Background: an optimization exercise with open tools, aiming at small area and a short achievable clock period. Do not read the settings as production practice. Where RTL was checked, it was by simulation tests only, not by an equivalence proof against the original. Not every run is shown, and edits may drop behaviour that the tests do not exercise. No functional check of the RTL was part of runs 2, 3 and 5 to 11. Power and IR drop assume default switching activity.

--- design.v ---
module ALU (
  input  logic [31:0] A, B,
  input  logic [3:0] ALUOp,
  output logic [31:0] Result,
  output logic Zero, Carry, Overflow, Negative
);
  logic [32:0] tmp;
  always_comb begin
    tmp = 33'd0;
    Carry = 0;
    Overflow = 0;
    case (ALUOp)
      4'b0000: begin  
        tmp = A + B;
        Result = tmp[31:0];
        Carry = tmp[32];
        Overflow = (~A[31] & ~B[31] & Result[31]) | (A[31] & B[31] & ~Result[31]);
      end
      4'b0001: begin  
        tmp = A - B;
        Result = tmp[31:0];
        Carry = tmp[32];
        Overflow = (A[31] & ~B[31] & ~Result[31]) | (~A[31] & B[31] & Result[31]);
      end
      4'b0010: Result = A & B;
      4'b0011: Result = A | B;
      4'b0100: Result = A ^ B;
      4'b0101: Result = ~A;
      4'b0110: Result = ~B;
      4'b0111: Result = A << B[4:0];
      4'b1000: Result = A >> B[4:0];
      4'b1001: Result = $signed(A) >>> B[4:0];
      default: Result = 32'd0;
    endcase
    Zero = (Result == 0);
    Negative = Result[31];
  end
endmodule
module ALUControl(
  input  logic [6:0] funct7,
  input  logic [2:0] funct3,
  input  logic [6:0] opcode,
  output logic [3:0] ALUOp
);
  always_comb begin
    case (opcode)
      7'b0110011: begin  
        case ({funct7, funct3})
          10'b0000000_000: ALUOp = 4'b0000;  
          10'b0100000_000: ALUOp = 4'b0001;  
          10'b0000000_111: ALUOp = 4'b0010;  
          10'b0000000_110: ALUOp = 4'b0011;  
          10'b0000000_100: ALUOp = 4'b0100;  
          10'b0000000_001: ALUOp = 4'b0111;  
          10'b0000000_101: ALUOp = 4'b1000;  
          10'b0100000_101: ALUOp = 4'b1001;  
          default: ALUOp = 4'b1111;
        endcase
      end
      default: ALUOp = 4'b1111;
    endcase
  end
endmodule
module InstructionDecoder(
  input  logic [31:0] instruction,
  output logic [6:0]  opcode,
  output logic [4:0]  rd,
  output logic [2:0]  funct3,
  output logic [4:0]  rs1,
  output logic [4:0]  rs2,
  output logic [6:0]  funct7
);
  assign opcode = instruction[6:0];
  assign rd     = instruction[11:7];
  assign funct3 = instruction[14:12];
  assign rs1    = instruction[19:15];
  assign rs2    = instruction[24:20];
  assign funct7 = instruction[31:25];
endmodule
module ALU_Pipeline(
  input  logic clk, rst,
  input  logic [31:0] A_in, B_in,
  input  logic [31:0] instr_in,
  output logic [31:0] Result_out,
  output logic Zero_out, Carry_out, Overflow_out, Negative_out
);
  logic [31:0] A_reg, B_reg;
  logic [3:0]  ALUOp;
  logic [31:0] instr_reg;
  logic [6:0] opcode, funct7;
  logic [4:0] rd, rs1, rs2;
  logic [2:0] funct3;
  logic [31:0] Result_comb;
  logic Zero_comb, Carry_comb, Overflow_comb, Negative_comb;
  always_ff @(posedge clk or posedge rst) begin
    if (rst) begin
      A_reg <= 0;
      B_reg <= 0;
      instr_reg <= 0;
    end else begin
      A_reg <= A_in;
      B_reg <= B_in;
      instr_reg <= instr_in;
    end
  end
  InstructionDecoder decoder (
    .instruction(instr_reg),
    .opcode(opcode),
    .rd(rd),
    .funct3(funct3),
    .rs1(rs1),
    .rs2(rs2),
    .funct7(funct7)
  );
  ALUControl control (
    .opcode(opcode),
    .funct3(funct3),
    .funct7(funct7),
    .ALUOp(ALUOp)
  );
  ALU alu_inst (
    .A(A_reg),
    .B(B_reg),
    .ALUOp(ALUOp),
    .Result(Result_comb),
    .Zero(Zero_comb),
    .Carry(Carry_comb),
    .Overflow(Overflow_comb),
    .Negative(Negative_comb)
  );
  always_ff @(posedge clk or posedge rst) begin
    if (rst) begin
      Result_out <= 0;
      Zero_out <= 0;
      Carry_out <= 0;
      Overflow_out <= 0;
      Negative_out <= 0;
    end else begin
      Result_out <= Result_comb;
      Zero_out <= Zero_comb;
      Carry_out <= Carry_comb;
      Overflow_out <= Overflow_comb;
      Negative_out <= Negative_comb;
    end
  end
endmodule
--- config.mk ---
export PLATFORM = sky130hd
export DESIGN_NAME = ALU_Pipeline
export DESIGN_NICKNAME = ALU_Pipeline
export VERILOG_FILES = /design/flow/design.v
export SDC_FILE = /design/flow/constraint.sdc
export NUM_CORES = 4
export LEC_CHECK = 0
export CAP_MARGIN = 20
export CORE_MARGIN = 2
export CORE_UTILIZATION = 40
export SLEW_MARGIN = 20
--- run.sh ---
#!/bin/bash
# synth_recipe.tcl (not shown) runs the flow's synth.tcl, then flattens the netlist and writes it again
# the make line also repeats each setting of config.mk as NAME=value (left out here)
make -C /OpenROAD-flow-scripts/flow DESIGN_CONFIG=/design/flow/config.mk WORK_HOME=/design/flow/orfs CLKGATE_MAP_FILE= SYNTH_SCRIPT=/design/flow/synth_recipe.tcl finish
--- constraint.sdc ---
create_clock -name core_clock -period 7.0 [get_ports {clk}]
set_input_delay 1.4000 -clock core_clock [delete_from_list [all_inputs] [get_ports {clk}]]
set_output_delay 1.4000 -clock core_clock [all_outputs]
set_load 0.01 [all_outputs]
==> impl_metrics.env, run 1 <==
export IMPL_run_status="complete, no violations"
export IMPL_timing_critical_path_buf_inv=1
export IMPL_grt_antenna_before_repair=0
export IMPL_hold_violations=0
export IMPL_area_delta_synth_final_pct=15.19
export IMPL_synth_enable_flop_cells=0
export IMPL_design_core_area_um2=33360
export IMPL_wl_met1_um=26440
export IMPL_grt_first_pass_wirelength_um=90960
export IMPL_multiInputGateArea_um2=9520
export IMPL_ctsHtreeMaxLevel=4
export IMPL_met2WireLength_um=26770
export IMPL_power_clock_total_mw=1.02
export IMPL_timing_critical_path_required_ps=7360
export IMPL_grt_pass1_vias=13600
export IMPL_seq_power_mw=0.774
export IMPL_slowest_delay_ps=740
export IMPL_worst_pin_slew_ps=1114
export IMPL_top_layer_used="met4"
export IMPL_register_bit_total_from_synthesis=116
export IMPL_grt_util_met1=0.4897
export IMPL_switching_portion_of_total_power=0.3681
export IMPL_detailedRoute_firstIterationViolations=2173
export IMPL_dr_wl_met3_um=5862
export IMPL_post_synthesis_share_of_cell_area_spent_on_full_adders_half_adders_and_majority_gates=0.09408
export IMPL_final_max_slew_viol_count=0
export IMPL_worst_hold_path_cell_count=3
export IMPL_num_cts_buffers=17
export IMPL_critical_path_start="B_reg[0]"
export IMPL_timing_worst_setup_path_type="reg2reg"
export IMPL_finalSetupViolations=0
export IMPL_netlist_top_cells_area="sky130_fd_sc_hd__dfrtp_1 (22%), sky130_fd_sc_hd__ha_1 (9.1%), sky130_fd_sc_hd__mux4_2 (8.0%)"
export IMPL_synth_cell_type_count=94
export IMPL_worst_ir_drop_vdd_mv=0.1897
export IMPL_grt_setup_unrepaired="no"
export IMPL_synth_area_mux_share=0.1650
export IMPL_antenna_left=0
export IMPL_top_level_ports=134
export IMPL_ys_seq_area_frac=0.2157
export IMPL_maxPowerGroup="clock"
export IMPL_regToRegEndpoint="Zero_out"
export IMPL_totalNegativeSetupSlack_ps=0
export IMPL_synthesis_area_um2=13460
export IMPL_combinational_group_share_of_total_power=0.329
export IMPL_synthTopCellsByCount="sky130_fd_sc_hd__nand2_1 (158), sky130_fd_sc_hd__nor2_1 (141), sky130_fd_sc_hd__a21oi_1 (125)"
export IMPL_portion_of_total_power_attributed_to_the_clock_network=0.382
export IMPL_area_share_of_the_leading_cell_type_in_the_synthesized_netlist=0.2157
export IMPL_grtUsageMet3=0.07355
==> run 1: worst min-delay path, delay by kind of cell (launching register included) <==
kind	cells	cell delay [ps]
fa+ha+maj	1	150
compound gates	1	130
mux	1	60
flops	1	370
==> run 1: layout make-up <==
type,instances,area share
clock buffer,18,0.02833
clock inverter,14,0.01445
inverter,99,0.02413
multi-input combinational,1276,0.6141
sequential,116,0.1880
tap,448,0.03616
timing repair buffer,155,0.09491
==> run 1: cells by family (layout without fill, tap and decap cells) <==
logic type | Yosys count | count (layout)
XOR/XNOR | 13 | 13
flip-flops | 116 | 116
multiplexers | 145 | 145
AND/OR/NAND/NOR | 496 | 496
AO/OA/AOI/OAI | 522 | 522
adder cells (fa/ha/maj) | 100 | 100
buffers and inverters | 235 | 286
==> run 1: per-stage QoR <==
step                instance area, um2  worst slack (ps)  hold slack (ps)  total power, mW  std cells
floorplan                        13460              1627            688.3            1.320       1627
global placement                 14840              1328            747.9            1.628       2094
detailed placement               14840              1287            744.9            1.631       2094
CTS                              15500              1244            778.7            2.665       2126
global route                     15500             769.0            809.1            2.777       2126
finish                           15500              1154            777.4            2.681       2126
Run 1, metal 2:
(3 px per um)
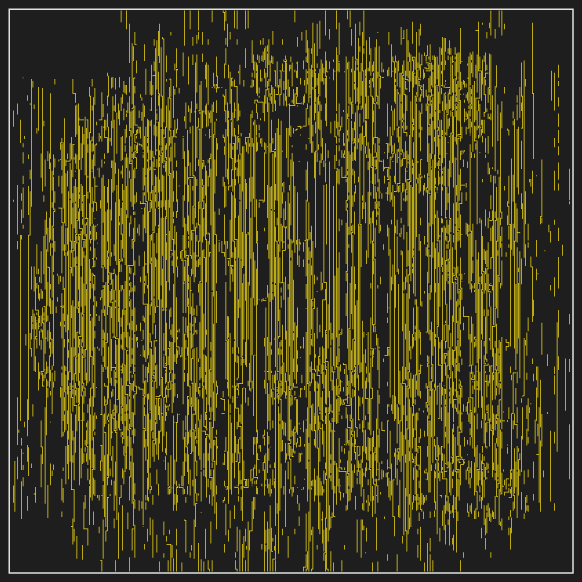
The wires run mostly vertical. The longest straight run is 75.0 um.
sum of routed wire length over all layers: 61540 um
via count: 14240
met2 routing resource usage after global routing: 0.5222

Run 1, routed metal per tile:
(2 px per um) The die is cut into 37 by 37 equal tiles; dark purple is low, yellow is high, scaled to the fullest tile. Values are wire area over tile area, all layers added.
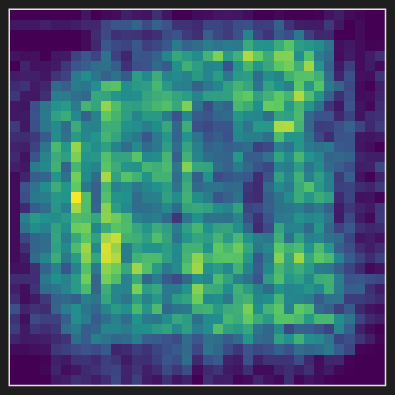
6.0% of the tiles are nearly empty. 28% of the tiles are over half the peak. The fullest tile reaches 0.83. The mean over all tiles is 0.29.

Run 1, selected gate families:
(2 px per um)
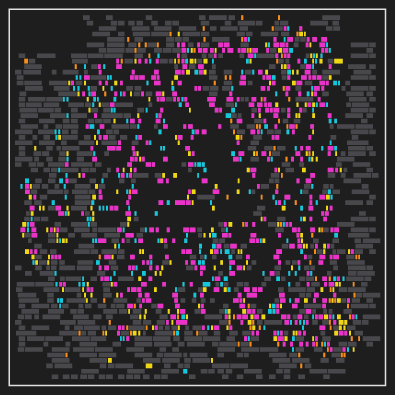
Key: orange = inv cells [cells 99, most used inv_1]; cyan = nand cells [cells 222, most used nand2_1, where widely spread]; yellow = nor cells [cells 215, most used nor2_1, where widely spread]; magenta = aoi and oai cells [cells 434, most used a21oi_1]
proportion of cell area occupied by multi-input gates: 0.6141
final instance count without filler cells: 2126

Run 1, placement view:
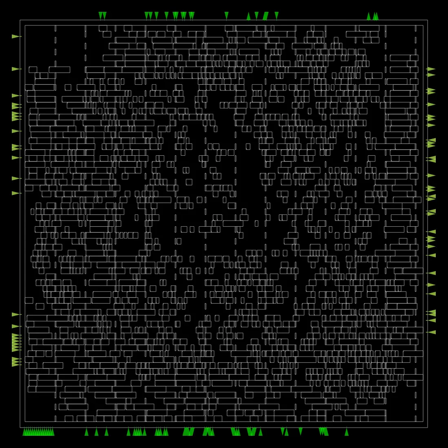

## Run 2: files that changed since run 1, shown whole
==> design.v <==
module ALUPre (
  input  logic [31:0] A, B,
  input  logic [6:0] funct7,
  input  logic [2:0] funct3,
  input  logic op_add, op_sub, op_and, op_or, op_xor, op_sll, op_srl, op_sra,
  output logic [31:0] X, Y,
  output logic cin
);
  logic [31:0] Ar, s0, s1, s2, s3, s4, Sl;
  logic left, fill, k11, k10, k01, k00, sh_r, sh_l;
  assign left = ~funct3[2];
  assign fill = funct7[5] & A[31];
  always_comb
    for (int i = 0; i < 32; i++) Ar[i] = left ? A[31-i] : A[i];
  assign s0 = B[0] ? {fill, Ar[31:1]}       : Ar;
  assign s1 = B[1] ? {{2{fill}}, s0[31:2]}  : s0;
  assign s2 = B[2] ? {{4{fill}}, s1[31:4]}  : s1;
  assign s3 = B[3] ? {{8{fill}}, s2[31:8]}  : s2;
  assign s4 = B[4] ? {{16{fill}}, s3[31:16]} : s3;
  always_comb
    for (int i = 0; i < 32; i++) Sl[i] = s4[31-i];
  assign k11 = op_sub | op_and | op_or;
  assign k10 = op_add | op_xor | op_or;
  assign k01 = op_add | op_xor | op_or;
  assign k00 = op_sub;
  assign sh_r = op_srl | op_sra;
  assign sh_l = op_sll;
  assign X = (A & B & {32{k11}}) | (A & ~B & {32{k10}}) | (~A & B & {32{k01}})
           | (~A & ~B & {32{k00}}) | (s4 & {32{sh_r}}) | (Sl & {32{sh_l}});
  assign Y = (A & B & {32{op_add}}) | (A & ~B & {32{op_sub}});
  assign cin = op_sub;
endmodule
module ALU (
  input  logic [31:0] X, Y,
  input  logic cin,
  output logic [31:0] Result,
  output logic Zero, Carry, Overflow
);
  logic [32:0] c;
  logic [31:0] zt;
  logic [31:0] g0, p0;
  assign g0 = {Y[31:1], Y[0] | (X[0] & cin)};
  assign p0 = X | Y;
  genvar l, i;
  generate
    for (l = 0; l <= 5; l++) begin : lv
      logic [31:0] g, p;
      if (l == 0) begin : base
        assign g = g0;
        assign p = p0;
      end else begin : node
        for (i = 0; i < 32; i++) begin : b
          if (((i >> (l-1)) & 1) == 1) begin : m
            localparam int J = ((i >> (l-1)) << (l-1)) - 1;
            assign g[i] = lv[l-1].g[i] | (lv[l-1].p[i] & lv[l-1].g[J]);
            assign p[i] = lv[l-1].p[i] & lv[l-1].p[J];
          end else begin : t
            assign g[i] = lv[l-1].g[i];
            assign p[i] = lv[l-1].p[i];
          end
        end
      end
    end
  endgenerate
  assign c = {lv[5].g, cin};
  assign Result = X ^ c[31:0];
  assign Carry = c[32] ^ cin;
  assign Overflow = c[32] ^ c[31];
  assign zt = X ^ {X[30:0] | Y[30:0], cin};
  assign Zero = ~|zt;
endmodule
module ALUControl(
  input  logic [6:0] funct7,
  input  logic [2:0] funct3,
  input  logic [6:0] opcode,
  output logic op_add, op_sub, op_and, op_or, op_xor, op_sll, op_srl, op_sra
);
  logic rtype, f7z, f7s;
  assign rtype = (opcode == 7'b0110011);
  assign f7z   = rtype & (funct7 == 7'b0000000);
  assign f7s   = rtype & (funct7 == 7'b0100000);
  assign op_add = f7z & (funct3 == 3'b000);
  assign op_sub = f7s & (funct3 == 3'b000);
  assign op_and = f7z & (funct3 == 3'b111);
  assign op_or  = f7z & (funct3 == 3'b110);
  assign op_xor = f7z & (funct3 == 3'b100);
  assign op_sll = f7z & (funct3 == 3'b001);
  assign op_srl = f7z & (funct3 == 3'b101);
  assign op_sra = f7s & (funct3 == 3'b101);
endmodule
module InstructionDecoder(
  input  logic [31:0] instruction,
  output logic [6:0]  opcode,
  output logic [2:0]  funct3,
  output logic [6:0]  funct7
);
  assign opcode = instruction[6:0];
  assign funct3 = instruction[14:12];
  assign funct7 = instruction[31:25];
endmodule
module ALU_Pipeline(
  input  logic clk, rst,
  input  logic [31:0] A_in, B_in,
  input  logic [31:0] instr_in,
  output logic [31:0] Result_out,
  output logic Zero_out, Carry_out, Overflow_out, Negative_out
);
  logic [6:0] opcode, funct7;
  logic [2:0] funct3;
  logic op_add, op_sub, op_and, op_or, op_xor, op_sll, op_srl, op_sra;
  logic [31:0] X_d, Y_d;
  logic cin_d;
  logic [31:0] X_reg, Y_reg;
  logic cin_reg;
  logic [31:0] Result_comb;
  logic Zero_comb, Carry_comb, Overflow_comb;
  InstructionDecoder decoder (
    .instruction(instr_in),
    .opcode(opcode),
    .funct3(funct3),
    .funct7(funct7)
  );
  ALUControl control (
    .opcode(opcode), .funct3(funct3), .funct7(funct7),
    .op_add(op_add), .op_sub(op_sub), .op_and(op_and), .op_or(op_or),
    .op_xor(op_xor), .op_sll(op_sll), .op_srl(op_srl), .op_sra(op_sra)
  );
  ALUPre pre (
    .A(A_in), .B(B_in), .funct7(funct7), .funct3(funct3),
    .op_add(op_add), .op_sub(op_sub), .op_and(op_and), .op_or(op_or),
    .op_xor(op_xor), .op_sll(op_sll), .op_srl(op_srl), .op_sra(op_sra),
    .X(X_d), .Y(Y_d), .cin(cin_d)
  );
  always_ff @(posedge clk or posedge rst) begin
    if (rst) begin
      X_reg <= 0;
      Y_reg <= 0;
      cin_reg <= 0;
    end else begin
      X_reg <= X_d;
      Y_reg <= Y_d;
      cin_reg <= cin_d;
    end
  end
  ALU alu_inst (
    .X(X_reg), .Y(Y_reg), .cin(cin_reg),
    .Result(Result_comb),
    .Zero(Zero_comb),
    .Carry(Carry_comb),
    .Overflow(Overflow_comb)
  );
  always_ff @(posedge clk or posedge rst) begin
    if (rst) begin
      Result_out <= 0;
      Zero_out <= 0;
      Carry_out <= 0;
      Overflow_out <= 0;
    end else begin
      Result_out <= Result_comb;
      Zero_out <= Zero_comb;
      Carry_out <= Carry_comb;
      Overflow_out <= Overflow_comb;
    end
  end
  assign Negative_out = Result_out[31];
endmodule
==> config.mk <==
export PLATFORM = sky130hd
export DESIGN_NAME = ALU_Pipeline
export DESIGN_NICKNAME = ALU_Pipeline
export VERILOG_FILES = /design/flow/design.v
export SDC_FILE = /design/flow/constraint.sdc
export NUM_CORES = 4
export LEC_CHECK = 0
export ABC_CLOCK_PERIOD_IN_PS = 3000
export CAP_MARGIN = 20
export CORE_MARGIN = 2
export CORE_UTILIZATION = 40
export SETUP_SLACK_MARGIN = 4.0
export SLEW_MARGIN = 20
Run 2, placement view:
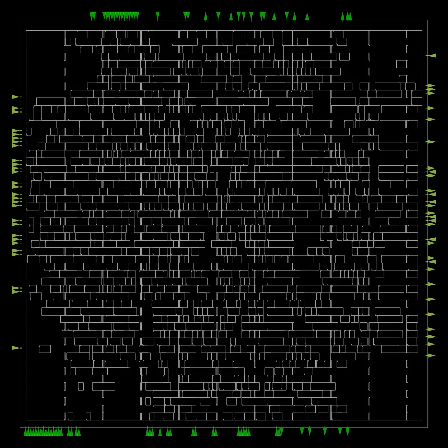
well tap count: 270
fill cell total of the finished layout: 1781
final instance count without filler cells: 1345

Run 2, metal 2:
(4 px per um)
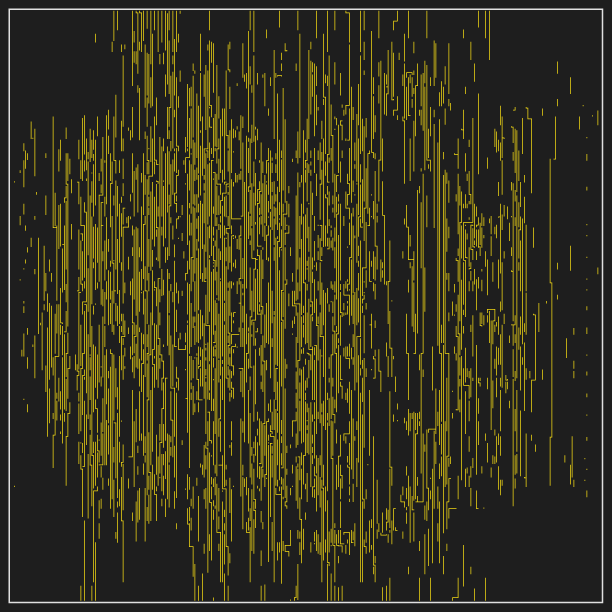
The longest straight run is 64.9 um. The wires run mostly vertical. The layer carries 13800 um of wire.

Run 2, track usage over the die:
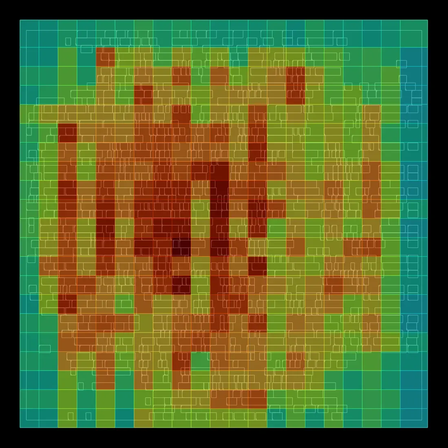
global-route track usage on met1: 0.3533
GRT Util Overall: 0.2531
busiest layer in global routing: met2

==> run 2 against run 1 <==
- synthesized area is 38% lower
- still clean on timing, DRC and antenna
- highest routed layer unchanged
- cell area decreased by 25%
- combinational power is about 40% lower
- critical path type is now in2reg
- synthesized cell count decreased by 43%
- final cell count fell by 37%
==> impl_metrics.env, run 2 <==
export IMPL_final_area_um2=11580
export IMPL_hold_violations=0
export IMPL_timing_critical_path_required_ps=7220
export IMPL_final_max_slew_viol_count=0
export IMPL_design_core_area_um2=20300
export IMPL_detailedRoute_firstIterationViolations=855
export IMPL_gpl_final_weighted_congestion=0.9273
export IMPL_ys_seq_area_frac=0.3020
export IMPL_ctsHtreeMaxLevel=3
export IMPL_timing_critical_path_buf_inv=2
export IMPL_post_synthesis_share_of_cell_area_spent_on_full_adders_half_adders_and_majority_gates=0.001510
export IMPL_antenna_left=0
export IMPL_timing_slew_headroom=0.3612
export IMPL_postLayoutSetupSlackWorst_ps=3853
export IMPL_synthTopCellsByCount="sky130_fd_sc_hd__a21oi_1 (125), sky130_fd_sc_hd__nor2_1 (120), sky130_fd_sc_hd__dfrtp_1 (100)"
export IMPL_quantity_of_gates_resized_following_cts=342
export IMPL_num_vias=8194
export IMPL_area_share_of_the_leading_cell_type_in_the_synthesized_netlist=0.3020
export IMPL_area_delta_synth_final_pct=39.69
export IMPL_worst_pin_slew_ps=958.2
export IMPL_finalSetupViolations=0
export IMPL_synth_cell_type_count=70
export IMPL_report_power_total_mw=1.587
export IMPL_top_level_ports=134
export IMPL_post_placement_cell_area_um2=9709
export IMPL_grt_first_pass_wirelength_um=43330
export IMPL_wire_length_per_cell_um=21.75
export IMPL_place_inst=1262
export IMPL_grt_setup_unrepaired="yes"
export IMPL_portion_of_total_power_attributed_to_the_clock_network=0.286
export IMPL_combinational_group_share_of_total_power=0.332
export IMPL_multiInputGateArea_um2=6093
export IMPL_synth_area_mux_share=0.2138
export IMPL_slowest_delay_ps=350
export IMPL_totalNegativeSetupSlack_ps=0
export IMPL_grt_pass1_vias=7677
export IMPL_run_status="complete, no violations"
export IMPL_drv_cap=0
export IMPL_num_cts_buffers=9
export IMPL_synth_enable_flop_cells=0
export IMPL_fin_worst_hold_slack_ps=491.2
export IMPL_wl_um=29250
export IMPL_switching_portion_of_total_power=0.3067
## run 2: cell type report
cell class                      count  share of cell area
Sequential cell                   100              0.2162
Multi-Input combinational cell    742              0.5264
Clock buffer                       12             0.02129
Tap cell                          270             0.02918
Timing Repair Buffer              197              0.1958
Inverter                           20            0.008971
Clock inverter                      4            0.002162
## run 2: worst paths after layout
path	start	to	cells past startpoint
min	cin_reg	Carry_out	1
max	instr_in[14]	X_reg[1]	9
max in group asynchronous	rst	X_reg[17]	3
min in group asynchronous	rst	Carry_out	2
min reg2reg	cin_reg	Carry_out	1
max reg2reg	X_reg[0]	Overflow_out	8
## run 2: routing by layer
metal	up-vias	track usage	routed length [um]
li1	3795	-	-
met1	3887	0.3533	11990
met2	443	0.4033	13780
met3	69	0.03642	2496
met4	0	0.09095	975
met5	-	0	0
## run 2: power by group through the flow
| stage | logic, mW | clock network (mW) | registers, mW |
|---|---|---|---|
| 2_1_floorplan | 0.250 | 0 | 0.617 |
| 6_report | 0.526 | 0.453 | 0.607 |
| 3_5_place_dp | 0.398 | 0 | 0.618 |
| 3_3_place_gp | 0.396 | 0 | 0.618 |
| 5_1_grt | 0.551 | 0.491 | 0.610 |
| 4_1_cts | 0.488 | 0.464 | 0.607 |
Run 2, routed metal per tile:
(2 px per um) The die is cut into 30 by 30 equal tiles; dark purple is low, yellow is high, scaled to the fullest tile. Values are wire area over tile area, all layers added.
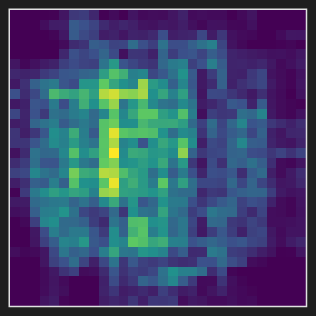

==> run 3: changes to the inputs <==
--- a/config.mk
+++ b/config.mk
@@ -6,8 +6,6 @@
 export NUM_CORES = 4
 export LEC_CHECK = 0
-export ABC_CLOCK_PERIOD_IN_PS = 3000
 export CAP_MARGIN = 20
 export CORE_MARGIN = 2
 export CORE_UTILIZATION = 40
-export SETUP_SLACK_MARGIN = 4.0
 export SLEW_MARGIN = 20
Run 3, routed metal per tile:
(2 px per um) The die is cut into 30 by 30 equal tiles; dark purple is low, yellow is high, scaled to the fullest tile. Values are wire area over tile area, all layers added.
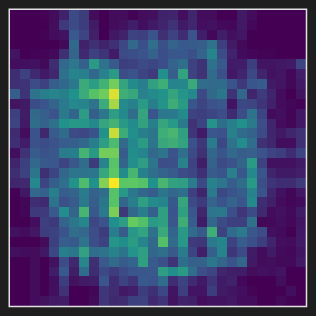
11% of the tiles are over half the peak. The fullest tile reaches 0.77. The mean over all tiles is 0.18. The emptiest ninth of the die: upper right. The densest ninth of the die: centre. 12% of the tiles are nearly empty.
via count: 7579
wire length per cell: 19.75 um
GRT Util Overall: 0.2327
sum of routed wire length over all layers: 25200 um

Run 3, placement by cell class:
(3 px per um) Fill, decap, tap and diode cells in grey.
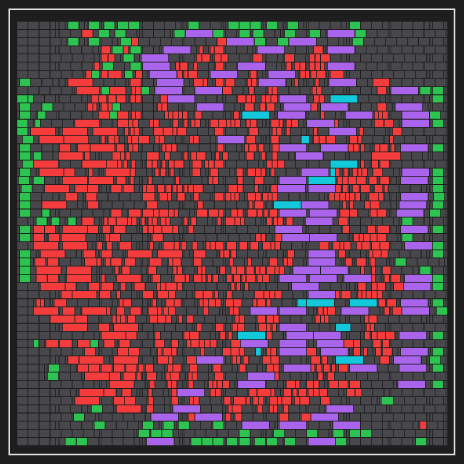
Key: green = remaining buffers and delay cells [cells 131]; cyan = clock drivers and dummy loads [cells 14]; red = combinational and other logic [cells 761]; purple = sequential cells [cells 100]

Run 3, track usage over the die:
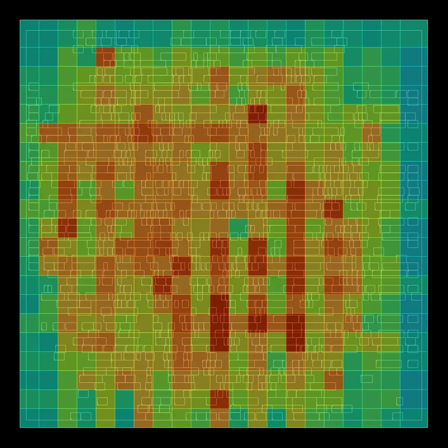
share of the core filled with cells in the final layout: 0.4867
met2 routing resource usage after global routing: 0.3556
global-route track usage on met1: 0.3529
met3 track demand over resource in global routing: 0.02222

==> run 3 against run 2 <==
- clock power about the same
- worst hold slack worse by 5.7 ps
- synthesized area unchanged
- largest cell class unchanged
- highest routed layer unchanged
==> impl_metrics.env, run 3 <==
export IMPL_post_synthesis_share_of_cell_area_spent_on_full_adders_half_adders_and_majority_gates=0.001510
export IMPL_totalNegativeSetupSlack_ps=0
export IMPL_ctsHtreeMaxLevel=3
export IMPL_synth_area_mux_share=0.2138
export IMPL_layout_area_top_class="multi-input combinational cells"
export IMPL_quantity_of_gates_resized_following_cts=0
export IMPL_synthTopCellsByCount="sky130_fd_sc_hd__a21oi_1 (125), sky130_fd_sc_hd__nor2_1 (120), sky130_fd_sc_hd__dfrtp_1 (100)"
export IMPL_run_status="complete, no violations"
export IMPL_area_share_clock_buf_inv=0.02685
export IMPL_tap_cell_count=270
export IMPL_timing_critical_path_required_ps=7220
export IMPL_combinational_group_share_of_total_power=0.269
export IMPL_timing_slew_headroom=0.3715
export IMPL_slowest_delay_ps=670
export IMPL_place_inst=1262
export IMPL_switching_portion_of_total_power=0.2989
export IMPL_grt_first_pass_wirelength_um=39720
export IMPL_worst_pin_slew_ps=942.7
export IMPL_power_combinational_mw=0.391
export IMPL_comb_multi_input_count=741
export IMPL_portion_of_total_power_attributed_to_the_clock_network=0.313
export IMPL_clock_buffer_count=10
export IMPL_numSequentialCells=100
export IMPL_final_instance_count_without_filler_cells=1276
export IMPL_grt_pass1_vias=6883
export IMPL_ys_seq_area_frac=0.3020
export IMPL_register_bit_total_from_synthesis=100
export IMPL_post_placement_cell_area_um2=9607
export IMPL_area_share_nonclk_buffers=0.1283
export IMPL_gpl_final_weighted_congestion=0.9455
export IMPL_synth_enable_flop_cells=0
export IMPL_area_delta_synth_final_pct=19.22
## run 3: cell types whose count changed in the layout (fill, tap and decap cells not counted), moves of 11 or more
cell and delta:
sky130_fd_sc_hd__clkdlybuf4s50_1 +50, sky130_fd_sc_hd__buf_4 -42, sky130_fd_sc_hd__buf_6 -19, sky130_fd_sc_hd__mux2i_1 +17, sky130_fd_sc_hd__a21oi_1 +14, sky130_fd_sc_hd__mux2_4 -14, sky130_fd_sc_hd__mux2_2 +13, sky130_fd_sc_hd__buf_2 -11
sky130_fd_sc_hd__o221ai_1 +11
## run 3: path summary, 6_finish.rpt
path | startpoint | to | slack [ps] | cells after the start
worst max-delay path | B_in[1] | X_reg[24] | 2700 | 9
worst min-delay path | cin_reg | Carry_out | 490 | 1
worst max register to register | X_reg[0] | Overflow_out | 3980 | 8
worst min register to register | cin_reg | Carry_out | 490 | 1
max in group asynchronous | rst | X_reg[31] | 4680 | 3
min in group asynchronous | rst | Result_out[8] | 1350 | 2
## run 3: layer usage
metal	GRT usage	up-vias	part of all wire
met5	0	-	0
met4	0.06381	0	0.023
met3	0.02222	33	0.058
met2	0.3556	275	0.46
met1	0.3529	3616	0.46
li1	-	3655	-
Run 3, metal 2:
(4 px per um)
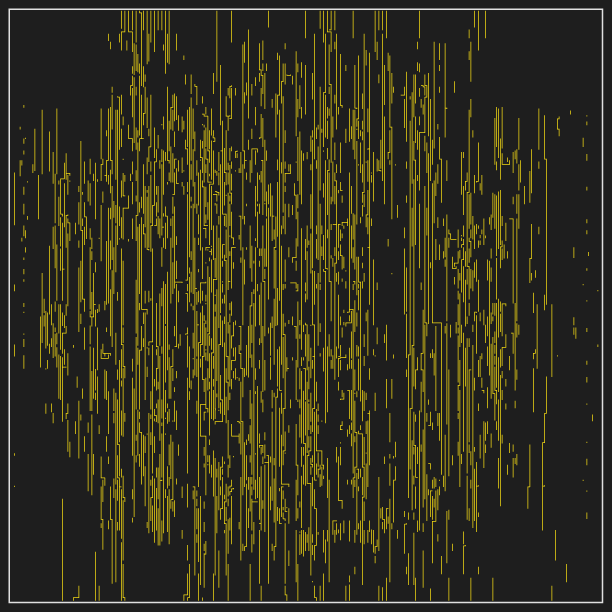

==> run 4: changes to the inputs <==
--- a/design.v
+++ b/design.v
@@ -1,16 +1,13 @@
 module ALUPre (
   input  logic [31:0] A, B,
-  input  logic [6:0] funct7,
-  input  logic [2:0] funct3,
   input  logic op_add, op_sub, op_and, op_or, op_xor, op_sll, op_srl, op_sra,
   output logic [31:0] X, Y,
   output logic cin
 );
-  logic [31:0] Ar, s0, s1, s2, s3, s4, Sl;
-  logic left, fill, k11, k10, k01, k00, sh_r, sh_l;
-  assign left = ~funct3[2];
-  assign fill = funct7[5] & A[31];
+  logic [31:0] Ar, s0, s1, s2, s3, s4, Sr;
+  logic fill;
   always_comb
-    for (int i = 0; i < 32; i++) Ar[i] = left ? A[31-i] : A[i];
+    for (int i = 0; i < 32; i++) Ar[i] = op_sll ? A[31-i] : A[i];
+  assign fill = op_sra & A[31];
   assign s0 = B[0] ? {fill, Ar[31:1]}       : Ar;
   assign s1 = B[1] ? {{2{fill}}, s0[31:2]}  : s0;
@@ -19,14 +16,11 @@
   assign s4 = B[4] ? {{16{fill}}, s3[31:16]} : s3;
   always_comb
-    for (int i = 0; i < 32; i++) Sl[i] = s4[31-i];
-  assign k11 = op_sub | op_and | op_or;
-  assign k10 = op_add | op_xor | op_or;
-  assign k01 = op_add | op_xor | op_or;
-  assign k00 = op_sub;
-  assign sh_r = op_srl | op_sra;
-  assign sh_l = op_sll;
-  assign X = (A & B & {32{k11}}) | (A & ~B & {32{k10}}) | (~A & B & {32{k01}})
-           | (~A & ~B & {32{k00}}) | (s4 & {32{sh_r}}) | (Sl & {32{sh_l}});
-  assign Y = (A & B & {32{op_add}}) | (A & ~B & {32{op_sub}});
+    for (int i = 0; i < 32; i++) Sr[i] = op_sll ? s4[31-i] : s4[i];
+  assign X = ((op_add | op_xor) ? (A ^ B)  : 32'd0)
+           | (op_sub            ? ~(A ^ B) : 32'd0)
+           | (op_and            ? (A & B)  : 32'd0)
+           | (op_or             ? (A | B)  : 32'd0)
+           | ((op_sll | op_srl | op_sra) ? Sr : 32'd0);
+  assign Y = (op_add ? (A & B) : 32'd0) | (op_sub ? (A & ~B) : 32'd0);
   assign cin = op_sub;
 endmodule
@@ -127,5 +121,5 @@
   );
   ALUPre pre (
-    .A(A_in), .B(B_in), .funct7(funct7), .funct3(funct3),
+    .A(A_in), .B(B_in),
     .op_add(op_add), .op_sub(op_sub), .op_and(op_and), .op_or(op_or),
     .op_xor(op_xor), .op_sll(op_sll), .op_srl(op_srl), .op_sra(op_sra),
Run 4, metal 2:
(4 px per um)
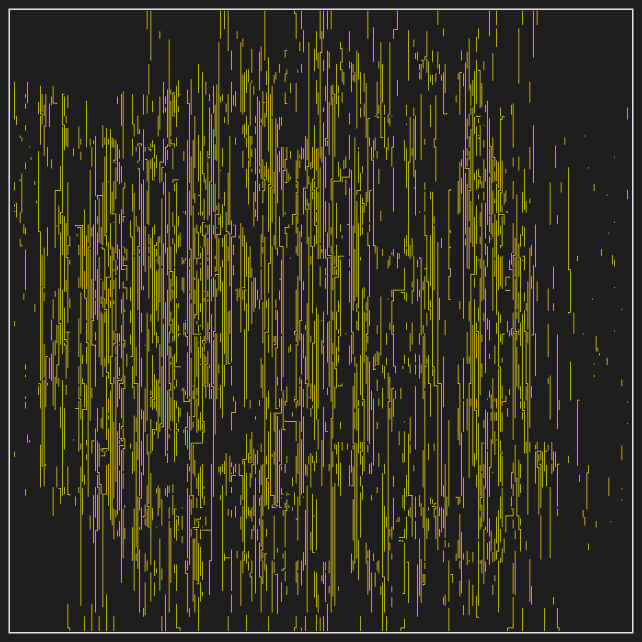
The layer carries 13600 um of wire. The longest straight run is 59.8 um.

Run 4, track usage over the die:
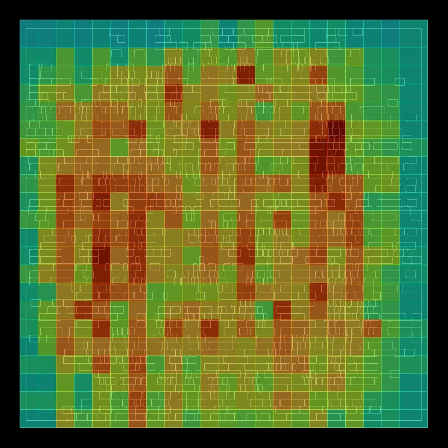
wire length per cell: 21.23 um
global-route track usage on met1: 0.3566
met3 track demand over resource in global routing: 0.03426

==> run 4 against run 3 <==
- still clean
- largest cell class unchanged
- critical path type unchanged
- worst setup slack got worse by 680 ps
- die area increased by 11%
- first-iteration DRC count decreased by 4.4%
- clock skew decreased by 2.4 ps
- fmax decreased by 14%
- utilization decreased by 0.62 points
- synthesized cell count increased by 9.9%
- count of clock-buffer cells in the layout unchanged
- combinational power increased by 26%
- via count increased by 9.5%
- sequential power increased by 7.6%
- final cell count increased by 9.2%
==> impl_metrics.env, run 4 <==
export IMPL_run_status="complete, no violations"
export IMPL_rr_worst_depth=10
export IMPL_ys_seq_area_frac=0.2725
export IMPL_use_met2=0.3892
export IMPL_timing_hold_worst_endpoint="Result_out[11]"
export IMPL_track_usage=0.2460
export IMPL_gpl_final_weighted_congestion=1.012
export IMPL_post_synthesis_share_of_cell_area_spent_on_full_adders_half_adders_and_majority_gates=0.1322
export IMPL_timing_slew_headroom=0.2680
export IMPL_worst_case_setup_slack_after_placement_ps=1692
export IMPL_area_share_of_the_leading_cell_type_in_the_synthesized_netlist=0.2725
export IMPL_power_clock_total_mw=0.468
export IMPL_critical_path_endpoint="X_reg[25]"
export IMPL_synthTopCellsByCount="sky130_fd_sc_hd__dfrtp_1 (100), sky130_fd_sc_hd__ha_1 (97), sky130_fd_sc_hd__a21oi_1 (95)"
export IMPL_report_power_total_mw=1.616
export IMPL_top_layer_used="met4"
export IMPL_totalNegativeSetupSlack_ps=0
export IMPL_maxPowerGroup="sequential cells"
export IMPL_final_area_um2=10850
export IMPL_finalSetupViolations=0
export IMPL_num_vias=8300
export IMPL_portion_of_total_power_attributed_to_the_clock_network=0.289
export IMPL_holdCritStartpoint="X_reg[11]"
export IMPL_grt_setup_unrepaired="no"
export IMPL_switching_portion_of_total_power=0.3300
export IMPL_grt_first_pass_wirelength_um=45460
export IMPL_dr_wl_met3_um=1887
export IMPL_critical_path_start="instr_in[6]"
export IMPL_power_combinational_mw=0.494
export IMPL_quantity_of_gates_resized_following_cts=0
export IMPL_antenna_left=0
export IMPL_worst_pin_slew_ps=1094
export IMPL_ctsHtreeMaxLevel=3
export IMPL_regToRegEndpoint="Overflow_out"
export IMPL_final_instance_count_without_filler_cells=1393
export IMPL_synthesis_area_um2=9183
export IMPL_seq_power_mw=0.654
export IMPL_timing_rr_start="cin_reg"
export IMPL_synth_cell_type_count=64
export IMPL_fin_worst_hold_slack_ps=541.4
export IMPL_met2WireLength_um=13600
export IMPL_postLayoutSetupSlackWorst_ps=2020
export IMPL_synth_enable_flop_cells=0
export IMPL_synth_area_mux_share=0.1375
export IMPL_netlist_top_cells_area="sky130_fd_sc_hd__dfrtp_1 (27%), sky130_fd_sc_hd__ha_1 (13%), sky130_fd_sc_hd__mux4_2 (10%)"
export IMPL_post_synth_and_or_nand_nor_area_fraction=0.1232
export IMPL_detailedRoute_firstIterationViolations=699
export IMPL_design_core_area_um2=22570
export IMPL_wl_um=29580
export IMPL_post_placement_cell_area_um2=10570
export IMPL_grt_antenna_before_repair=1
export IMPL_top_level_ports=134
export IMPL_area_delta_synth_final_pct=18.11
export IMPL_final_max_slew_viol_count=0
export IMPL_fin_util=0.4805
export IMPL_wl_met1_um=13490
export IMPL_combinational_group_share_of_total_power=0.306
export IMPL_num_cts_buffers=9
export IMPL_register_bit_total_from_synthesis=100
Run 4, routed metal per tile:
(2 px per um) The die is cut into 31 by 31 equal tiles; dark purple is low, yellow is high, scaled to the fullest tile. Values are wire area over tile area, all layers added.
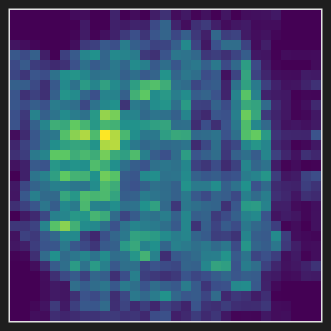
12% of the tiles are over half the peak. The fullest tile reaches 0.73. 11% of the tiles are nearly empty.

[run 4: cell types whose count changed after synthesis, moves of 30 or more]
cell,delta
sky130_fd_sc_hd__nand2_1,+43
sky130_fd_sc_hd__o21ai_0,+33
sky130_fd_sc_hd__inv_1,+59
sky130_fd_sc_hd__a22o_1,+33
sky130_fd_sc_hd__nor2b_1,-31
sky130_fd_sc_hd__a21oi_1,-30
sky130_fd_sc_hd__ha_1,+96
sky130_fd_sc_hd__nor2_1,-32
[run 4: worst max-delay path, cell delays in order]
cell	delay, ps
sky130_fd_sc_hd__clkdlybuf4s50_1	470
sky130_fd_sc_hd__nor4_4	340
sky130_fd_sc_hd__nand4b_4	220
sky130_fd_sc_hd__nor4_4	240
sky130_fd_sc_hd__buf_4	420
sky130_fd_sc_hd__mux4_2	610
sky130_fd_sc_hd__a211oi_1	430
sky130_fd_sc_hd__mux2i_1	240
sky130_fd_sc_hd__a21boi_0	440
sky130_fd_sc_hd__o221ai_1	170
sky130_fd_sc_hd__a21o_1	210
[run 4: layout make-up]
cell class	count	area, um2
flip-flops and latches	100	2502
clock inverters	6	47.55
multi-input cells	786	6167
clock buffers	10	229.0
fillers	2203	11730
inverters	79	299.0
well taps	285	356.6
repair buffers	127	1244
Run 4, placement view:
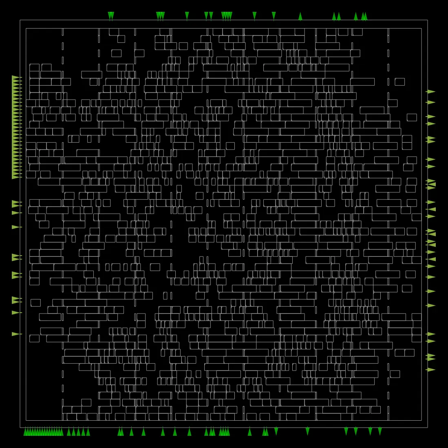

## Run 5: files that changed since run 4, shown whole
==> design.v <==
module ALUPre #(parameter int NS1 = 2) (
  input  logic [31:0] A, B,
  input  logic [6:0] funct7,
  input  logic [2:0] funct3,
  input  logic op_add, op_sub, op_and, op_or, op_xor, op_sll, op_srl, op_sra,
  output logic [31:0] X, Y,
  output logic cin,
  output logic [4-NS1:0] shamt,
  output logic fill, sel_r, sel_l
);
  logic [31:0] Ar;
  logic [31:0] s [0:NS1];
  logic left, fillbit, k11, k10, k01, k00;
  assign left = ~funct3[2];
  assign fillbit = funct7[5] & A[31];
  always_comb
    for (int i = 0; i < 32; i++) Ar[i] = left ? A[31-i] : A[i];
  assign s[0] = Ar;
  genvar l;
  generate
    for (l = 0; l < NS1; l++) begin : sh
      localparam int D = 16 >> l;
      assign s[l+1] = B[4-l] ? {{D{fillbit}}, s[l][31:D]} : s[l];
    end
  endgenerate
  assign k11 = op_sub | op_and | op_or;
  assign k10 = op_add | op_xor | op_or;
  assign k01 = op_add | op_xor | op_or;
  assign k00 = op_sub;
  assign X = (A & B & {32{k11}}) | (A & ~B & {32{k10}}) | (~A & B & {32{k01}})
           | (~A & ~B & {32{k00}}) | (s[NS1] & {32{op_sll | op_srl | op_sra}});
  assign Y = (A & B & {32{op_add}}) | (A & ~B & {32{op_sub}});
  assign cin = op_sub;
  assign shamt = B[4-NS1:0];
  assign fill = fillbit & op_sra;
  assign sel_r = op_srl | op_sra;
  assign sel_l = op_sll;
endmodule
module ALU #(parameter int NS1 = 2) (
  input  logic [31:0] X, Y,
  input  logic cin,
  input  logic [4-NS1:0] shamt,
  input  logic fill, sel_r, sel_l,
  output logic [31:0] Result,
  output logic Zero, Carry, Overflow
);
  logic [32:0] c;
  logic [31:0] zt, sum;
  logic [31:0] g0, p0;
  logic [31:0] t [0:5-NS1];
  logic [31:0] S;
  logic zadd;
  assign g0 = {Y[31:1], Y[0] | (X[0] & cin)};
  assign p0 = X | Y;
  genvar l, i;
  generate
    for (l = 0; l <= 5; l++) begin : lv
      logic [31:0] g, p;
      if (l == 0) begin : base
        assign g = g0;
        assign p = p0;
      end else begin : node
        for (i = 0; i < 32; i++) begin : b
          if (((i >> (l-1)) & 1) == 1) begin : m
            localparam int J = ((i >> (l-1)) << (l-1)) - 1;
            assign g[i] = lv[l-1].g[i] | (lv[l-1].p[i] & lv[l-1].g[J]);
            assign p[i] = lv[l-1].p[i] & lv[l-1].p[J];
          end else begin : t
            assign g[i] = lv[l-1].g[i];
            assign p[i] = lv[l-1].p[i];
          end
        end
      end
    end
  endgenerate
  assign c = {lv[5].g, cin};
  assign sum = X ^ c[31:0];
  assign zt = X ^ {X[30:0] | Y[30:0], cin};
  assign zadd = ~|zt;
  assign t[0] = X;
  generate
    for (l = 0; l < 5 - NS1; l++) begin : sh
      localparam int D = 1 << (4 - NS1 - l);
      assign t[l+1] = shamt[4-NS1-l] ? {{D{fill}}, t[l][31:D]} : t[l];
    end
  endgenerate
  assign S = t[5-NS1];
  always_comb
    for (int k = 0; k < 32; k++)
      Result[k] = (sel_r & S[k]) | (sel_l & S[31-k]) | (~(sel_r | sel_l) & sum[k]);
  assign Zero = (sel_r | sel_l) ? ~|S : zadd;
  assign Carry = c[32] ^ cin;
  assign Overflow = c[32] ^ c[31];
endmodule
module ALUControl(
  input  logic [6:0] funct7,
  input  logic [2:0] funct3,
  input  logic [6:0] opcode,
  output logic op_add, op_sub, op_and, op_or, op_xor, op_sll, op_srl, op_sra
);
  logic rtype, f7z, f7s;
  assign rtype = (opcode == 7'b0110011);
  assign f7z   = rtype & (funct7 == 7'b0000000);
  assign f7s   = rtype & (funct7 == 7'b0100000);
  assign op_add = f7z & (funct3 == 3'b000);
  assign op_sub = f7s & (funct3 == 3'b000);
  assign op_and = f7z & (funct3 == 3'b111);
  assign op_or  = f7z & (funct3 == 3'b110);
  assign op_xor = f7z & (funct3 == 3'b100);
  assign op_sll = f7z & (funct3 == 3'b001);
  assign op_srl = f7z & (funct3 == 3'b101);
  assign op_sra = f7s & (funct3 == 3'b101);
endmodule
module InstructionDecoder(
  input  logic [31:0] instruction,
  output logic [6:0]  opcode,
  output logic [2:0]  funct3,
  output logic [6:0]  funct7
);
  assign opcode = instruction[6:0];
  assign funct3 = instruction[14:12];
  assign funct7 = instruction[31:25];
endmodule
module ALU_Pipeline(
  input  logic clk, rst,
  input  logic [31:0] A_in, B_in,
  input  logic [31:0] instr_in,
  output logic [31:0] Result_out,
  output logic Zero_out, Carry_out, Overflow_out, Negative_out
);
  localparam int NS1 = 2;
  logic [6:0] opcode, funct7;
  logic [2:0] funct3;
  logic op_add, op_sub, op_and, op_or, op_xor, op_sll, op_srl, op_sra;
  logic [31:0] X_d, Y_d;
  logic cin_d, fill_d, sel_r_d, sel_l_d;
  logic [4-NS1:0] shamt_d;
  logic [31:0] X_reg, Y_reg;
  logic cin_reg, fill_reg, sel_r_reg, sel_l_reg;
  logic [4-NS1:0] shamt_reg;
  logic [31:0] Result_comb;
  logic Zero_comb, Carry_comb, Overflow_comb;
  InstructionDecoder decoder (
    .instruction(instr_in),
    .opcode(opcode),
    .funct3(funct3),
    .funct7(funct7)
  );
  ALUControl control (
    .opcode(opcode), .funct3(funct3), .funct7(funct7),
    .op_add(op_add), .op_sub(op_sub), .op_and(op_and), .op_or(op_or),
    .op_xor(op_xor), .op_sll(op_sll), .op_srl(op_srl), .op_sra(op_sra)
  );
  ALUPre #(.NS1(NS1)) pre (
    .A(A_in), .B(B_in), .funct7(funct7), .funct3(funct3),
    .op_add(op_add), .op_sub(op_sub), .op_and(op_and), .op_or(op_or),
    .op_xor(op_xor), .op_sll(op_sll), .op_srl(op_srl), .op_sra(op_sra),
    .X(X_d), .Y(Y_d), .cin(cin_d), .shamt(shamt_d),
    .fill(fill_d), .sel_r(sel_r_d), .sel_l(sel_l_d)
  );
  always_ff @(posedge clk or posedge rst) begin
    if (rst) begin
      X_reg <= 0;
      Y_reg <= 0;
      cin_reg <= 0;
      shamt_reg <= 0;
      fill_reg <= 0;
      sel_r_reg <= 0;
      sel_l_reg <= 0;
    end else begin
      X_reg <= X_d;
      Y_reg <= Y_d;
      cin_reg <= cin_d;
      shamt_reg <= shamt_d;
      fill_reg <= fill_d;
      sel_r_reg <= sel_r_d;
      sel_l_reg <= sel_l_d;
    end
  end
  ALU #(.NS1(NS1)) alu_inst (
    .X(X_reg), .Y(Y_reg), .cin(cin_reg), .shamt(shamt_reg),
    .fill(fill_reg), .sel_r(sel_r_reg), .sel_l(sel_l_reg),
    .Result(Result_comb),
    .Zero(Zero_comb),
    .Carry(Carry_comb),
    .Overflow(Overflow_comb)
  );
  always_ff @(posedge clk or posedge rst) begin
    if (rst) begin
      Result_out <= 0;
      Zero_out <= 0;
      Carry_out <= 0;
      Overflow_out <= 0;
    end else begin
      Result_out <= Result_comb;
      Zero_out <= Zero_comb;
      Carry_out <= Carry_comb;
      Overflow_out <= Overflow_comb;
    end
  end
  assign Negative_out = Result_out[31];
endmodule
==> config.mk <==
export PLATFORM = sky130hd
export DESIGN_NAME = ALU_Pipeline
export DESIGN_NICKNAME = ALU_Pipeline
export VERILOG_FILES = /design/flow/design.v
export SDC_FILE = /design/flow/constraint.sdc
export NUM_CORES = 4
export LEC_CHECK = 0
export CAP_MARGIN = 20
export CORE_MARGIN = 2
export CORE_UTILIZATION = 40
export SETUP_SLACK_MARGIN = 4.0
export SLEW_MARGIN = 20
Run 5, placement view:
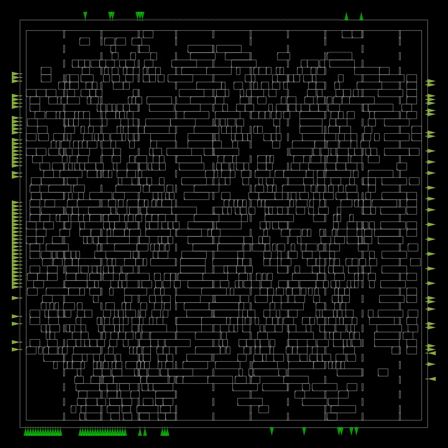
flip-flop and latch count: 106
share of the core filled with cells in the final layout: 0.5082
Seq area share: 0.2479

Run 5, metal 2:
(4 px per um)
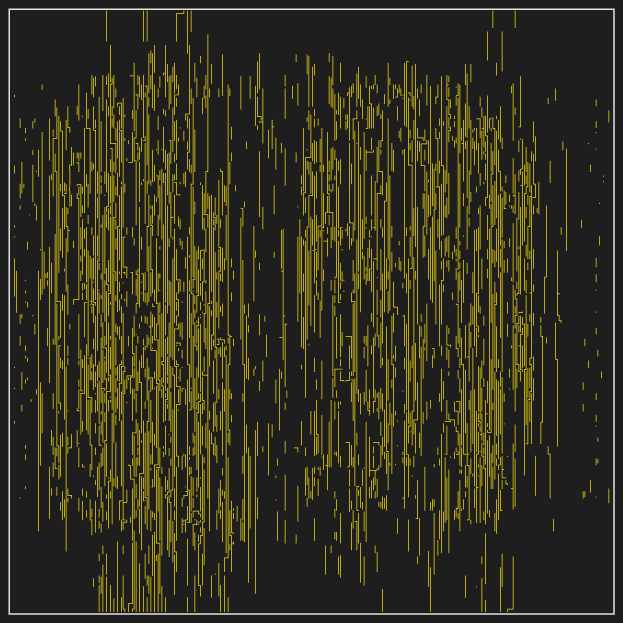
The layer carries 12600 um of wire. The longest straight run is 65.3 um. 943 nets have wire on it. The wires run mostly vertical.
via count: 8206
sum of routed wire length over all layers: 28450 um
met2 routing resource usage after global routing: 0.3768

==> run 5 against run 4 <==
- total power shrank 3.5%
- final cell count shrank 1.5%
- non-clock buffer count grew 20
- routed wire length shrank 3.8%
- critical path type unchanged
- largest cell class unchanged
- largest power group unchanged
==> impl_metrics.env, run 5 <==
export IMPL_multi_input_area_share=0.5443
export IMPL_postLayoutSetupSlackWorst_ps=3817
export IMPL_final_max_slew_viol_count=0
export IMPL_area_share_nonclk_buffers=0.1395
export IMPL_grt_pass1_vias=7497
export IMPL_timing_rr_start="X_reg[0]"
export IMPL_synth_area_mux_share=0.1919
export IMPL_quantity_of_gates_resized_following_cts=59
export IMPL_finalSetupViolations=0
export IMPL_post_placement_cell_area_um2=9930
export IMPL_timing_critical_path_buf_inv=3
export IMPL_fin_worst_hold_slack_ps=507.2
export IMPL_area_delta_synth_final_pct=24.35
export IMPL_layout_area_top_class="multi-input combinational cells"
export IMPL_comb_multi_input_count=812
export IMPL_post_synthesis_share_of_cell_area_spent_on_full_adders_half_adders_and_majority_gates=0.001452
export IMPL_design_core_area_um2=21090
export IMPL_worst_pin_slew_ps=1013
export IMPL_area_share_clock_buf_inv=0.02966
export IMPL_holdCritStartpoint="cin_reg"
export IMPL_grt_first_pass_wirelength_um=42830
export IMPL_clock_buffer_count=10
export IMPL_post_synth_and_or_nand_nor_area_fraction=0.1706
export IMPL_hold_violations=0
export IMPL_signal_buffers=147
export IMPL_antenna_left=0
export IMPL_top_level_ports=134
export IMPL_detailedRoute_firstIterationViolations=611
export IMPL_grt_antenna_before_repair=0
export IMPL_netlist_top_cells_area="sky130_fd_sc_hd__dfrtp_1 (31%), sky130_fd_sc_hd__mux2_2 (6.4%), sky130_fd_sc_hd__mux2i_1 (6.4%)"
export IMPL_tap_cell_count=275
export IMPL_multiInputGateArea_um2=5833
export IMPL_run_status="complete, no violations"
export IMPL_synth_enable_flop_cells=0
export IMPL_track_usage=0.2477
export IMPL_worst_ir_drop_vdd_mv=0.1309
export IMPL_critical_path_start="instr_in[26]"
export IMPL_wire_length_per_cell_um=20.74
export IMPL_area_sequential_um2=2656
export IMPL_synthTopCellsByCount="sky130_fd_sc_hd__nor2_1 (116), sky130_fd_sc_hd__dfrtp_1 (106), sky130_fd_sc_hd__o21ai_0 (99)"
export IMPL_timing_critical_path_required_ps=7260
export IMPL_critical_path_cell_chain="dlygate4sd2_1 -> nor4b_4 -> nand3_2 -> or4_4 -> inv_4 -> a31oi_4 -> clkbuf_16 -> a21oi_2 -> nor2b_1 -> o22ai_2"
export IMPL_timing_slew_headroom=0.3250
export IMPL_timing_worst_setup_path_type="in2reg"
export IMPL_num_nonclk_inverters=16
Run 5, routed metal per tile:
(2 px per um) The die is cut into 30 by 30 equal tiles; dark purple is low, yellow is high, scaled to the fullest tile. Values are wire area over tile area, all layers added.
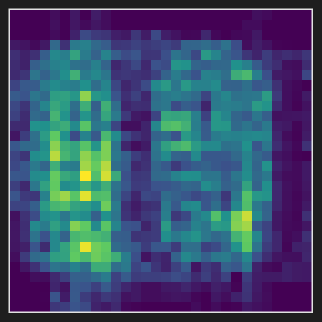
The densest ninth of the die: middle left. The emptiest ninth of the die: upper right. The fullest tile reaches 0.76. 13% of the tiles are nearly empty. 15% of the tiles are over half the peak. The mean over all tiles is 0.21.

-- run 5: per-layer routing --
metal  wire [um]  part of all wire  vias to the layer above  track usage
li1            -                 -                     3876            -
met1       12850              0.45                     3866       0.3595
met2       12590              0.44                      391       0.3768
met3        1890             0.066                       73      0.02831
met4        1123             0.039                        0       0.1005
met5           0                 0                        -            0
-- run 5: power breakdown --
part / internal [mW] / switching, mW
clock network: 0.286 / 0.246
logic: 0.174 / 0.187
registers: 0.632 / 0.0348
-- run 5: through the flow --
step / std cells / total power, mW
4_1_cts: 1363 / 1.561
3_5_place_dp: 1334 / 1.023
5_1_grt: 1372 / 1.625
2_1_floorplan: 1013 / 0.8759
3_3_place_gp: 1334 / 1.020
6_report: 1372 / 1.559
-- run 5: final timing paths --
| kind | end | slack [ps] | cells past startpoint |
|---|---|---|---|
| hold reg to reg | Carry_out | 510 | 1 |
| min in group asynchronous | Result_out[29] | 1470 | 2 |
| max in group asynchronous | shamt_reg[1] | 4430 | 3 |
| setup / recovery | X_reg[11] | 3820 | 10 |
| setup reg to reg | Overflow_out | 4170 | 9 |
| hold / removal | Carry_out | 510 | 1 |
Run 5, placement by cell class:
(3 px per um) Fill, decap, tap and diode cells in grey.
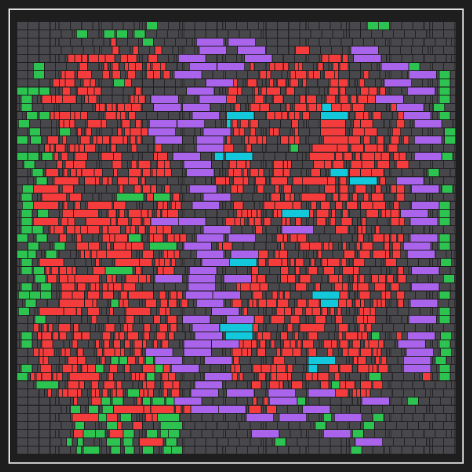

==> run 6: changes to the inputs <==
==> flow/run.sh (new file) <==
#!/bin/bash
# The standard layout, with the ports buffered by the smallest buffer (the resizer sizes
# them up where timing needs it) instead of buffer_ports' default delay buffer.
set -euo pipefail
bash standard.sh synth > synth.log 2>&1
export BUFFER_PORTS_ARGS="-buffer_cell sky130_fd_sc_hd__buf_1"
bash standard.sh finish > layout.log 2>&1
==> standard.sh (new file) <==
#!/bin/bash
# synth_recipe.tcl (not shown) runs the flow's synth.tcl, then flattens the netlist and writes it again
# the make line also repeats each setting of config.mk as NAME=value (left out here)
make -C /OpenROAD-flow-scripts/flow DESIGN_CONFIG=/design/flow/config.mk WORK_HOME=/design/flow/orfs CLKGATE_MAP_FILE= SYNTH_SCRIPT=/design/flow/synth_recipe.tcl "${@:-finish}"
removed: run.sh
Run 6, placement by cell class:
(3 px per um) Fill, decap, tap and diode cells in grey.
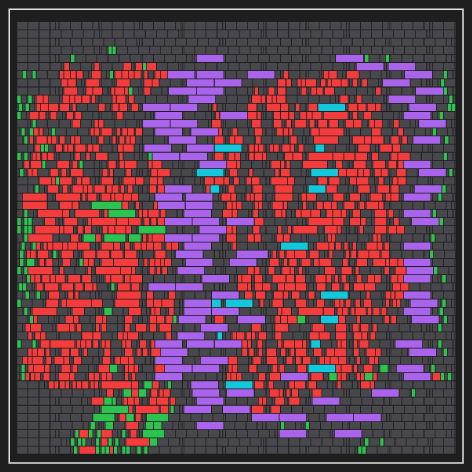
Key: cyan = clock drivers and dummy loads [cells 16]; green = remaining buffers and delay cells [cells 144]; purple = sequential cells [cells 106]; red = combinational and other logic [cells 829]

Run 6, selected gate families:
(2 px per um)
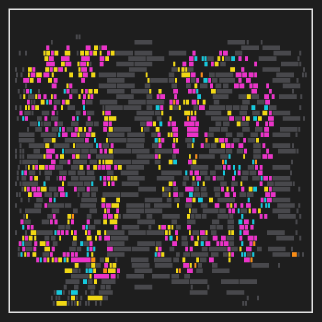
Key: cyan = nand cells [cells 80, most used nand2_1]; orange = inv cells [cells 16, most used inv_1]; magenta = aoi and oai cells [cells 302, most used a21oi_1]; yellow = nor cells [cells 209, most used nor2_1, where widely spread]

Run 6, metal 2:
(4 px per um)
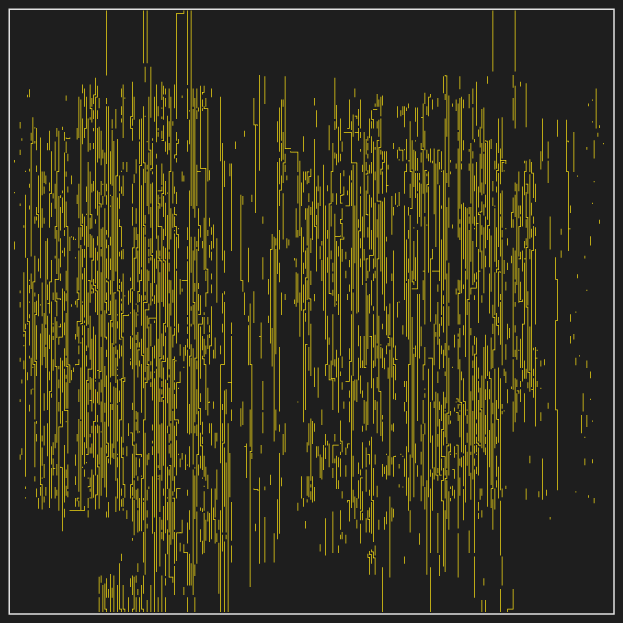
The layer carries 12500 um of wire. The wires run mostly vertical.
via count: 8265
met2 routing resource usage after global routing: 0.3748
sum of routed wire length over all layers: 28470 um

==> run 6 against run 5 <==
- still clean
- total power down 4.7%
- routed wire length hardly changed
- register-to-register slack is essentially flat
- die area did not move
- sequential power about the same
- critical endpoint is now X_reg[26]
==> impl_metrics.env, run 6 <==
export IMPL_run_status="complete, no violations"
export IMPL_worst_case_setup_slack_after_placement_ps=2496
export IMPL_wire_length_per_cell_um=20.78
export IMPL_design_core_area_um2=21090
export IMPL_post_synth_and_or_nand_nor_area_fraction=0.1706
export IMPL_seq_cell_share=0.2665
export IMPL_report_power_total_mw=1.486
export IMPL_timing_slew_headroom=0.3491
export IMPL_critical_path_start="instr_in[6]"
export IMPL_maxPowerGroup="sequential cells"
export IMPL_num_fill_cells=2139
export IMPL_synthTopCellsByCount="sky130_fd_sc_hd__nor2_1 (116), sky130_fd_sc_hd__dfrtp_1 (106), sky130_fd_sc_hd__o21ai_0 (99)"
export IMPL_worst_setup_slack_for_register_to_register_paths_ps=4170
export IMPL_timing_rr_start="X_reg[10]"
export IMPL_final_instance_count_without_filler_cells=1370
export IMPL_grtUsageMet3=0.02771
export IMPL_area_share_nonclk_buffers=0.07719
export IMPL_signal_buffers=144
export IMPL_grt_util_met1=0.3654
export IMPL_grt_first_pass_wirelength_um=42680
export IMPL_multiInputGateArea_um2=5832
export IMPL_grt_antenna_before_repair=0
export IMPL_combinational_group_share_of_total_power=0.212
export IMPL_worst_pin_slew_ps=976.3
export IMPL_antenna_left=0
export IMPL_timing_worst_setup_path_type="in2reg"
export IMPL_netlist_top_cells_area="sky130_fd_sc_hd__dfrtp_1 (31%), sky130_fd_sc_hd__mux2_2 (6.4%), sky130_fd_sc_hd__mux2i_1 (6.4%)"
export IMPL_critical_path_endpoint="X_reg[26]"
export IMPL_rr_worst_depth=8
export IMPL_num_nonclk_inverters=16
export IMPL_ys_seq_area_frac=0.3078
export IMPL_totalNegativeSetupSlack_ps=0
export IMPL_switchingPower_mw=0.4710
export IMPL_holdCritStartpoint="cin_reg"
export IMPL_power_combinational_mw=0.315
export IMPL_tap_cell_count=275
export IMPL_post_synthesis_share_of_cell_area_spent_on_full_adders_half_adders_and_majority_gates=0.001452
export IMPL_portion_of_total_power_attributed_to_the_clock_network=0.339
export IMPL_synth_cell_type_count=69
export IMPL_seq_power_mw=0.667
export IMPL_place_inst=1334
export IMPL_gpl_final_weighted_congestion=0.9325
export IMPL_drv_cap=0
export IMPL_worst_ir_drop_vdd_mv=0.1182
export IMPL_post_placement_cell_area_um2=9185
export IMPL_multi_input_area_share=0.5850
export IMPL_synthesis_area_um2=8618
export IMPL_top_level_ports=134
export IMPL_final_max_slew_viol_count=0
export IMPL_timing_hold_worst_endpoint="Carry_out"
export IMPL_synth_area_mux_share=0.1919
==> run 6: changes by cell type in the layout (fill, tap and decap cells not counted), sizes merged, moves of 2 or more <==
cell / previous run / this run
or4: 6 / 8
clkdlybuf4s50: 103 / 0
inv: 13 / 15
clkbuf: 15 / 13
dlygate4sd2: 8 / 0
buf: 29 / 140
==> run 6: timing repair <==
action                                  in CTS  in global routing
endpoints found under the setup margin      67                 67
hold buffers                                 0                  0
cloned                                       8                  3
pin swaps                                   10                 14
resized for setup                           45                 47
buffers inserted                             5                  4
==> run 6: critical path: stages <==
cell	delay (ps)
sky130_fd_sc_hd__buf_1	70
sky130_fd_sc_hd__nand4b_1	180
sky130_fd_sc_hd__nor4b_2	320
sky130_fd_sc_hd__nand3_2	130
sky130_fd_sc_hd__or4_4	460
sky130_fd_sc_hd__inv_4	80
sky130_fd_sc_hd__a31oi_4	70
sky130_fd_sc_hd__buf_12	250
sky130_fd_sc_hd__a21oi_1	140
sky130_fd_sc_hd__mux2i_1	90
sky130_fd_sc_hd__o21ai_0	150
==> run 6: routing by layer <==
layer | wire length (um) | vias to the layer above
met1 | 12810 | 3945
li1 | - | 3871
met3 | 2048 | 64
met2 | 12530 | 385
met4 | 1081 | 0
met5 | 0 | -
Run 6, track usage over the die:
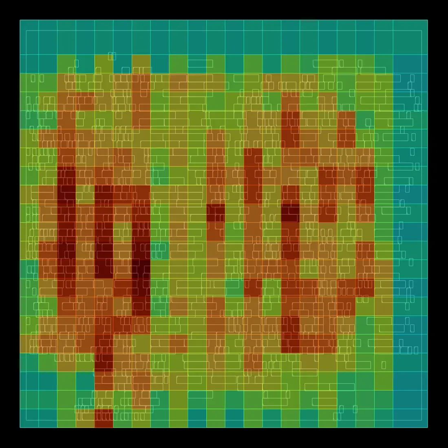

==> run 7: a larger rewrite; changed files in full <==
removed: flow/run.sh
removed: standard.sh
==> design.v <==
module ALUPre #(parameter int NS1 = 2) (
  input  logic [31:0] A, B,
  input  logic [6:0] funct7,
  input  logic [2:0] funct3,
  input  logic v_logic, v_arith, v_shift, v_sll,
  output logic [31:0] X, Y,
  output logic cin,
  output logic [4-NS1:0] shamt,
  output logic fill, sel_r, sel_l
);
  logic [31:0] Ar, F;
  logic [31:0] s [0:NS1];
  logic left, sub, k11, k10;
  assign left = ~funct3[2];
  assign sub = funct7[5];
  assign fill = sub & A[31];
  always_comb
    for (int i = 0; i < 32; i++) Ar[i] = left ? A[31-i] : A[i];
  assign s[0] = Ar;
  genvar l;
  generate
    for (l = 0; l < NS1; l++) begin : sh
      localparam int D = 16 >> l;
      assign s[l+1] = B[4-l] ? {{D{fill}}, s[l][31:D]} : s[l];
    end
  endgenerate
  assign k11 = sub | funct3[1];
  assign k10 = ~sub & ~funct3[0];
  assign F = (A & B & {32{k11}}) | ((A ^ B) & {32{k10}}) | (~A & ~B & {32{sub}});
  assign X = (F & {32{v_logic}}) | (s[NS1] & {32{v_shift}});
  assign Y = A & (B ^ {32{sub}}) & {32{v_arith}};
  assign cin = v_arith & sub;
  assign shamt = B[4-NS1:0];
  assign sel_r = v_shift & ~v_sll;
  assign sel_l = v_sll;
endmodule
module ALU #(parameter int NS1 = 2) (
  input  logic [31:0] X, Y,
  input  logic cin,
  input  logic [4-NS1:0] shamt,
  input  logic fill, sel_r, sel_l,
  output logic [31:0] Result,
  output logic Zero, Carry, Overflow
);
  logic [32:0] c;
  logic [31:0] zt, sum;
  logic [31:0] g0, p0;
  logic [31:0] t [0:5-NS1];
  logic [31:0] S;
  logic zadd;
  assign g0 = {Y[31:1], Y[0] | (X[0] & cin)};
  assign p0 = X | Y;
  genvar l, i;
  generate
    for (l = 0; l <= 5; l++) begin : lv
      logic [31:0] g, p;
      if (l == 0) begin : base
        assign g = g0;
        assign p = p0;
      end else begin : node
        for (i = 0; i < 32; i++) begin : b
          if (((i >> (l-1)) & 1) == 1) begin : m
            localparam int J = ((i >> (l-1)) << (l-1)) - 1;
            assign g[i] = lv[l-1].g[i] | (lv[l-1].p[i] & lv[l-1].g[J]);
            assign p[i] = lv[l-1].p[i] & lv[l-1].p[J];
          end else begin : t
            assign g[i] = lv[l-1].g[i];
            assign p[i] = lv[l-1].p[i];
          end
        end
      end
    end
  endgenerate
  assign c = {lv[5].g, cin};
  assign sum = X ^ c[31:0];
  assign zt = X ^ {X[30:0] | Y[30:0], cin};
  assign zadd = ~|zt;
  assign t[0] = X;
  generate
    for (l = 0; l < 5 - NS1; l++) begin : sh
      localparam int D = 1 << (4 - NS1 - l);
      assign t[l+1] = shamt[4-NS1-l] ? {{D{fill}}, t[l][31:D]} : t[l];
    end
  endgenerate
  assign S = t[5-NS1];
  always_comb
    for (int k = 0; k < 32; k++)
      Result[k] = (sel_r & S[k]) | (sel_l & S[31-k]) | (~(sel_r | sel_l) & sum[k]);
  assign Zero = (sel_r | sel_l) ? ~|S : zadd;
  assign Carry = c[32] ^ cin;
  assign Overflow = c[32] ^ c[31];
endmodule
module ALUControl(
  input  logic [6:0] funct7,
  input  logic [2:0] funct3,
  input  logic [6:0] opcode,
  output logic v_logic,   
  output logic v_arith,   
  output logic v_shift,   
  output logic v_sll      
);
  logic rtype, f7z, f7s;
  assign rtype = (opcode == 7'b0110011);
  assign f7z   = rtype & (funct7 == 7'b0000000);
  assign f7s   = rtype & (funct7 == 7'b0100000);
  assign v_arith = (f7z | f7s) & (funct3 == 3'b000);
  assign v_logic = v_arith | (f7z & funct3[2] & ~funct3[0])        
                           | (f7z & (funct3 == 3'b111));            
  assign v_shift = (f7z & (funct3[1:0] == 2'b01)) | (f7s & (funct3 == 3'b101));
  assign v_sll   = f7z & (funct3 == 3'b001);
endmodule
module InstructionDecoder(
  input  logic [31:0] instruction,
  output logic [6:0]  opcode,
  output logic [2:0]  funct3,
  output logic [6:0]  funct7
);
  assign opcode = instruction[6:0];
  assign funct3 = instruction[14:12];
  assign funct7 = instruction[31:25];
endmodule
module ALU_Pipeline(
  input  logic clk, rst,
  input  logic [31:0] A_in, B_in,
  input  logic [31:0] instr_in,
  output logic [31:0] Result_out,
  output logic Zero_out, Carry_out, Overflow_out, Negative_out
);
  localparam int NS1 = 2;
  logic [6:0] opcode, funct7;
  logic [2:0] funct3;
  logic v_logic, v_arith, v_shift, v_sll;
  logic [31:0] X_d, Y_d;
  logic cin_d, fill_d, sel_r_d, sel_l_d;
  logic [4-NS1:0] shamt_d;
  logic [31:0] X_reg, Y_reg;
  logic cin_reg, fill_reg, sel_r_reg, sel_l_reg;
  logic [4-NS1:0] shamt_reg;
  logic [31:0] Result_comb;
  logic Zero_comb, Carry_comb, Overflow_comb;
  InstructionDecoder decoder (
    .instruction(instr_in),
    .opcode(opcode),
    .funct3(funct3),
    .funct7(funct7)
  );
  ALUControl control (
    .opcode(opcode), .funct3(funct3), .funct7(funct7),
    .v_logic(v_logic), .v_arith(v_arith), .v_shift(v_shift), .v_sll(v_sll)
  );
  ALUPre #(.NS1(NS1)) pre (
    .A(A_in), .B(B_in), .funct7(funct7), .funct3(funct3),
    .v_logic(v_logic), .v_arith(v_arith), .v_shift(v_shift), .v_sll(v_sll),
    .X(X_d), .Y(Y_d), .cin(cin_d), .shamt(shamt_d),
    .fill(fill_d), .sel_r(sel_r_d), .sel_l(sel_l_d)
  );
  always_ff @(posedge clk or posedge rst) begin
    if (rst) begin
      X_reg <= 0;
      Y_reg <= 0;
      cin_reg <= 0;
      shamt_reg <= 0;
      fill_reg <= 0;
      sel_r_reg <= 0;
      sel_l_reg <= 0;
    end else begin
      X_reg <= X_d;
      Y_reg <= Y_d;
      cin_reg <= cin_d;
      shamt_reg <= shamt_d;
      fill_reg <= fill_d;
      sel_r_reg <= sel_r_d;
      sel_l_reg <= sel_l_d;
    end
  end
  ALU #(.NS1(NS1)) alu_inst (
    .X(X_reg), .Y(Y_reg), .cin(cin_reg), .shamt(shamt_reg),
    .fill(fill_reg), .sel_r(sel_r_reg), .sel_l(sel_l_reg),
    .Result(Result_comb),
    .Zero(Zero_comb),
    .Carry(Carry_comb),
    .Overflow(Overflow_comb)
  );
  always_ff @(posedge clk or posedge rst) begin
    if (rst) begin
      Result_out <= 0;
      Zero_out <= 0;
      Carry_out <= 0;
      Overflow_out <= 0;
    end else begin
      Result_out <= Result_comb;
      Zero_out <= Zero_comb;
      Carry_out <= Carry_comb;
      Overflow_out <= Overflow_comb;
    end
  end
  assign Negative_out = Result_out[31];
endmodule
==> run.sh <==
#!/bin/bash
# synth_recipe.tcl (not shown) runs the flow's synth.tcl, then flattens the netlist and writes it again
# the make line also repeats each setting of config.mk as NAME=value (left out here)
make -C /OpenROAD-flow-scripts/flow DESIGN_CONFIG=/design/flow/config.mk WORK_HOME=/design/flow/orfs CLKGATE_MAP_FILE= SYNTH_SCRIPT=/design/flow/synth_recipe.tcl finish
Run 7, track usage over the die:
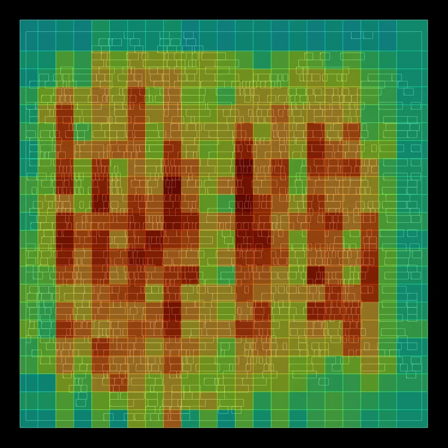
wire length per cell: 20.68 um
met3 track demand over resource in global routing: 0.02354
share of the core filled with cells in the final layout: 0.5285

Run 7, selected gate families:
(2 px per um)
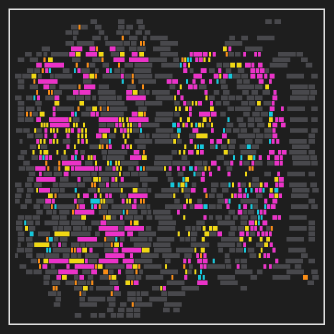
Key: cyan = nand cells [cells 69, most used nand2_1]; orange = inv cells [cells 78, most used inv_1]; yellow = nor cells [cells 181, most used nor2_1]; magenta = aoi and oai cells [cells 279, most used o21ai_0]
proportion of cell area occupied by multi-input gates: 0.5514
most common cell after layout, fill and taps aside: sky130_fd_sc_hd__clkdlybuf4s50_1
final instance count without filler cells: 1509

==> run 7 against run 6 <==
- worst setup slack gained 11 ps
- first-iteration DRC count grew 34%
- synthesized area grew 8.3%
- via count grew 7.6%
- final cell count grew 10%
- clock skew grew 7.3 ps
- critical path depth shrank 1
- count of clock-buffer cells in the layout grew 1
- clock power grew 1%
- fmax grew 0.37%
- sequential power shrank 7.2%
- flip-flop and latch count is the same
- critical endpoint is now X_reg[2]
- largest power group unchanged
==> impl_metrics.env, run 7 <==
export IMPL_timing_hold_worst_endpoint="Carry_out"
export IMPL_num_fill_cells=2110
export IMPL_finalSetupViolations=0
export IMPL_sequentialPowerShare=0.427
export IMPL_run_status="complete, no violations"
export IMPL_track_usage=0.2554
export IMPL_p_int_mw=1.001
export IMPL_power_combinational_mw=0.319
export IMPL_ctsHtreeMaxLevel=3
export IMPL_timing_rr_start="sel_r_reg"
export IMPL_report_power_total_mw=1.447
export IMPL_grt_pass1_vias=8405
export IMPL_grt_setup_unrepaired="yes"
export IMPL_drv_cap=0
export IMPL_gpl_final_weighted_congestion=0.9110
export IMPL_wl_met1_um=13870
export IMPL_switching_portion_of_total_power=0.3083
export IMPL_post_placement_cell_area_um2=10870
export IMPL_num_vias=8897
export IMPL_fin_worst_hold_slack_ps=550.5
export IMPL_final_area_um2=12040
export IMPL_dr_wl_met3_um=1585
export IMPL_rr_worst_depth=7
export IMPL_postLayoutSetupSlackWorst_ps=3891
export IMPL_worst_pin_slew_ps=955.3
export IMPL_hold_violations=0
export IMPL_worst_ir_drop_vdd_mv=0.09817
export IMPL_power_clock_total_mw=0.510
export IMPL_synth_enable_flop_cells=0
export IMPL_place_inst=1470
export IMPL_busiest_layer_in_global_routing="met2"
export IMPL_detailedRoute_firstIterationViolations=869
export IMPL_synthesis_area_um2=9338
export IMPL_worst_setup_slack_for_register_to_register_paths_ps=4180
export IMPL_worst_case_setup_slack_after_placement_ps=2815
export IMPL_cts_setup_buffers=13
export IMPL_portion_of_total_power_attributed_to_the_clock_network=0.352
export IMPL_holdCritStartpoint="cin_reg"
export IMPL_timing_slew_headroom=0.3631
export IMPL_worst_hold_path_cell_count=1
export IMPL_num_cts_buffers=9
export IMPL_quantity_of_gates_resized_following_cts=72
export IMPL_maxPowerGroup="sequential cells"
export IMPL_final_max_slew_viol_count=0
export IMPL_grt_antenna_before_repair=0
export IMPL_synthTopCellsByCount="sky130_fd_sc_hd__nor2_1 (109), sky130_fd_sc_hd__dfrtp_1 (106), sky130_fd_sc_hd__o21ai_0 (88)"
export IMPL_multiInputGateArea_um2=6638
export IMPL_met2WireLength_um=14600
export IMPL_area_delta_synth_final_pct=28.92
export IMPL_antenna_left=0
export IMPL_timing_critical_path_required_ps=7260
export IMPL_netlist_top_cells_area="sky130_fd_sc_hd__dfrtp_1 (28%), sky130_fd_sc_hd__ha_1 (8.7%), sky130_fd_sc_hd__mux2i_1 (6.6%)"
export IMPL_area_share_of_the_leading_cell_type_in_the_synthesized_netlist=0.2841
export IMPL_timing_worst_setup_path_type="in2reg"
Run 7, placement by cell class:
(3 px per um) Fill, decap, tap and diode cells in grey.
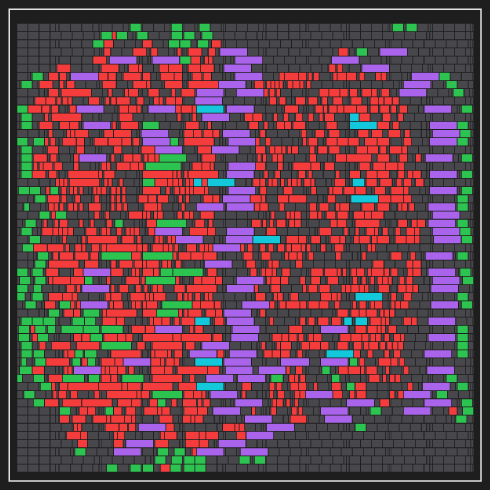
Key: green = remaining buffers and delay cells [cells 157]; cyan = clock drivers and dummy loads [cells 15]; purple = sequential cells [cells 106]; red = combinational and other logic [cells 918]
site row count: 55
Core Footprint: 22780 um2

-- run 7: kinds of logic after synthesis --
kind of cell / count (synthesis) / share of synthesized area
mux: 97 / 0.1111
flops: 106 / 0.2841
buf+inv: 172 / 0.07195
xor+xnor: 73 / 0.06847
fa+ha+maj: 65 / 0.08710
simple gates: 299 / 0.1613
compound gates: 306 / 0.2160
-- run 7: worst max-delay path, stage by stage --
cell and delay [ps]:
sky130_fd_sc_hd__buf_6 90, sky130_fd_sc_hd__or4_4 530, sky130_fd_sc_hd__nor4_4 140, sky130_fd_sc_hd__nand4_1 150, sky130_fd_sc_hd__buf_4 180, sky130_fd_sc_hd__buf_6 110
sky130_fd_sc_hd__a211o_4 350, sky130_fd_sc_hd__buf_12 160, sky130_fd_sc_hd__buf_16 130, sky130_fd_sc_hd__o32ai_4 140
-- run 7: area by class of cell --
cell class,count,area share
Multi-Input combinational cell,840,0.5514
Sequential cell,106,0.2205
Timing Repair Buffer,157,0.1470
Tap cell,313,0.03253
Inverter,78,0.02495
Clock buffer,10,0.01985
Clock inverter,5,0.003846
Run 7, placement view:
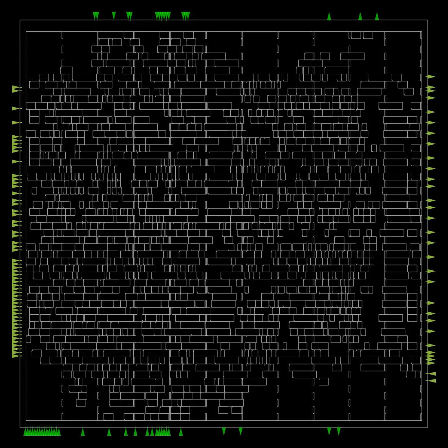

## Run 8: files that changed since run 7, shown whole
removed: run.sh
==> design.v <==
module ALUPre #(parameter int NS1 = 2) (
  input  logic [31:0] A, B,
  input  logic [6:0] funct7,
  input  logic [2:0] funct3,
  output logic [31:0] X, Y,
  output logic cin,
  output logic [4-NS1:0] shamt,
  output logic fill
);
  logic [31:0] Ar, F;
  logic [31:0] s [0:NS1];
  logic left, sub, arith, shift, k11, k10;
  assign left  = ~funct3[2];                
  assign shift = ~funct3[1] & funct3[0];    
  assign arith = (funct3 == 3'b000);        
  assign sub   = funct7[5];
  assign fill  = sub & A[31];
  always_comb
    for (int i = 0; i < 32; i++) Ar[i] = left ? A[31-i] : A[i];
  assign s[0] = Ar;
  genvar l;
  generate
    for (l = 0; l < NS1; l++) begin : sh
      localparam int D = 16 >> l;
      assign s[l+1] = B[4-l] ? {{D{fill}}, s[l][31:D]} : s[l];
    end
  endgenerate
  assign k11 = sub | funct3[1];
  assign k10 = ~sub & ~funct3[0];
  always_comb
    for (int i = 0; i < 32; i++)
      F[i] = B[i] ? (A[i] ? k11 : k10) : (A[i] ? k10 : sub);
  assign X = shift ? s[NS1] : F;
  assign Y = A & (B ^ {32{sub}}) & {32{arith}};
  assign cin = arith & sub;
  assign shamt = B[4-NS1:0];
endmodule
module ALU #(parameter int NS1 = 2) (
  input  logic [31:0] X, Y,
  input  logic cin,
  input  logic [4-NS1:0] shamt,
  input  logic fill, sel_sum, sel_r, sel_l,
  output logic [31:0] Result,
  output logic Zero, Carry, Overflow
);
  logic [32:0] c;
  logic [31:0] zt, sum;
  logic [31:0] g0, p0;
  logic [31:0] t [0:5-NS1];
  logic [31:0] S;
  logic zadd;
  assign g0 = {Y[31:1], Y[0] | (X[0] & cin)};
  assign p0 = X | Y;
  genvar l, i;
  generate
    for (l = 0; l <= 5; l++) begin : lv
      logic [31:0] g, p;
      if (l == 0) begin : base
        assign g = g0;
        assign p = p0;
      end else begin : node
        for (i = 0; i < 32; i++) begin : b
          if (((i >> (l-1)) & 1) == 1) begin : m
            localparam int J = ((i >> (l-1)) << (l-1)) - 1;
            assign g[i] = lv[l-1].g[i] | (lv[l-1].p[i] & lv[l-1].g[J]);
            assign p[i] = lv[l-1].p[i] & lv[l-1].p[J];
          end else begin : t
            assign g[i] = lv[l-1].g[i];
            assign p[i] = lv[l-1].p[i];
          end
        end
      end
    end
  endgenerate
  assign c = {lv[5].g, cin};
  assign sum = X ^ c[31:0];
  assign zt = X ^ {X[30:0] | Y[30:0], cin};
  assign zadd = ~|zt;
  assign t[0] = X;
  generate
    for (l = 0; l < 5 - NS1; l++) begin : sh
      localparam int D = 1 << (4 - NS1 - l);
      assign t[l+1] = shamt[4-NS1-l] ? {{D{fill}}, t[l][31:D]} : t[l];
    end
  endgenerate
  assign S = t[5-NS1];
  always_comb
    for (int k = 0; k < 32; k++)
      Result[k] = (sel_r & S[k]) | (sel_l & S[31-k]) | (sel_sum & sum[k]);
  assign Zero = ((sel_r | sel_l) & ~|S) | (sel_sum & zadd) | ~(sel_r | sel_l | sel_sum);
  assign Carry = sel_sum & (c[32] ^ cin);
  assign Overflow = sel_sum & (c[32] ^ c[31]);
endmodule
module ALUControl(
  input  logic [6:0] funct7,
  input  logic [2:0] funct3,
  input  logic [6:0] opcode,
  output logic sel_sum,   
  output logic sel_r,     
  output logic sel_l      
);
  logic rtype, f7z, f7s;
  assign rtype = (opcode == 7'b0110011);
  assign f7z   = rtype & (funct7 == 7'b0000000);
  assign f7s   = rtype & (funct7 == 7'b0100000);
  assign sel_sum = ((f7z | f7s) & (funct3 == 3'b000))
                 | (f7z & funct3[2] & ~funct3[0])        
                 | (f7z & (funct3 == 3'b111));           
  assign sel_r = (f7z | f7s) & (funct3 == 3'b101);
  assign sel_l = f7z & (funct3 == 3'b001);
endmodule
module InstructionDecoder(
  input  logic [31:0] instruction,
  output logic [6:0]  opcode,
  output logic [2:0]  funct3,
  output logic [6:0]  funct7
);
  assign opcode = instruction[6:0];
  assign funct3 = instruction[14:12];
  assign funct7 = instruction[31:25];
endmodule
module ALU_Pipeline(
  input  logic clk, rst,
  input  logic [31:0] A_in, B_in,
  input  logic [31:0] instr_in,
  output logic [31:0] Result_out,
  output logic Zero_out, Carry_out, Overflow_out, Negative_out
);
  localparam int NS1 = 2;
  logic [6:0] opcode, funct7;
  logic [2:0] funct3;
  logic [31:0] X_d, Y_d;
  logic cin_d, fill_d, sel_sum_d, sel_r_d, sel_l_d;
  logic [4-NS1:0] shamt_d;
  logic [31:0] X_reg, Y_reg;
  logic cin_reg, fill_reg, sel_sum_reg, sel_r_reg, sel_l_reg;
  logic [4-NS1:0] shamt_reg;
  logic [31:0] Result_comb;
  logic Zero_comb, Carry_comb, Overflow_comb;
  InstructionDecoder decoder (
    .instruction(instr_in),
    .opcode(opcode),
    .funct3(funct3),
    .funct7(funct7)
  );
  ALUControl control (
    .opcode(opcode), .funct3(funct3), .funct7(funct7),
    .sel_sum(sel_sum_d), .sel_r(sel_r_d), .sel_l(sel_l_d)
  );
  ALUPre #(.NS1(NS1)) pre (
    .A(A_in), .B(B_in), .funct7(funct7), .funct3(funct3),
    .X(X_d), .Y(Y_d), .cin(cin_d), .shamt(shamt_d), .fill(fill_d)
  );
  always_ff @(posedge clk or posedge rst) begin
    if (rst) begin
      X_reg <= 0;
      Y_reg <= 0;
      cin_reg <= 0;
      shamt_reg <= 0;
      fill_reg <= 0;
      sel_sum_reg <= 0;
      sel_r_reg <= 0;
      sel_l_reg <= 0;
    end else begin
      X_reg <= X_d;
      Y_reg <= Y_d;
      cin_reg <= cin_d;
      shamt_reg <= shamt_d;
      fill_reg <= fill_d;
      sel_sum_reg <= sel_sum_d;
      sel_r_reg <= sel_r_d;
      sel_l_reg <= sel_l_d;
    end
  end
  ALU #(.NS1(NS1)) alu_inst (
    .X(X_reg), .Y(Y_reg), .cin(cin_reg), .shamt(shamt_reg), .fill(fill_reg),
    .sel_sum(sel_sum_reg), .sel_r(sel_r_reg), .sel_l(sel_l_reg),
    .Result(Result_comb),
    .Zero(Zero_comb),
    .Carry(Carry_comb),
    .Overflow(Overflow_comb)
  );
  always_ff @(posedge clk or posedge rst) begin
    if (rst) begin
      Result_out <= 0;
      Zero_out <= 0;
      Carry_out <= 0;
      Overflow_out <= 0;
    end else begin
      Result_out <= Result_comb;
      Zero_out <= Zero_comb;
      Carry_out <= Carry_comb;
      Overflow_out <= Overflow_comb;
    end
  end
  assign Negative_out = Result_out[31];
endmodule
==> flow/run.sh <==
#!/bin/bash
# The standard layout, with the ports buffered by the smallest buffer (the resizer sizes
# them up where timing needs it) instead of buffer_ports' default delay buffer.
set -euo pipefail
bash standard.sh synth > synth.log 2>&1
export BUFFER_PORTS_ARGS="-buffer_cell sky130_fd_sc_hd__buf_1"
bash standard.sh finish > layout.log 2>&1
==> standard.sh <==
#!/bin/bash
# synth_recipe.tcl (not shown) runs the flow's synth.tcl, then flattens the netlist and writes it again
# the make line also repeats each setting of config.mk as NAME=value (left out here)
make -C /OpenROAD-flow-scripts/flow DESIGN_CONFIG=/design/flow/config.mk WORK_HOME=/design/flow/orfs CLKGATE_MAP_FILE= SYNTH_SCRIPT=/design/flow/synth_recipe.tcl "${@:-finish}"
Run 8, placement view:
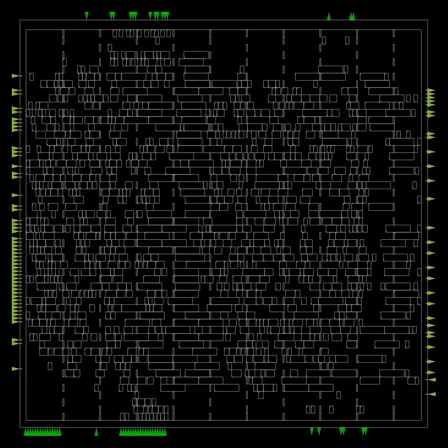
Seq area share: 0.2740
share of the core filled with cells in the final layout: 0.4484
site row count: 54
Core Footprint: 21820 um2
well tap count: 280

Run 8, placement by cell class:
(3 px per um) Fill, decap, tap and diode cells in grey.
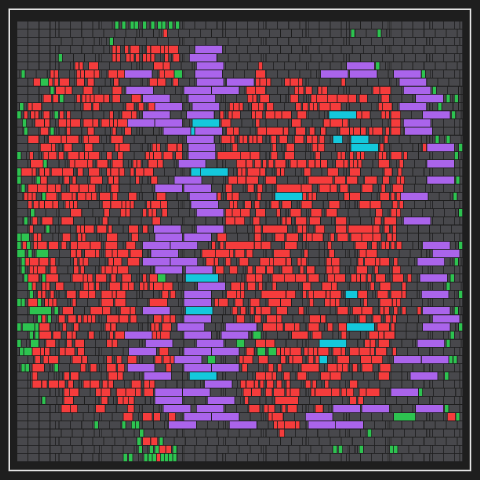
Key: red = combinational and other logic [cells 885]; green = remaining buffers and delay cells [cells 130]; cyan = clock drivers and dummy loads [cells 16]; purple = sequential cells [cells 107]

==> run 8 against run 7 <==
- still clean
- worst hold slack improved by 54 ps
- flip-flop and latch count rose by 1
- first-iteration DRC count rose by 12%
- die area fell by 4.4%
- synthesized cell count is 3.2% lower
- combinational power increased by 67%
- global-route usage is 1.6 points lower
- total power rose by 25%
- worst setup slack better by 200 ps
- clock power grew 6.9%
- sequential power grew 19%
- via count decreased by 5.4%
- critical path type unchanged
- critical endpoint is now X_reg[3]
- largest power group unchanged
- highest routed layer unchanged
==> impl_metrics.env, run 8 <==
export IMPL_worst_ir_drop_vdd_mv=0.1240
export IMPL_hold_violations=0
export IMPL_timing_critical_path_required_ps=7210
export IMPL_antenna_left=0
export IMPL_register_bit_total_from_synthesis=107
export IMPL_finalSetupViolations=0
export IMPL_detailedRoute_firstIterationViolations=973
export IMPL_area_share_of_the_leading_cell_type_in_the_synthesized_netlist=0.3004
export IMPL_synth_area_mux_share=0.1422
export IMPL_worst_case_setup_slack_after_placement_ps=3055
export IMPL_num_fill_cells=2209
export IMPL_post_synth_and_or_nand_nor_area_fraction=0.1921
export IMPL_totalNegativeSetupSlack_ps=0
export IMPL_num_cts_buffers=9
export IMPL_wire_length_per_cell_um=20.19
export IMPL_critical_path_start="instr_in[14]"
export IMPL_top_layer_used="met4"
export IMPL_grt_first_pass_wirelength_um=44250
export IMPL_worst_hold_path_cell_count=2
export IMPL_postLayoutSetupSlackWorst_ps=4088
export IMPL_synthTopCellsByCount="sky130_fd_sc_hd__nand2_1 (148), sky130_fd_sc_hd__dfrtp_1 (107), sky130_fd_sc_hd__nor2_1 (88)"
export IMPL_timing_rr_start="X_reg[0]"
export IMPL_run_status="complete, no violations"
export IMPL_area_sequential_um2=2681
export IMPL_post_synthesis_share_of_cell_area_spent_on_full_adders_half_adders_and_majority_gates=0.001404
export IMPL_multiInputGateArea_um2=5754
export IMPL_grt_setup_unrepaired="no"
export IMPL_drv_cap=0
export IMPL_wl_um=28630
export IMPL_timing_slew_headroom=0.4423
export IMPL_area_delta_synth_final_pct=9.799
export IMPL_worst_setup_slack_for_register_to_register_paths_ps=4220
export IMPL_synth_cell_type_count=81
export IMPL_worst_pin_slew_ps=835.6
export IMPL_holdCritStartpoint="cin_reg"
export IMPL_post_synth_xor_area_fraction=0.09631
export IMPL_synth_compound_gate_area_share=0.2117
export IMPL_regToRegEndpoint="Result_out[22]"
export IMPL_synth_top_family_by_area="compound AO/OA/AOI/OAI gates"
export IMPL_fin_worst_hold_slack_ps=604.6
export IMPL_num_vias=8418
export IMPL_grt_pass1_vias=7601
export IMPL_met2WireLength_um=12350
export IMPL_gpl_final_weighted_congestion=0.9276
export IMPL_track_usage=0.2398
export IMPL_final_area_um2=9786
export IMPL_netlist_top_cells_area="sky130_fd_sc_hd__dfrtp_1 (30%), sky130_fd_sc_hd__mux2i_1 (9.2%), sky130_fd_sc_hd__nand2_1 (6.2%)"
export IMPL_final_max_slew_viol_count=0
export IMPL_critPathCaptureType="register"
export IMPL_critical_path_endpoint="X_reg[3]"
export IMPL_timing_worst_setup_path_type="in2reg"
export IMPL_synthesis_area_um2=8912
export IMPL_top_level_ports=134
export IMPL_place_inst=1401
export IMPL_cts_setup_buffers=0
export IMPL_dr_wl_met3_um=1774
Run 8, selected gate families:
(2 px per um)
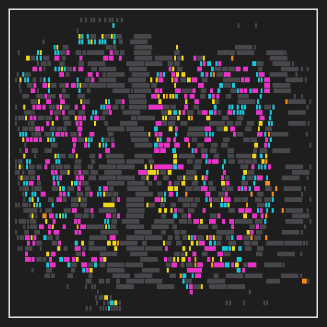
Key: cyan = nand cells [cells 186, most used nand2_1]; magenta = aoi and oai cells [cells 245, most used o21ai_0]; orange = inv cells [cells 26, most used inv_1]; yellow = nor cells [cells 135, most used nor2_1]
final instance count without filler cells: 1418
proportion of cell area occupied by multi-input gates: 0.5880
most common cell after layout, fill and taps aside: sky130_fd_sc_hd__nand2_1

[run 8: changes by cell type after synthesis, sizes merged, moves of 33 or more]
cell	change
inv	-52
nand2	+93
xnor2	+33
o32ai	-33
ha	-64
nor3b	-37
[run 8: cell type report]
class                      count  share of cell area
clock inverter                 6            0.008439
tap                          280             0.03580
timing repair buffer         130             0.05933
clock buffer                  10             0.02340
inverter                      26             0.01100
sequential                   107              0.2740
multi-input combinational    859              0.5880
[run 8: layer usage]
layer,track usage,vias up
met3,0.02949,53
met4,0.09700,0
li1,-,3993
met2,0.3548,374
met1,0.3541,3998
met5,0,-
[run 8: critical path: stages]
cell                       delay, ps
sky130_fd_sc_hd__clkbuf_4        490
sky130_fd_sc_hd__mux2_2          450
sky130_fd_sc_hd__a21oi_1         200
sky130_fd_sc_hd__mux2i_1         140
sky130_fd_sc_hd__a22oi_1         260
sky130_fd_sc_hd__o21ai_0         160
[run 8: timing repair]
action	4_1_cts	5_1_grt
endpoints found under the setup margin	50	10
hold buffers	0	0
resized for setup	9	6
[run 8: where the power goes]
part | internal, mW | switching, mW
clock | 0.286 | 0.258
combinational | 0.207 | 0.326
sequential | 0.647 | 0.0888
Run 8, metal 2:
(4 px per um)
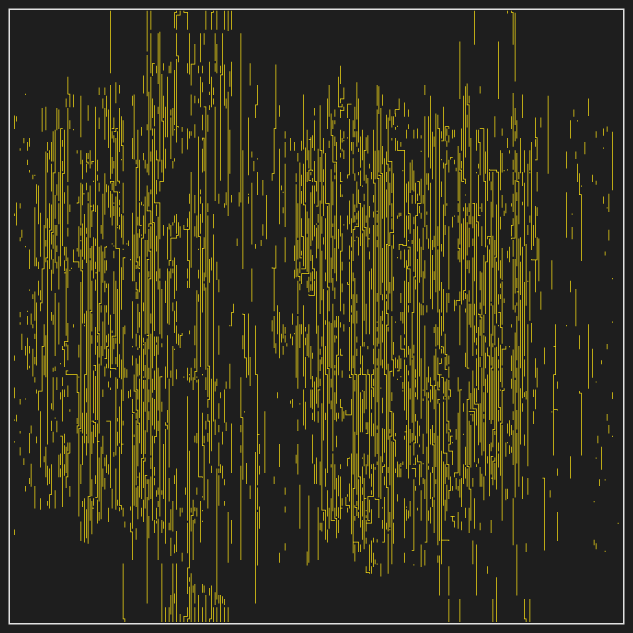

==> run 9: changes to the inputs <==
--- a/design.v
+++ b/design.v
@@ -127,5 +127,5 @@
   output logic Zero_out, Carry_out, Overflow_out, Negative_out
 );
-  localparam int NS1 = 2;
+  localparam int NS1 = 1;
   logic [6:0] opcode, funct7;
   logic [2:0] funct3;
@@ -154,22 +154,19 @@
   always_ff @(posedge clk or posedge rst) begin
     if (rst) begin
-      X_reg <= 0;
-      Y_reg <= 0;
-      cin_reg <= 0;
-      shamt_reg <= 0;
-      fill_reg <= 0;
       sel_sum_reg <= 0;
       sel_r_reg <= 0;
       sel_l_reg <= 0;
     end else begin
-      X_reg <= X_d;
-      Y_reg <= Y_d;
-      cin_reg <= cin_d;
-      shamt_reg <= shamt_d;
-      fill_reg <= fill_d;
       sel_sum_reg <= sel_sum_d;
       sel_r_reg <= sel_r_d;
       sel_l_reg <= sel_l_d;
     end
+  end
+  always_ff @(posedge clk) begin
+    X_reg <= X_d;
+    Y_reg <= Y_d;
+    cin_reg <= cin_d;
+    shamt_reg <= shamt_d;
+    fill_reg <= fill_d;
   end
   ALU #(.NS1(NS1)) alu_inst (
Run 9, metal 2:
(4 px per um)
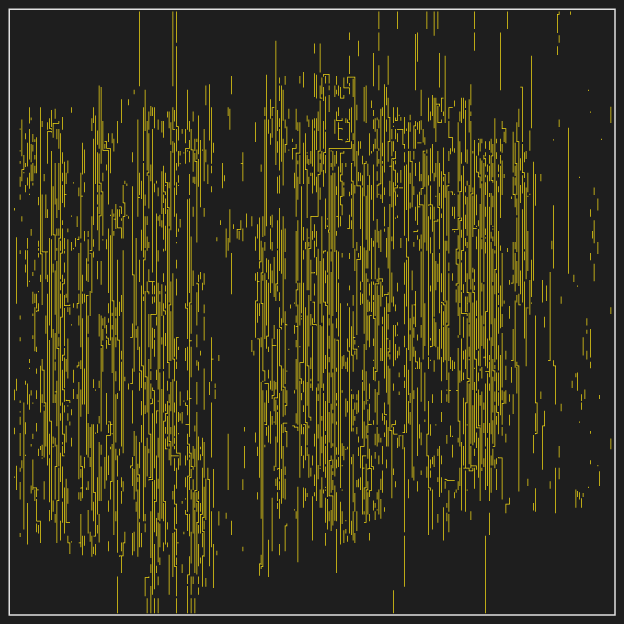
The layer holds 42% of the routed length. The layer carries 12100 um of wire. The longest straight run is 58.5 um.
via count: 8578
met2 routing resource usage after global routing: 0.3711
sum of routed wire length over all layers: 29010 um

Run 9, routed metal per tile:
(2 px per um) The die is cut into 30 by 30 equal tiles; dark purple is low, yellow is high, scaled to the fullest tile. Values are wire area over tile area, all layers added.
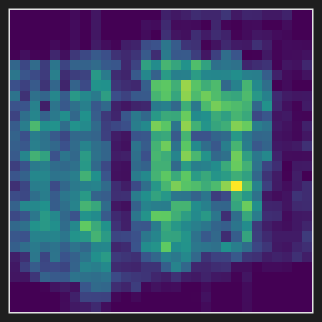
The mean over all tiles is 0.21. The emptiest ninth of the die: lower right. The fullest tile reaches 0.80. 16% of the tiles are over half the peak. The densest ninth of the die: centre. 16% of the tiles are nearly empty.
GRT Util Overall: 0.2532
wire length per cell: 20.39 um

Run 9, placement view:
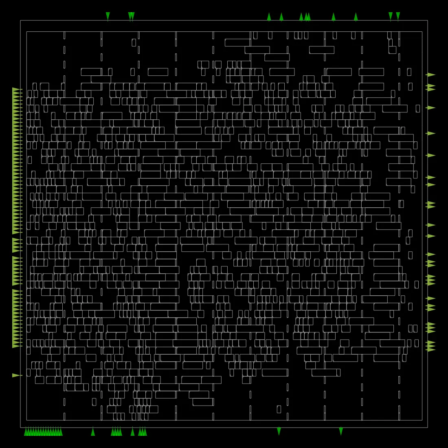
share of the core filled with cells in the final layout: 0.4511
well tap count: 275
final instance count without filler cells: 1423
fill cell total of the finished layout: 2201
flip-flop and latch count: 108

==> run 9 against run 8 <==
- still clean
- die area decreased by 2.9%
- final cell count up 0.35%
- clock skew is 0.90 ps lower
- count of clock-buffer cells in the layout did not move
- worst hold slack worse by 80 ps
- sequential share of layout area down 2.7 points
- synthesized cell count is 0.92% higher
- largest cell class unchanged
==> impl_metrics.env, run 9 <==
export IMPL_run_status="complete, no violations"
export IMPL_worst_case_setup_slack_after_placement_ps=3760
export IMPL_critical_path_cell_count=7
export IMPL_timing_critical_path_buf_inv=1
export IMPL_report_power_total_mw=1.804
export IMPL_totalNegativeSetupSlack_ps=0
export IMPL_portion_of_total_power_attributed_to_the_clock_network=0.297
export IMPL_multiInputGateArea_um2=5856
export IMPL_final_max_slew_viol_count=0
export IMPL_area_delta_synth_final_pct=10.30
export IMPL_placement_rows=53
export IMPL_slowest_delay_ps=600
export IMPL_grt_util_met1=0.3698
export IMPL_worst_setup_slack_for_register_to_register_paths_ps=4080
export IMPL_place_inst=1403
export IMPL_num_cts_buffers=9
export IMPL_signal_buffers=136
export IMPL_critPathCaptureType="register"
export IMPL_regToRegEndpoint="Zero_out"
export IMPL_timing_hold_worst_endpoint="Overflow_out"
export IMPL_critical_path_slowest_cell="sky130_fd_sc_hd__mux4_2"
export IMPL_synthTopCellsByCount="sky130_fd_sc_hd__nand2_1 (141), sky130_fd_sc_hd__nor2_1 (117), sky130_fd_sc_hd__clkbuf_1 (72)"
export IMPL_area_share_nonclk_buffers=0.06281
export IMPL_met2WireLength_um=12140
export IMPL_critical_path_cell_chain="buf_12 -> mux4_2 -> mux2_2 -> mux2_2 -> or4b_1 -> nor3_2 -> a41o_1"
export IMPL_p_int_mw=1.148
export IMPL_finalSetupViolations=0
export IMPL_area_share_of_the_leading_cell_type_in_the_synthesized_netlist=0.1620
export IMPL_rr_worst_depth=7
export IMPL_area_share_clock_buf_inv=0.03134
export IMPL_grt_antenna_before_repair=0
export IMPL_register_bit_total_from_synthesis=108
export IMPL_fin_worst_hold_slack_ps=524.7
export IMPL_critical_path_start="shamt_reg[1]"
export IMPL_clock_buffer_count=10
export IMPL_power_clock_total_mw=0.536
export IMPL_area_sequential_um2=2354
export IMPL_switchingPower_mw=0.6566
export IMPL_seq_power_mw=0.742
## run 9: cell count changes in the layout (fill, tap and decap cells not counted), sizes merged, moves of 10 or more
cell / change
dfxtp: +70
dfrtp: -69
o21ai: -31
nor2: +27
a22oi: -21
nor3: +19
mux4: +17
a31oi: +15
xnor2: -14
a21oi: +13
mux2i: -12
nor4: -12
a32oi: +10
## run 9: logic make-up (layout without fill, tap and decap cells)
| group | after synthesis | count (layout) | synth area share |
|---|---|---|---|
| buffers and inverters | 118 | 174 | 0.05525 |
| flip-flops | 108 | 108 | 0.2719 |
| AND/OR/NAND/NOR | 400 | 400 | 0.2116 |
| XOR/XNOR | 91 | 91 | 0.09213 |
| multiplexers | 114 | 114 | 0.1678 |
| adder cells (fa/ha/maj) | 1 | 1 | 0.001446 |
| AO/OA/AOI/OAI | 260 | 260 | 0.1999 |
## run 9: worst register-to-register path, delay by kind of cell (launching register included)
family / cells / cell delay [ps]
DFF: 1 / 340
and+or+nand+nor: 2 / 820
buffers and inverters: 1 / 250
muxes: 3 / 1230
AOI/OAI and AO/OA: 1 / 220
Run 9, track usage over the die:
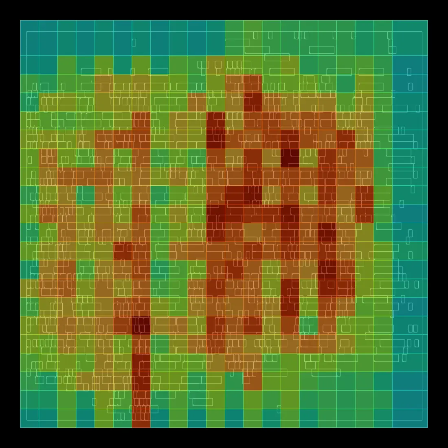

==> run 10: changes to the inputs <==
--- a/config.mk
+++ b/config.mk
@@ -9,4 +9,4 @@
 export CORE_MARGIN = 2
 export CORE_UTILIZATION = 40
-export SETUP_SLACK_MARGIN = 4.0
+export SETUP_SLACK_MARGIN = 4.5
 export SLEW_MARGIN = 20
Run 10, track usage over the die:
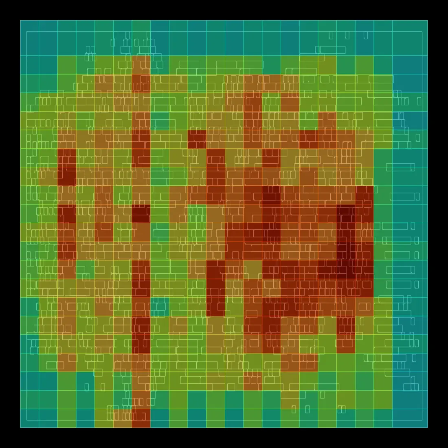
wire length per cell: 20.15 um
GRT Util Overall: 0.2543
share of the core filled with cells in the final layout: 0.4722
global-route track usage on met1: 0.3704

Run 10, placement view:
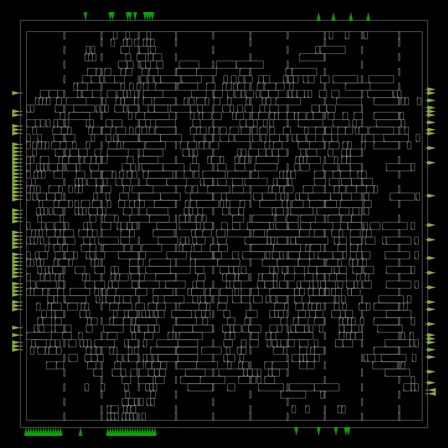
fill cell total of the finished layout: 2131
final instance count without filler cells: 1441

==> run 10 against run 9 <==
- flip-flop and latch count stayed put
- worst setup slack better by 250 ps
- utilization is 2.1 points higher
- synthesized cell count stayed put
- critical endpoint unchanged
- routed wire length hardly changed
- clock skew is 2.0 ps higher
- non-clock buffer count is 18 higher
- fmax is 9.2% higher
- final cell count is 1.3% higher
- combinational power is 7.6% higher
==> impl_metrics.env, run 10 <==
export IMPL_seq_power_mw=0.744
export IMPL_synthesis_area_um2=8651
export IMPL_portion_of_total_power_attributed_to_the_clock_network=0.276
export IMPL_run_status="complete, no violations"
export IMPL_top_layer_used="met4"
export IMPL_switching_portion_of_total_power=0.3642
export IMPL_grtUsageMet3=0.04940
export IMPL_hold_violations=0
export IMPL_grt_first_pass_wirelength_um=44170
export IMPL_grt_pass1_vias=7726
export IMPL_gpl_final_weighted_congestion=0.9566
export IMPL_critical_path_slowest_cell="sky130_fd_sc_hd__or4b_4"
export IMPL_ys_seq_area_frac=0.2719
export IMPL_multiInputGateArea_um2=6018
export IMPL_finalSetupViolations=0
export IMPL_final_max_slew_viol_count=0
export IMPL_holdCritStartpoint="Y_reg[31]"
export IMPL_register_bit_total_from_synthesis=108
export IMPL_timing_worst_setup_path_type="reg2reg"
export IMPL_synthTopCellsByCount="sky130_fd_sc_hd__nand2_1 (141), sky130_fd_sc_hd__nor2_1 (117), sky130_fd_sc_hd__clkbuf_1 (72)"
export IMPL_layout_cells_most_common="sky130_fd_sc_hd__nand2_1"
export IMPL_area_sequential_um2=2381
export IMPL_num_vias=8702
export IMPL_post_placement_cell_area_um2=9154
export IMPL_power_combinational_mw=0.566
export IMPL_antenna_left=0
export IMPL_timing_critical_path_required_ps=7290
export IMPL_netlist_top_cells_area="sky130_fd_sc_hd__dfxtp_1 (16%), sky130_fd_sc_hd__dfrtp_1 (11%), sky130_fd_sc_hd__mux2i_1 (8.1%)"
export IMPL_sequentialPowerShare=0.411
export IMPL_grt_setup_unrepaired="yes"
export IMPL_met2WireLength_um=12450
export IMPL_synth_cell_type_count=72
export IMPL_detailedRoute_firstIterationViolations=910
export IMPL_critical_path_start="shamt_reg[1]"
export IMPL_power_clock_total_mw=0.501
export IMPL_post_cts_hold_buffer_count=0
export IMPL_area_delta_synth_final_pct=15.46
export IMPL_timing_critical_path_buf_inv=1
export IMPL_timing_rr_start="shamt_reg[1]"
Run 10, placement by cell class:
(3 px per um) Fill, decap, tap and diode cells in grey.
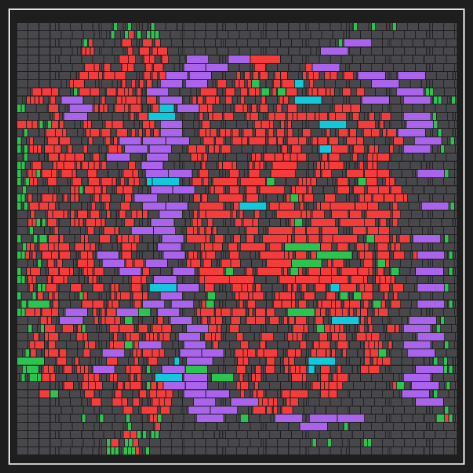
Key: red = combinational and other logic [cells 888]; cyan = clock drivers and dummy loads [cells 16]; purple = sequential cells [cells 108]; green = remaining buffers and delay cells [cells 154]
Seq area share: 0.2384
design area: 9988 um2
Core Footprint: 21150 um2
site row count: 53

## run 10: cell counts after synthesis
Identical to the previous run, type by type.
## run 10: kinds of logic (layout without fill, tap and decap cells)
logic type / count (synthesis) / count (layout) / share of synthesized area
simple gates: 400 / 400 / 0.2116
fa+ha+maj: 1 / 1 / 0.001446
flops: 108 / 108 / 0.2719
compound gates: 260 / 260 / 0.1999
mux: 114 / 114 / 0.1678
xor+xnor: 91 / 91 / 0.09213
buf+inv: 118 / 192 / 0.05525
## run 10: worst paths after layout
check	end	slack [ps]	cells after the start
worst max-delay path	Zero_out	4330	7
worst max register to register	Zero_out	4330	7
worst min register to register	Overflow_out	500	2
min in group asynchronous	Result_out[30]	1100	3
max in group asynchronous	Result_out[7]	5570	3
worst min-delay path	Overflow_out	500	2
## run 10: timing repair
action,CTS,global route
pin swaps,7,7
setup buffers,16,3
setup endpoints to repair,56,22
resized for setup,42,42
gates cloned,3,1
## run 10: final cells by class
class                   instances  share of cell area
multi-input cells             866              0.6025
flip-flops and latches        108              0.2384
repair buffers                154             0.08693
well taps                     275             0.03445
clock buffers                  10             0.02393
inverters                      22            0.009270
clock inverters                 6            0.004510
Run 10, routed metal per tile:
(2 px per um) The die is cut into 30 by 30 equal tiles; dark purple is low, yellow is high, scaled to the fullest tile. Values are wire area over tile area, all layers added.
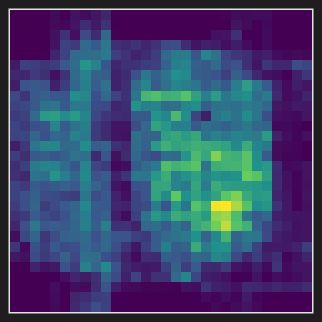

==> run 11: changes to the inputs <==
--- a/design.v
+++ b/design.v
@@ -127,5 +127,5 @@
   output logic Zero_out, Carry_out, Overflow_out, Negative_out
 );
-  localparam int NS1 = 1;
+  localparam int NS1 = 2;
   logic [6:0] opcode, funct7;
   logic [2:0] funct3;
Run 11, routed metal per tile:
(2 px per um) The die is cut into 30 by 30 equal tiles; dark purple is low, yellow is high, scaled to the fullest tile. Values are wire area over tile area, all layers added.
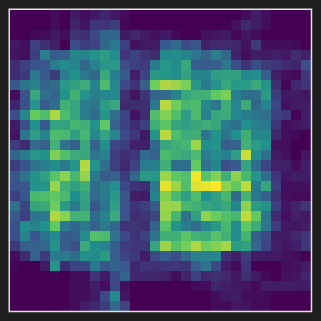
13% of the tiles are nearly empty. The fullest tile reaches 0.69. 25% of the tiles are over half the peak. The mean over all tiles is 0.21.

Run 11, placement by cell class:
(3 px per um) Fill, decap, tap and diode cells in grey.
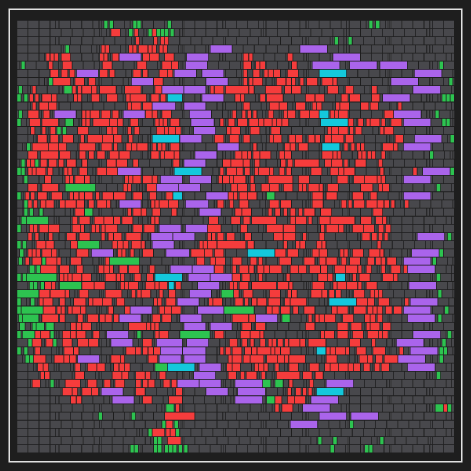
Key: cyan = clock drivers and dummy loads [cells 16]; green = remaining buffers and delay cells [cells 142]; purple = sequential cells [cells 107]; red = combinational and other logic [cells 885]
design area: 9858 um2
Core Footprint: 21020 um2
share of the core filled with cells in the final layout: 0.4690

==> run 11 against run 10 <==
- cell area is 1.3% lower
- critical path depth fell by 1
- die area is 0.94% lower
- worst hold slack worse by 5.1 ps
- clock power up 3%
- synthesized area is 0.97% lower
- critical path type is now in2reg
- largest cell class unchanged
- largest power group unchanged
==> impl_metrics.env, run 11 <==
export IMPL_run_status="complete, no violations"
export IMPL_placement_rows=53
export IMPL_switchingPower_mw=0.6818
export IMPL_post_synth_xor_area_fraction=0.1002
export IMPL_num_fill_cells=2124
export IMPL_antenna_left=0
export IMPL_post_placement_cell_area_um2=9133
export IMPL_postLayoutSetupSlackWorst_ps=4473
export IMPL_grt_setup_unrepaired="yes"
export IMPL_drv_cap=0
export IMPL_netlist_top_cells_area="sky130_fd_sc_hd__dfxtp_1 (16%), sky130_fd_sc_hd__dfrtp_1 (11%), sky130_fd_sc_hd__mux2i_1 (9.6%)"
export IMPL_synth_enable_flop_cells=0
export IMPL_busiest_layer_in_global_routing="met2"
export IMPL_timing_slew_headroom=0.4498
export IMPL_num_vias=8546
export IMPL_maxPowerGroup="sequential cells"
export IMPL_wl_met1_um=13450
export IMPL_sequentialPowerShare=0.403
export IMPL_critPathCaptureType="register"
export IMPL_cts_setup_buffers=6
export IMPL_report_power_total_mw=1.815
export IMPL_fin_worst_hold_slack_ps=498.3
export IMPL_finalSetupViolations=0
export IMPL_use_met2=0.3736
export IMPL_timing_critical_path_required_ps=7270
export IMPL_synthesis_area_um2=8567
export IMPL_totalNegativeSetupSlack_ps=0
export IMPL_power_combinational_mw=0.567
export IMPL_p_int_mw=1.133
export IMPL_post_synthesis_share_of_cell_area_spent_on_full_adders_half_adders_and_majority_gates=0.001460
export IMPL_combinational_group_share_of_total_power=0.313
export IMPL_grt_util_met1=0.3691
export IMPL_synthTopCellsByCount="sky130_fd_sc_hd__nand2_1 (148), sky130_fd_sc_hd__nor2_1 (88), sky130_fd_sc_hd__mux2i_1 (82)"
export IMPL_worst_ir_drop_vdd_mv=0.07235
export IMPL_place_inst=1397
export IMPL_portion_of_total_power_attributed_to_the_clock_network=0.284
export IMPL_track_usage=0.2530
export IMPL_grtUsageMet3=0.02879
export IMPL_hold_violations=0
export IMPL_met2WireLength_um=12440
export IMPL_grt_first_pass_wirelength_um=43860
export IMPL_register_bit_total_from_synthesis=107
export IMPL_synth_top_family_by_area="compound AO/OA/AOI/OAI gates"
export IMPL_switching_portion_of_total_power=0.3757
export IMPL_quantity_of_gates_resized_following_cts=35
export IMPL_seq_power_mw=0.732
export IMPL_wire_length_per_cell_um=20.37
export IMPL_timing_worst_setup_path_type="in2reg"
export IMPL_detailedRoute_firstIterationViolations=864
export IMPL_num_cts_buffers=9
export IMPL_area_delta_synth_final_pct=15.07
export IMPL_top_level_ports=134
export IMPL_worst_case_setup_slack_after_placement_ps=3265
export IMPL_ys_seq_area_frac=0.2722
export IMPL_ctsHtreeMaxLevel=3
export IMPL_top_layer_used="met4"
Run 11, selected gate families:
(2 px per um)
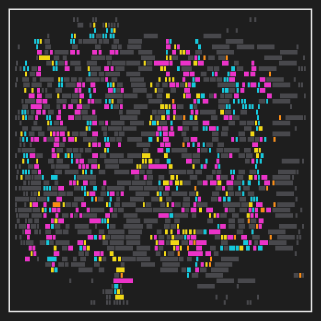
Key: yellow = nor cells [cells 135, most used nor2_1]; cyan = nand cells [cells 186, most used nand2_1]; magenta = aoi and oai cells [cells 245, most used o21ai_1]; orange = inv cells [cells 26, most used inv_1]
proportion of cell area occupied by multi-input gates: 0.6034
final instance count without filler cells: 1425

## run 11: worst paths after layout
| check | start | endpoint | slack [ps] | depth (start not counted) |
|---|---|---|---|---|
| max in group asynchronous | rst | Zero_out | 5580 | 3 |
| worst min register to register | cin_reg | Carry_out | 500 | 2 |
| worst min-delay path | cin_reg | Carry_out | 500 | 2 |
| min in group asynchronous | rst | Result_out[29] | 1100 | 3 |
| worst max register to register | shamt_reg[1] | Zero_out | 4590 | 7 |
| worst max-delay path | instr_in[12] | X_reg[13] | 4470 | 6 |
## run 11: critical path, cell delays in order
cell and delay, ps:
sky130_fd_sc_hd__buf_1 80, sky130_fd_sc_hd__buf_6 320, sky130_fd_sc_hd__nor2b_1 380, sky130_fd_sc_hd__buf_6 300
sky130_fd_sc_hd__a22oi_1 130, sky130_fd_sc_hd__o21ai_1 170
## run 11: area by class of cell
type,count,area [um2],share of cell area
clock buffers,10,239.0,0.02424
clock inverters,6,56.30,0.005711
inverters,26,107.6,0.01092
multi-input cells,859,5948,0.6034
flip-flops and latches,107,2347,0.2381
well taps,275,344.1,0.03490
repair buffers,142,815.8,0.08275
Run 11, placement view:
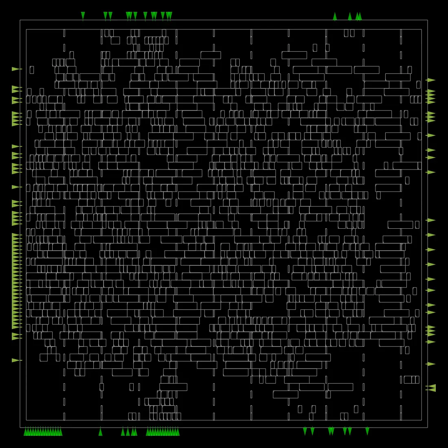

==> run 12: changes to the inputs <==
--- a/design.v
+++ b/design.v
@@ -1,3 +1,3 @@
-module ALUPre #(parameter int NS1 = 2) (
+module ALUPre #(parameter int NS1 = 1) (
   input  logic [31:0] A, B,
   input  logic [6:0] funct7,
@@ -8,33 +8,35 @@
   output logic fill
 );
-  logic [31:0] Ar, F;
+  logic [31:0] F, X0;
   logic [31:0] s [0:NS1];
-  logic left, sub, arith, shift, k11, k10;
-  assign left  = ~funct3[2];                
+  logic sub, arith, shift, sll, k11, k10, k01, k00;
+  assign sll   = (funct3 == 3'b001);
   assign shift = ~funct3[1] & funct3[0];    
   assign arith = (funct3 == 3'b000);        
   assign sub   = funct7[5];
   assign fill  = sub & A[31];
+  assign k11 = sub | funct3[1] | funct3[0];
+  assign k10 = funct3[0] ? ~funct3[1] : ~sub;
+  assign k01 = ~sub & ~funct3[0];
+  assign k00 = sub & ~funct3[0];
   always_comb
-    for (int i = 0; i < 32; i++) Ar[i] = left ? A[31-i] : A[i];
-  assign s[0] = Ar;
+    for (int i = 0; i < 32; i++)
+      F[i] = B[i] ? (A[i] ? k11 : k01) : (A[i] ? k10 : k00);
+  always_comb
+    for (int i = 0; i < 32; i++) X0[i] = sll ? A[31-i] : F[i];
+  assign s[0] = X0;
   genvar l;
   generate
     for (l = 0; l < NS1; l++) begin : sh
       localparam int D = 16 >> l;
-      assign s[l+1] = B[4-l] ? {{D{fill}}, s[l][31:D]} : s[l];
+      assign s[l+1] = (B[4-l] & shift) ? {{D{fill}}, s[l][31:D]} : s[l];
     end
   endgenerate
-  assign k11 = sub | funct3[1];
-  assign k10 = ~sub & ~funct3[0];
-  always_comb
-    for (int i = 0; i < 32; i++)
-      F[i] = B[i] ? (A[i] ? k11 : k10) : (A[i] ? k10 : sub);
-  assign X = shift ? s[NS1] : F;
-  assign Y = A & (B ^ {32{sub}}) & {32{arith}};
+  assign X = s[NS1];
+  assign Y = A & {32{arith}};
   assign cin = arith & sub;
   assign shamt = B[4-NS1:0];
 endmodule
-module ALU #(parameter int NS1 = 2) (
+module ALU #(parameter int NS1 = 1) (
   input  logic [31:0] X, Y,
   input  logic cin,
@@ -50,5 +52,5 @@
   logic [31:0] S;
   logic zadd;
-  assign g0 = {Y[31:1], Y[0] | (X[0] & cin)};
+  assign g0 = {Y[31:1] & ~X[31:1], (Y[0] & ~X[0]) | (X[0] & cin)};
   assign p0 = X | Y;
   genvar l, i;
@@ -127,5 +129,5 @@
   output logic Zero_out, Carry_out, Overflow_out, Negative_out
 );
-  localparam int NS1 = 2;
+  localparam int NS1 = 1;
   logic [6:0] opcode, funct7;
   logic [2:0] funct3;
Run 12, placement view:
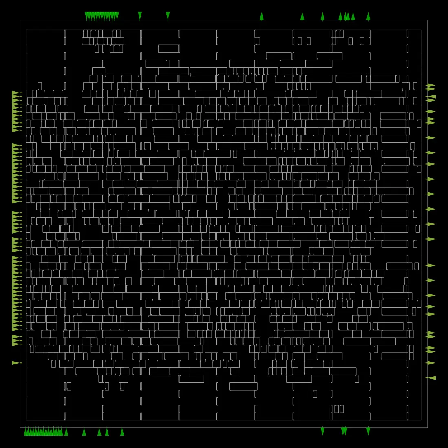
Core Footprint: 20230 um2
Seq area share: 0.2458

Run 12, track usage over the die:
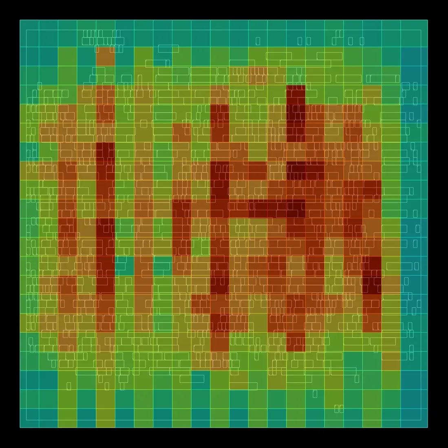
met3 track demand over resource in global routing: 0.04259
wire length per cell: 20.61 um
met2 routing resource usage after global routing: 0.3660

Run 12, selected gate families:
(2 px per um)
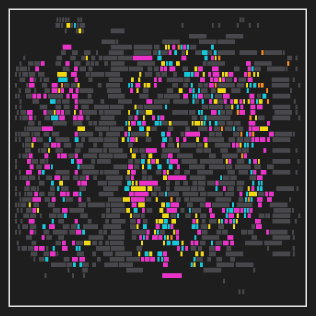
Key: orange = inv cells [cells 20, most used inv_1]; yellow = nor cells [cells 111, most used nor2_1]; cyan = nand cells [cells 133, most used nand2_1]; magenta = aoi and oai cells [cells 223, most used o21ai_0]
proportion of cell area occupied by multi-input gates: 0.5935
final instance count without filler cells: 1334
most common cell after layout, fill and taps aside: sky130_fd_sc_hd__buf_1

==> run 12 against run 11 <==
- still clean on timing, DRC and antenna
- total power grew 9.2%
- critical path depth grew 2
- cell area shrank 0.71%
- worst hold slack lost 6.7 ps
- final cell count shrank 6.4%
- clock power grew 7.2%
- fmax shrank 1.8%
- combinational power grew 17%
- global-route usage shrank 0.54 points
- die area shrank 3.4%
- critical path type is now reg2reg
==> impl_metrics.env, run 12 <==
export IMPL_register_bit_total_from_synthesis=108
export IMPL_ys_seq_area_frac=0.2845
export IMPL_seq_power_mw=0.763
export IMPL_report_power_total_mw=1.981
export IMPL_critical_path_cell_count=8
export IMPL_switchingPower_mw=0.7263
export IMPL_area_share_clock_buf_inv=0.03247
export IMPL_run_status="complete, no violations"
export IMPL_fin_util=0.4837
export IMPL_switching_portion_of_total_power=0.3666
export IMPL_numSequentialCells=108
export IMPL_timing_hold_worst_endpoint="Overflow_out"
export IMPL_synth_cell_type_count=71
export IMPL_timing_rr_start="X_reg[0]"
export IMPL_worst_ir_drop_vdd_mv=0.09861
export IMPL_critical_path_endpoint="Result_out[13]"
export IMPL_num_vias=7913
export IMPL_area_share_nonclk_buffers=0.08577
export IMPL_critical_path_slowest_cell="sky130_fd_sc_hd__dfxtp_1"
export IMPL_area_share_of_the_leading_cell_type_in_the_synthesized_netlist=0.1695
export IMPL_fin_worst_hold_slack_ps=491.6
export IMPL_multiInputGateArea_um2=5809
export IMPL_clock_buffer_count=11
export IMPL_cts_setup_buffers=14
export IMPL_p_int_mw=1.255
export IMPL_critPathCaptureType="register"
export IMPL_maxPowerGroup="sequential cells"
export IMPL_netlist_top_cells_area="sky130_fd_sc_hd__dfxtp_1 (17%), sky130_fd_sc_hd__dfrtp_1 (12%), sky130_fd_sc_hd__mux2i_1 (7.3%)"
export IMPL_timing_critical_path_required_ps=7250
export IMPL_combinational_group_share_of_total_power=0.336
export IMPL_grt_antenna_before_repair=0
export IMPL_grt_setup_unrepaired="yes"
export IMPL_layout_area_top_class="multi-input combinational cells"
export IMPL_num_cts_buffers=9
export IMPL_critical_path_cell_chain="mux2i_2 -> a2111oi_4 -> o21ai_2 -> a21o_2 -> a311oi_4 -> a211oi_2 -> mux2_1 -> a311o_1"
export IMPL_wl_um=27490
export IMPL_ctsHtreeMaxLevel=3
export IMPL_power_combinational_mw=0.666
export IMPL_drv_cap=0
export IMPL_timing_critical_path_buf_inv=0
export IMPL_worst_pin_slew_ps=776.6
export IMPL_grt_pass1_vias=7364
export IMPL_track_usage=0.2476
export IMPL_placement_rows=52
export IMPL_portion_of_total_power_attributed_to_the_clock_network=0.279
export IMPL_sequentialPowerShare=0.385
export IMPL_area_sequential_um2=2406
export IMPL_signal_buffers=157
export IMPL_critical_path_start="X_reg[0]"
export IMPL_synthesis_area_um2=8268
export IMPL_grt_first_pass_wirelength_um=42030
export IMPL_tap_cell_count=270
export IMPL_worst_hold_path_cell_count=2
export IMPL_top_level_ports=134
export IMPL_synth_enable_flop_cells=0
export IMPL_crit_family="compound AO/OA/AOI/OAI gates"
==> run 12: routing by layer <==
layer / part of all wire / up-vias / track usage
met5: 0 / - / 0
met4: 0.037 / 0 / 0.1106
met3: 0.083 / 59 / 0.04259
met2: 0.43 / 391 / 0.3660
met1: 0.45 / 3735 / 0.3536
li1: - / 3728 / -
==> run 12: per-stage QoR <==
step | setup WS [ps] | instance area (um2) | cells
3_3_place_gp | 3195 | 8788 | 1288
6_report | 4426 | 9788 | 1334
4_1_cts | 4500 | 9537 | 1320
5_1_grt | 4363 | 9788 | 1334
3_5_place_dp | 3113 | 8788 | 1288
2_1_floorplan | 4483 | 8323 | 979
==> run 12: worst min-delay path, stage by stage (launching register included) <==
cell	delay (ps)
sky130_fd_sc_hd__dfxtp_1	340
sky130_fd_sc_hd__nand2_1	60
sky130_fd_sc_hd__mux2i_1	60
==> run 12: cell families (layout without fill, tap and decap cells) <==
logic type	after synthesis	after routing	synth area share
flip-flops	108	108	0.2845
multiplexers	108	108	0.1684
XOR/XNOR	109	109	0.1155
AND/OR/NAND/NOR	302	303	0.1798
buffers and inverters	109	193	0.05100
AO/OA/AOI/OAI	243	243	0.2008
Run 12, placement by cell class:
(3 px per um) Fill, decap, tap and diode cells in grey.
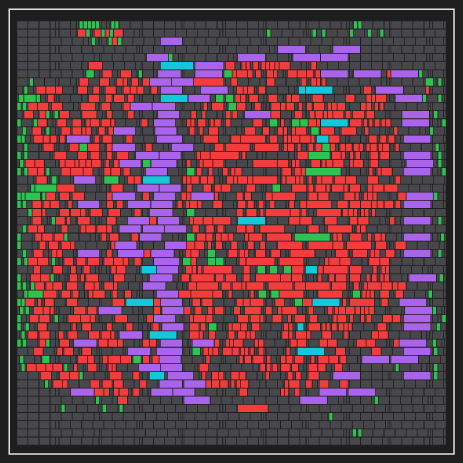

==> run 13: changes to the inputs <==
--- a/config.mk
+++ b/config.mk
@@ -6,4 +6,5 @@
 export NUM_CORES = 4
 export LEC_CHECK = 0
+export ABC_AREA = 1
 export CAP_MARGIN = 20
 export CORE_MARGIN = 2
Run 13, placement by cell class:
(3 px per um) Fill, decap, tap and diode cells in grey.
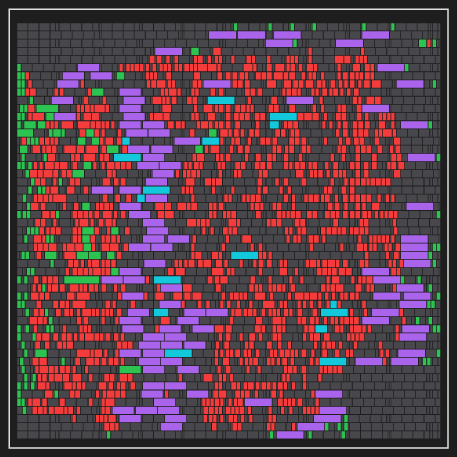
Key: green = remaining buffers and delay cells [cells 147]; purple = sequential cells [cells 108]; cyan = clock drivers and dummy loads [cells 16]; red = combinational and other logic [cells 1155]
Seq area share: 0.2540
design area: 9276 um2
Core Footprint: 19590 um2
site row count: 51

Run 13, selected gate families:
(2 px per um)
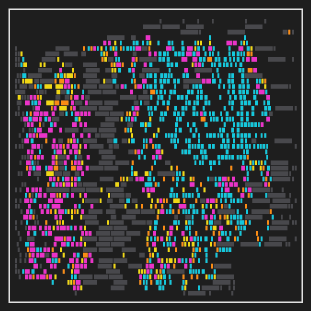
Key: orange = inv cells [cells 136, most used inv_1, where widely spread]; cyan = nand cells [cells 570, most used nand2_1]; yellow = nor cells [cells 151, most used nor2_1]; magenta = aoi and oai cells [cells 266, most used o21ai_0, where widely spread]
proportion of cell area occupied by multi-input gates: 0.5364
most common cell after layout, fill and taps aside: sky130_fd_sc_hd__nand2_1
final instance count without filler cells: 1691

Run 13, routed metal per tile:
(2 px per um) The die is cut into 29 by 29 equal tiles; dark purple is low, yellow is high, scaled to the fullest tile. Values are wire area over tile area, all layers added.
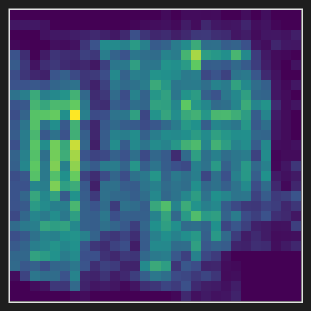
The densest ninth of the die: middle left. The fullest tile reaches 0.84. 11% of the tiles are nearly empty. 14% of the tiles are over half the peak. The emptiest ninth of the die: lower right.

==> run 13 against run 12 <==
- sequential share of layout area rose by 0.82 points
- cell area fell by 5.2%
- utilization fell by 1.0 points
- clock power fell by 8.3%
- worst setup slack improved by 53 ps
- routed wire length rose by 9.6%
- critical path type is now in2reg
- largest power group unchanged
==> impl_metrics.env, run 13 <==
export IMPL_grt_util_met1=0.3834
export IMPL_switchingPower_mw=0.6851
export IMPL_numSequentialCells=108
export IMPL_slowest_delay_ps=230
export IMPL_timing_critical_path_mode_cell="sky130_fd_sc_hd__nor2_4"
export IMPL_postLayoutSetupSlackWorst_ps=4479
export IMPL_timing_worst_setup_path_type="in2reg"
export IMPL_switching_portion_of_total_power=0.3863
export IMPL_timing_slew_headroom=0.5068
export IMPL_clock_buffer_count=10
export IMPL_top_layer_used="met4"
export IMPL_worst_pin_slew_ps=735.2
export IMPL_regToRegEndpoint="Result_out[16]"
export IMPL_timing_hold_worst_endpoint="Carry_out"
export IMPL_combinational_group_share_of_total_power=0.306
export IMPL_run_status="complete, no violations"
export IMPL_finalSetupViolations=0
export IMPL_power_clock_total_mw=0.506
export IMPL_grt_antenna_before_repair=0
export IMPL_grt_setup_unrepaired="yes"
export IMPL_portion_of_total_power_attributed_to_the_clock_network=0.285
export IMPL_synth_enable_flop_cells=0
export IMPL_report_power_total_mw=1.773
export IMPL_hold_violations=0
export IMPL_detailedRoute_firstIterationViolations=942
export IMPL_layout_area_top_class="multi-input combinational cells"
export IMPL_track_usage=0.2752
export IMPL_num_nonclk_inverters=136
export IMPL_rr_worst_depth=10
export IMPL_signal_buffers=147
export IMPL_comb_multi_input_count=1019
export IMPL_worst_case_setup_slack_after_placement_ps=3207
export IMPL_wl_um=30150
export IMPL_critical_path_cell_chain="buf_8 -> nor2_4 -> buf_12 -> clkinvlp_4 -> nor2_4 -> buf_6 -> nand2_1 -> o211ai_1 -> nand3_1 -> o21ai_2 -> o21ai_1"
export IMPL_maxPowerGroup="sequential cells"
export IMPL_critical_path_slowest_cell="sky130_fd_sc_hd__nor2_4"
export IMPL_synthesis_area_um2=8033
export IMPL_tap_cell_count=265
export IMPL_timing_rr_start="X_reg[3]"
export IMPL_gpl_final_weighted_congestion=0.9462
export IMPL_top_level_ports=134
==> run 13: changes by cell type after synthesis, moves of 54 or more <==
cell and change:
sky130_fd_sc_hd__inv_1 +104, sky130_fd_sc_hd__nand2_1 +238, sky130_fd_sc_hd__mux2i_1 -60, sky130_fd_sc_hd__xnor2_1 -54
sky130_fd_sc_hd__nor2_1 +65, sky130_fd_sc_hd__nand3_1 +212
==> run 13: worst max-delay path by stage <==
| stage | end | slack, ps | depth (start not counted) |
|---|---|---|---|
| floorplan | X_reg[7] | 4440 | 7 |
| global placement | X_reg[12] | 3240 | 10 |
| detailed placement | X_reg[12] | 3210 | 10 |
| CTS | X_reg[19] | 4490 | 11 |
| global route | X_reg[19] | 4420 | 11 |
| finish | X_reg[25] | 4480 | 11 |
==> run 13: repair_timing <==
action                                  in CTS  in global routing
setup buffers                               18                  1
pin swaps                                    5                 13
cloned                                       5                  1
endpoints found under the setup margin      51                 52
gates resized for setup                     59                 24
==> run 13: kinds of logic after synthesis <==
family | share of synthesized area
buffers and inverters | 0.09969
AO/OA/AOI/OAI | 0.1931
XOR/XNOR | 0.02508
AND/OR/NAND/NOR | 0.3893
flip-flops | 0.2928

## port drivers added, routing unchanged
The results above use ideal ports. As a check the final layouts listed here were re-extracted and re-timed, cells and wires unchanged.
Step 1: set_driving_cell puts a clkbuf_16 on clk and a buf_2 on each other input, an assumption about the parent block.
Step 2 moves the port delays by t, midway between the first and last clock arrival at a register: inputs arrive t later, outputs are due t later. That takes back most of the time a late clock gives input paths.
a / b / c = no drivers / after step 1 / after step 2; a / b = the first two.
run | shift t [ns] | setup slack, ns | clock arrival spread, ns | slew at the worst register clock pin (ns) | pins driven straight from the clock port
run 1 | 0.520 | 1.154 / 1.154 / 1.154 | 0.025 / 0.025 | 0.08 / 0.08 | 1
run 2 | 0.377 | 3.853 / 3.735 / 3.359 | 0.015 / 0.015 | 0.07 / 0.07 | 1
run 3 | 0.385 | 2.701 / 2.721 / 2.337 | 0.012 / 0.011 | 0.07 / 0.07 | 1
run 4 | 0.385 | 2.020 / 2.039 / 1.654 | 0.007 / 0.007 | 0.07 / 0.07 | 1
run 5 | 0.397 | 3.817 / 3.834 / 3.437 | 0.009 / 0.009 | 0.08 / 0.08 | 1
run 6 | 0.396 | 3.880 / 3.895 / 3.499 | 0.010 / 0.010 | 0.08 / 0.08 | 1
run 7 | 0.405 | 3.891 / 3.909 / 3.503 | 0.015 / 0.015 | 0.08 / 0.08 | 1
run 8 | 0.405 | 4.088 / 4.109 / 3.704 | 0.011 / 0.012 | 0.08 / 0.08 | 1
run 9 | 0.401 | 4.081 / 4.081 / 3.809 | 0.011 / 0.011 | 0.08 / 0.08 | 1
run 10 | 0.410 | 4.327 / 4.327 / 4.193 | 0.013 / 0.012 | 0.08 / 0.08 | 1
run 11 | 0.408 | 4.473 / 4.459 / 4.051 | 0.008 / 0.008 | 0.08 / 0.08 | 1
run 12 | 0.406 | 4.426 / 4.426 / 4.135 | 0.012 / 0.011 | 0.08 / 0.08 | 1
run 13 | 0.409 | 4.479 / 4.487 / 4.078 | 0.011 / 0.012 | 0.08 / 0.08 | 1
After both steps setup and hold are still met in every run listed. The setup slack of run 2, which loses most, moves by -0.118 ns with the drivers and by -0.494 ns with both steps.
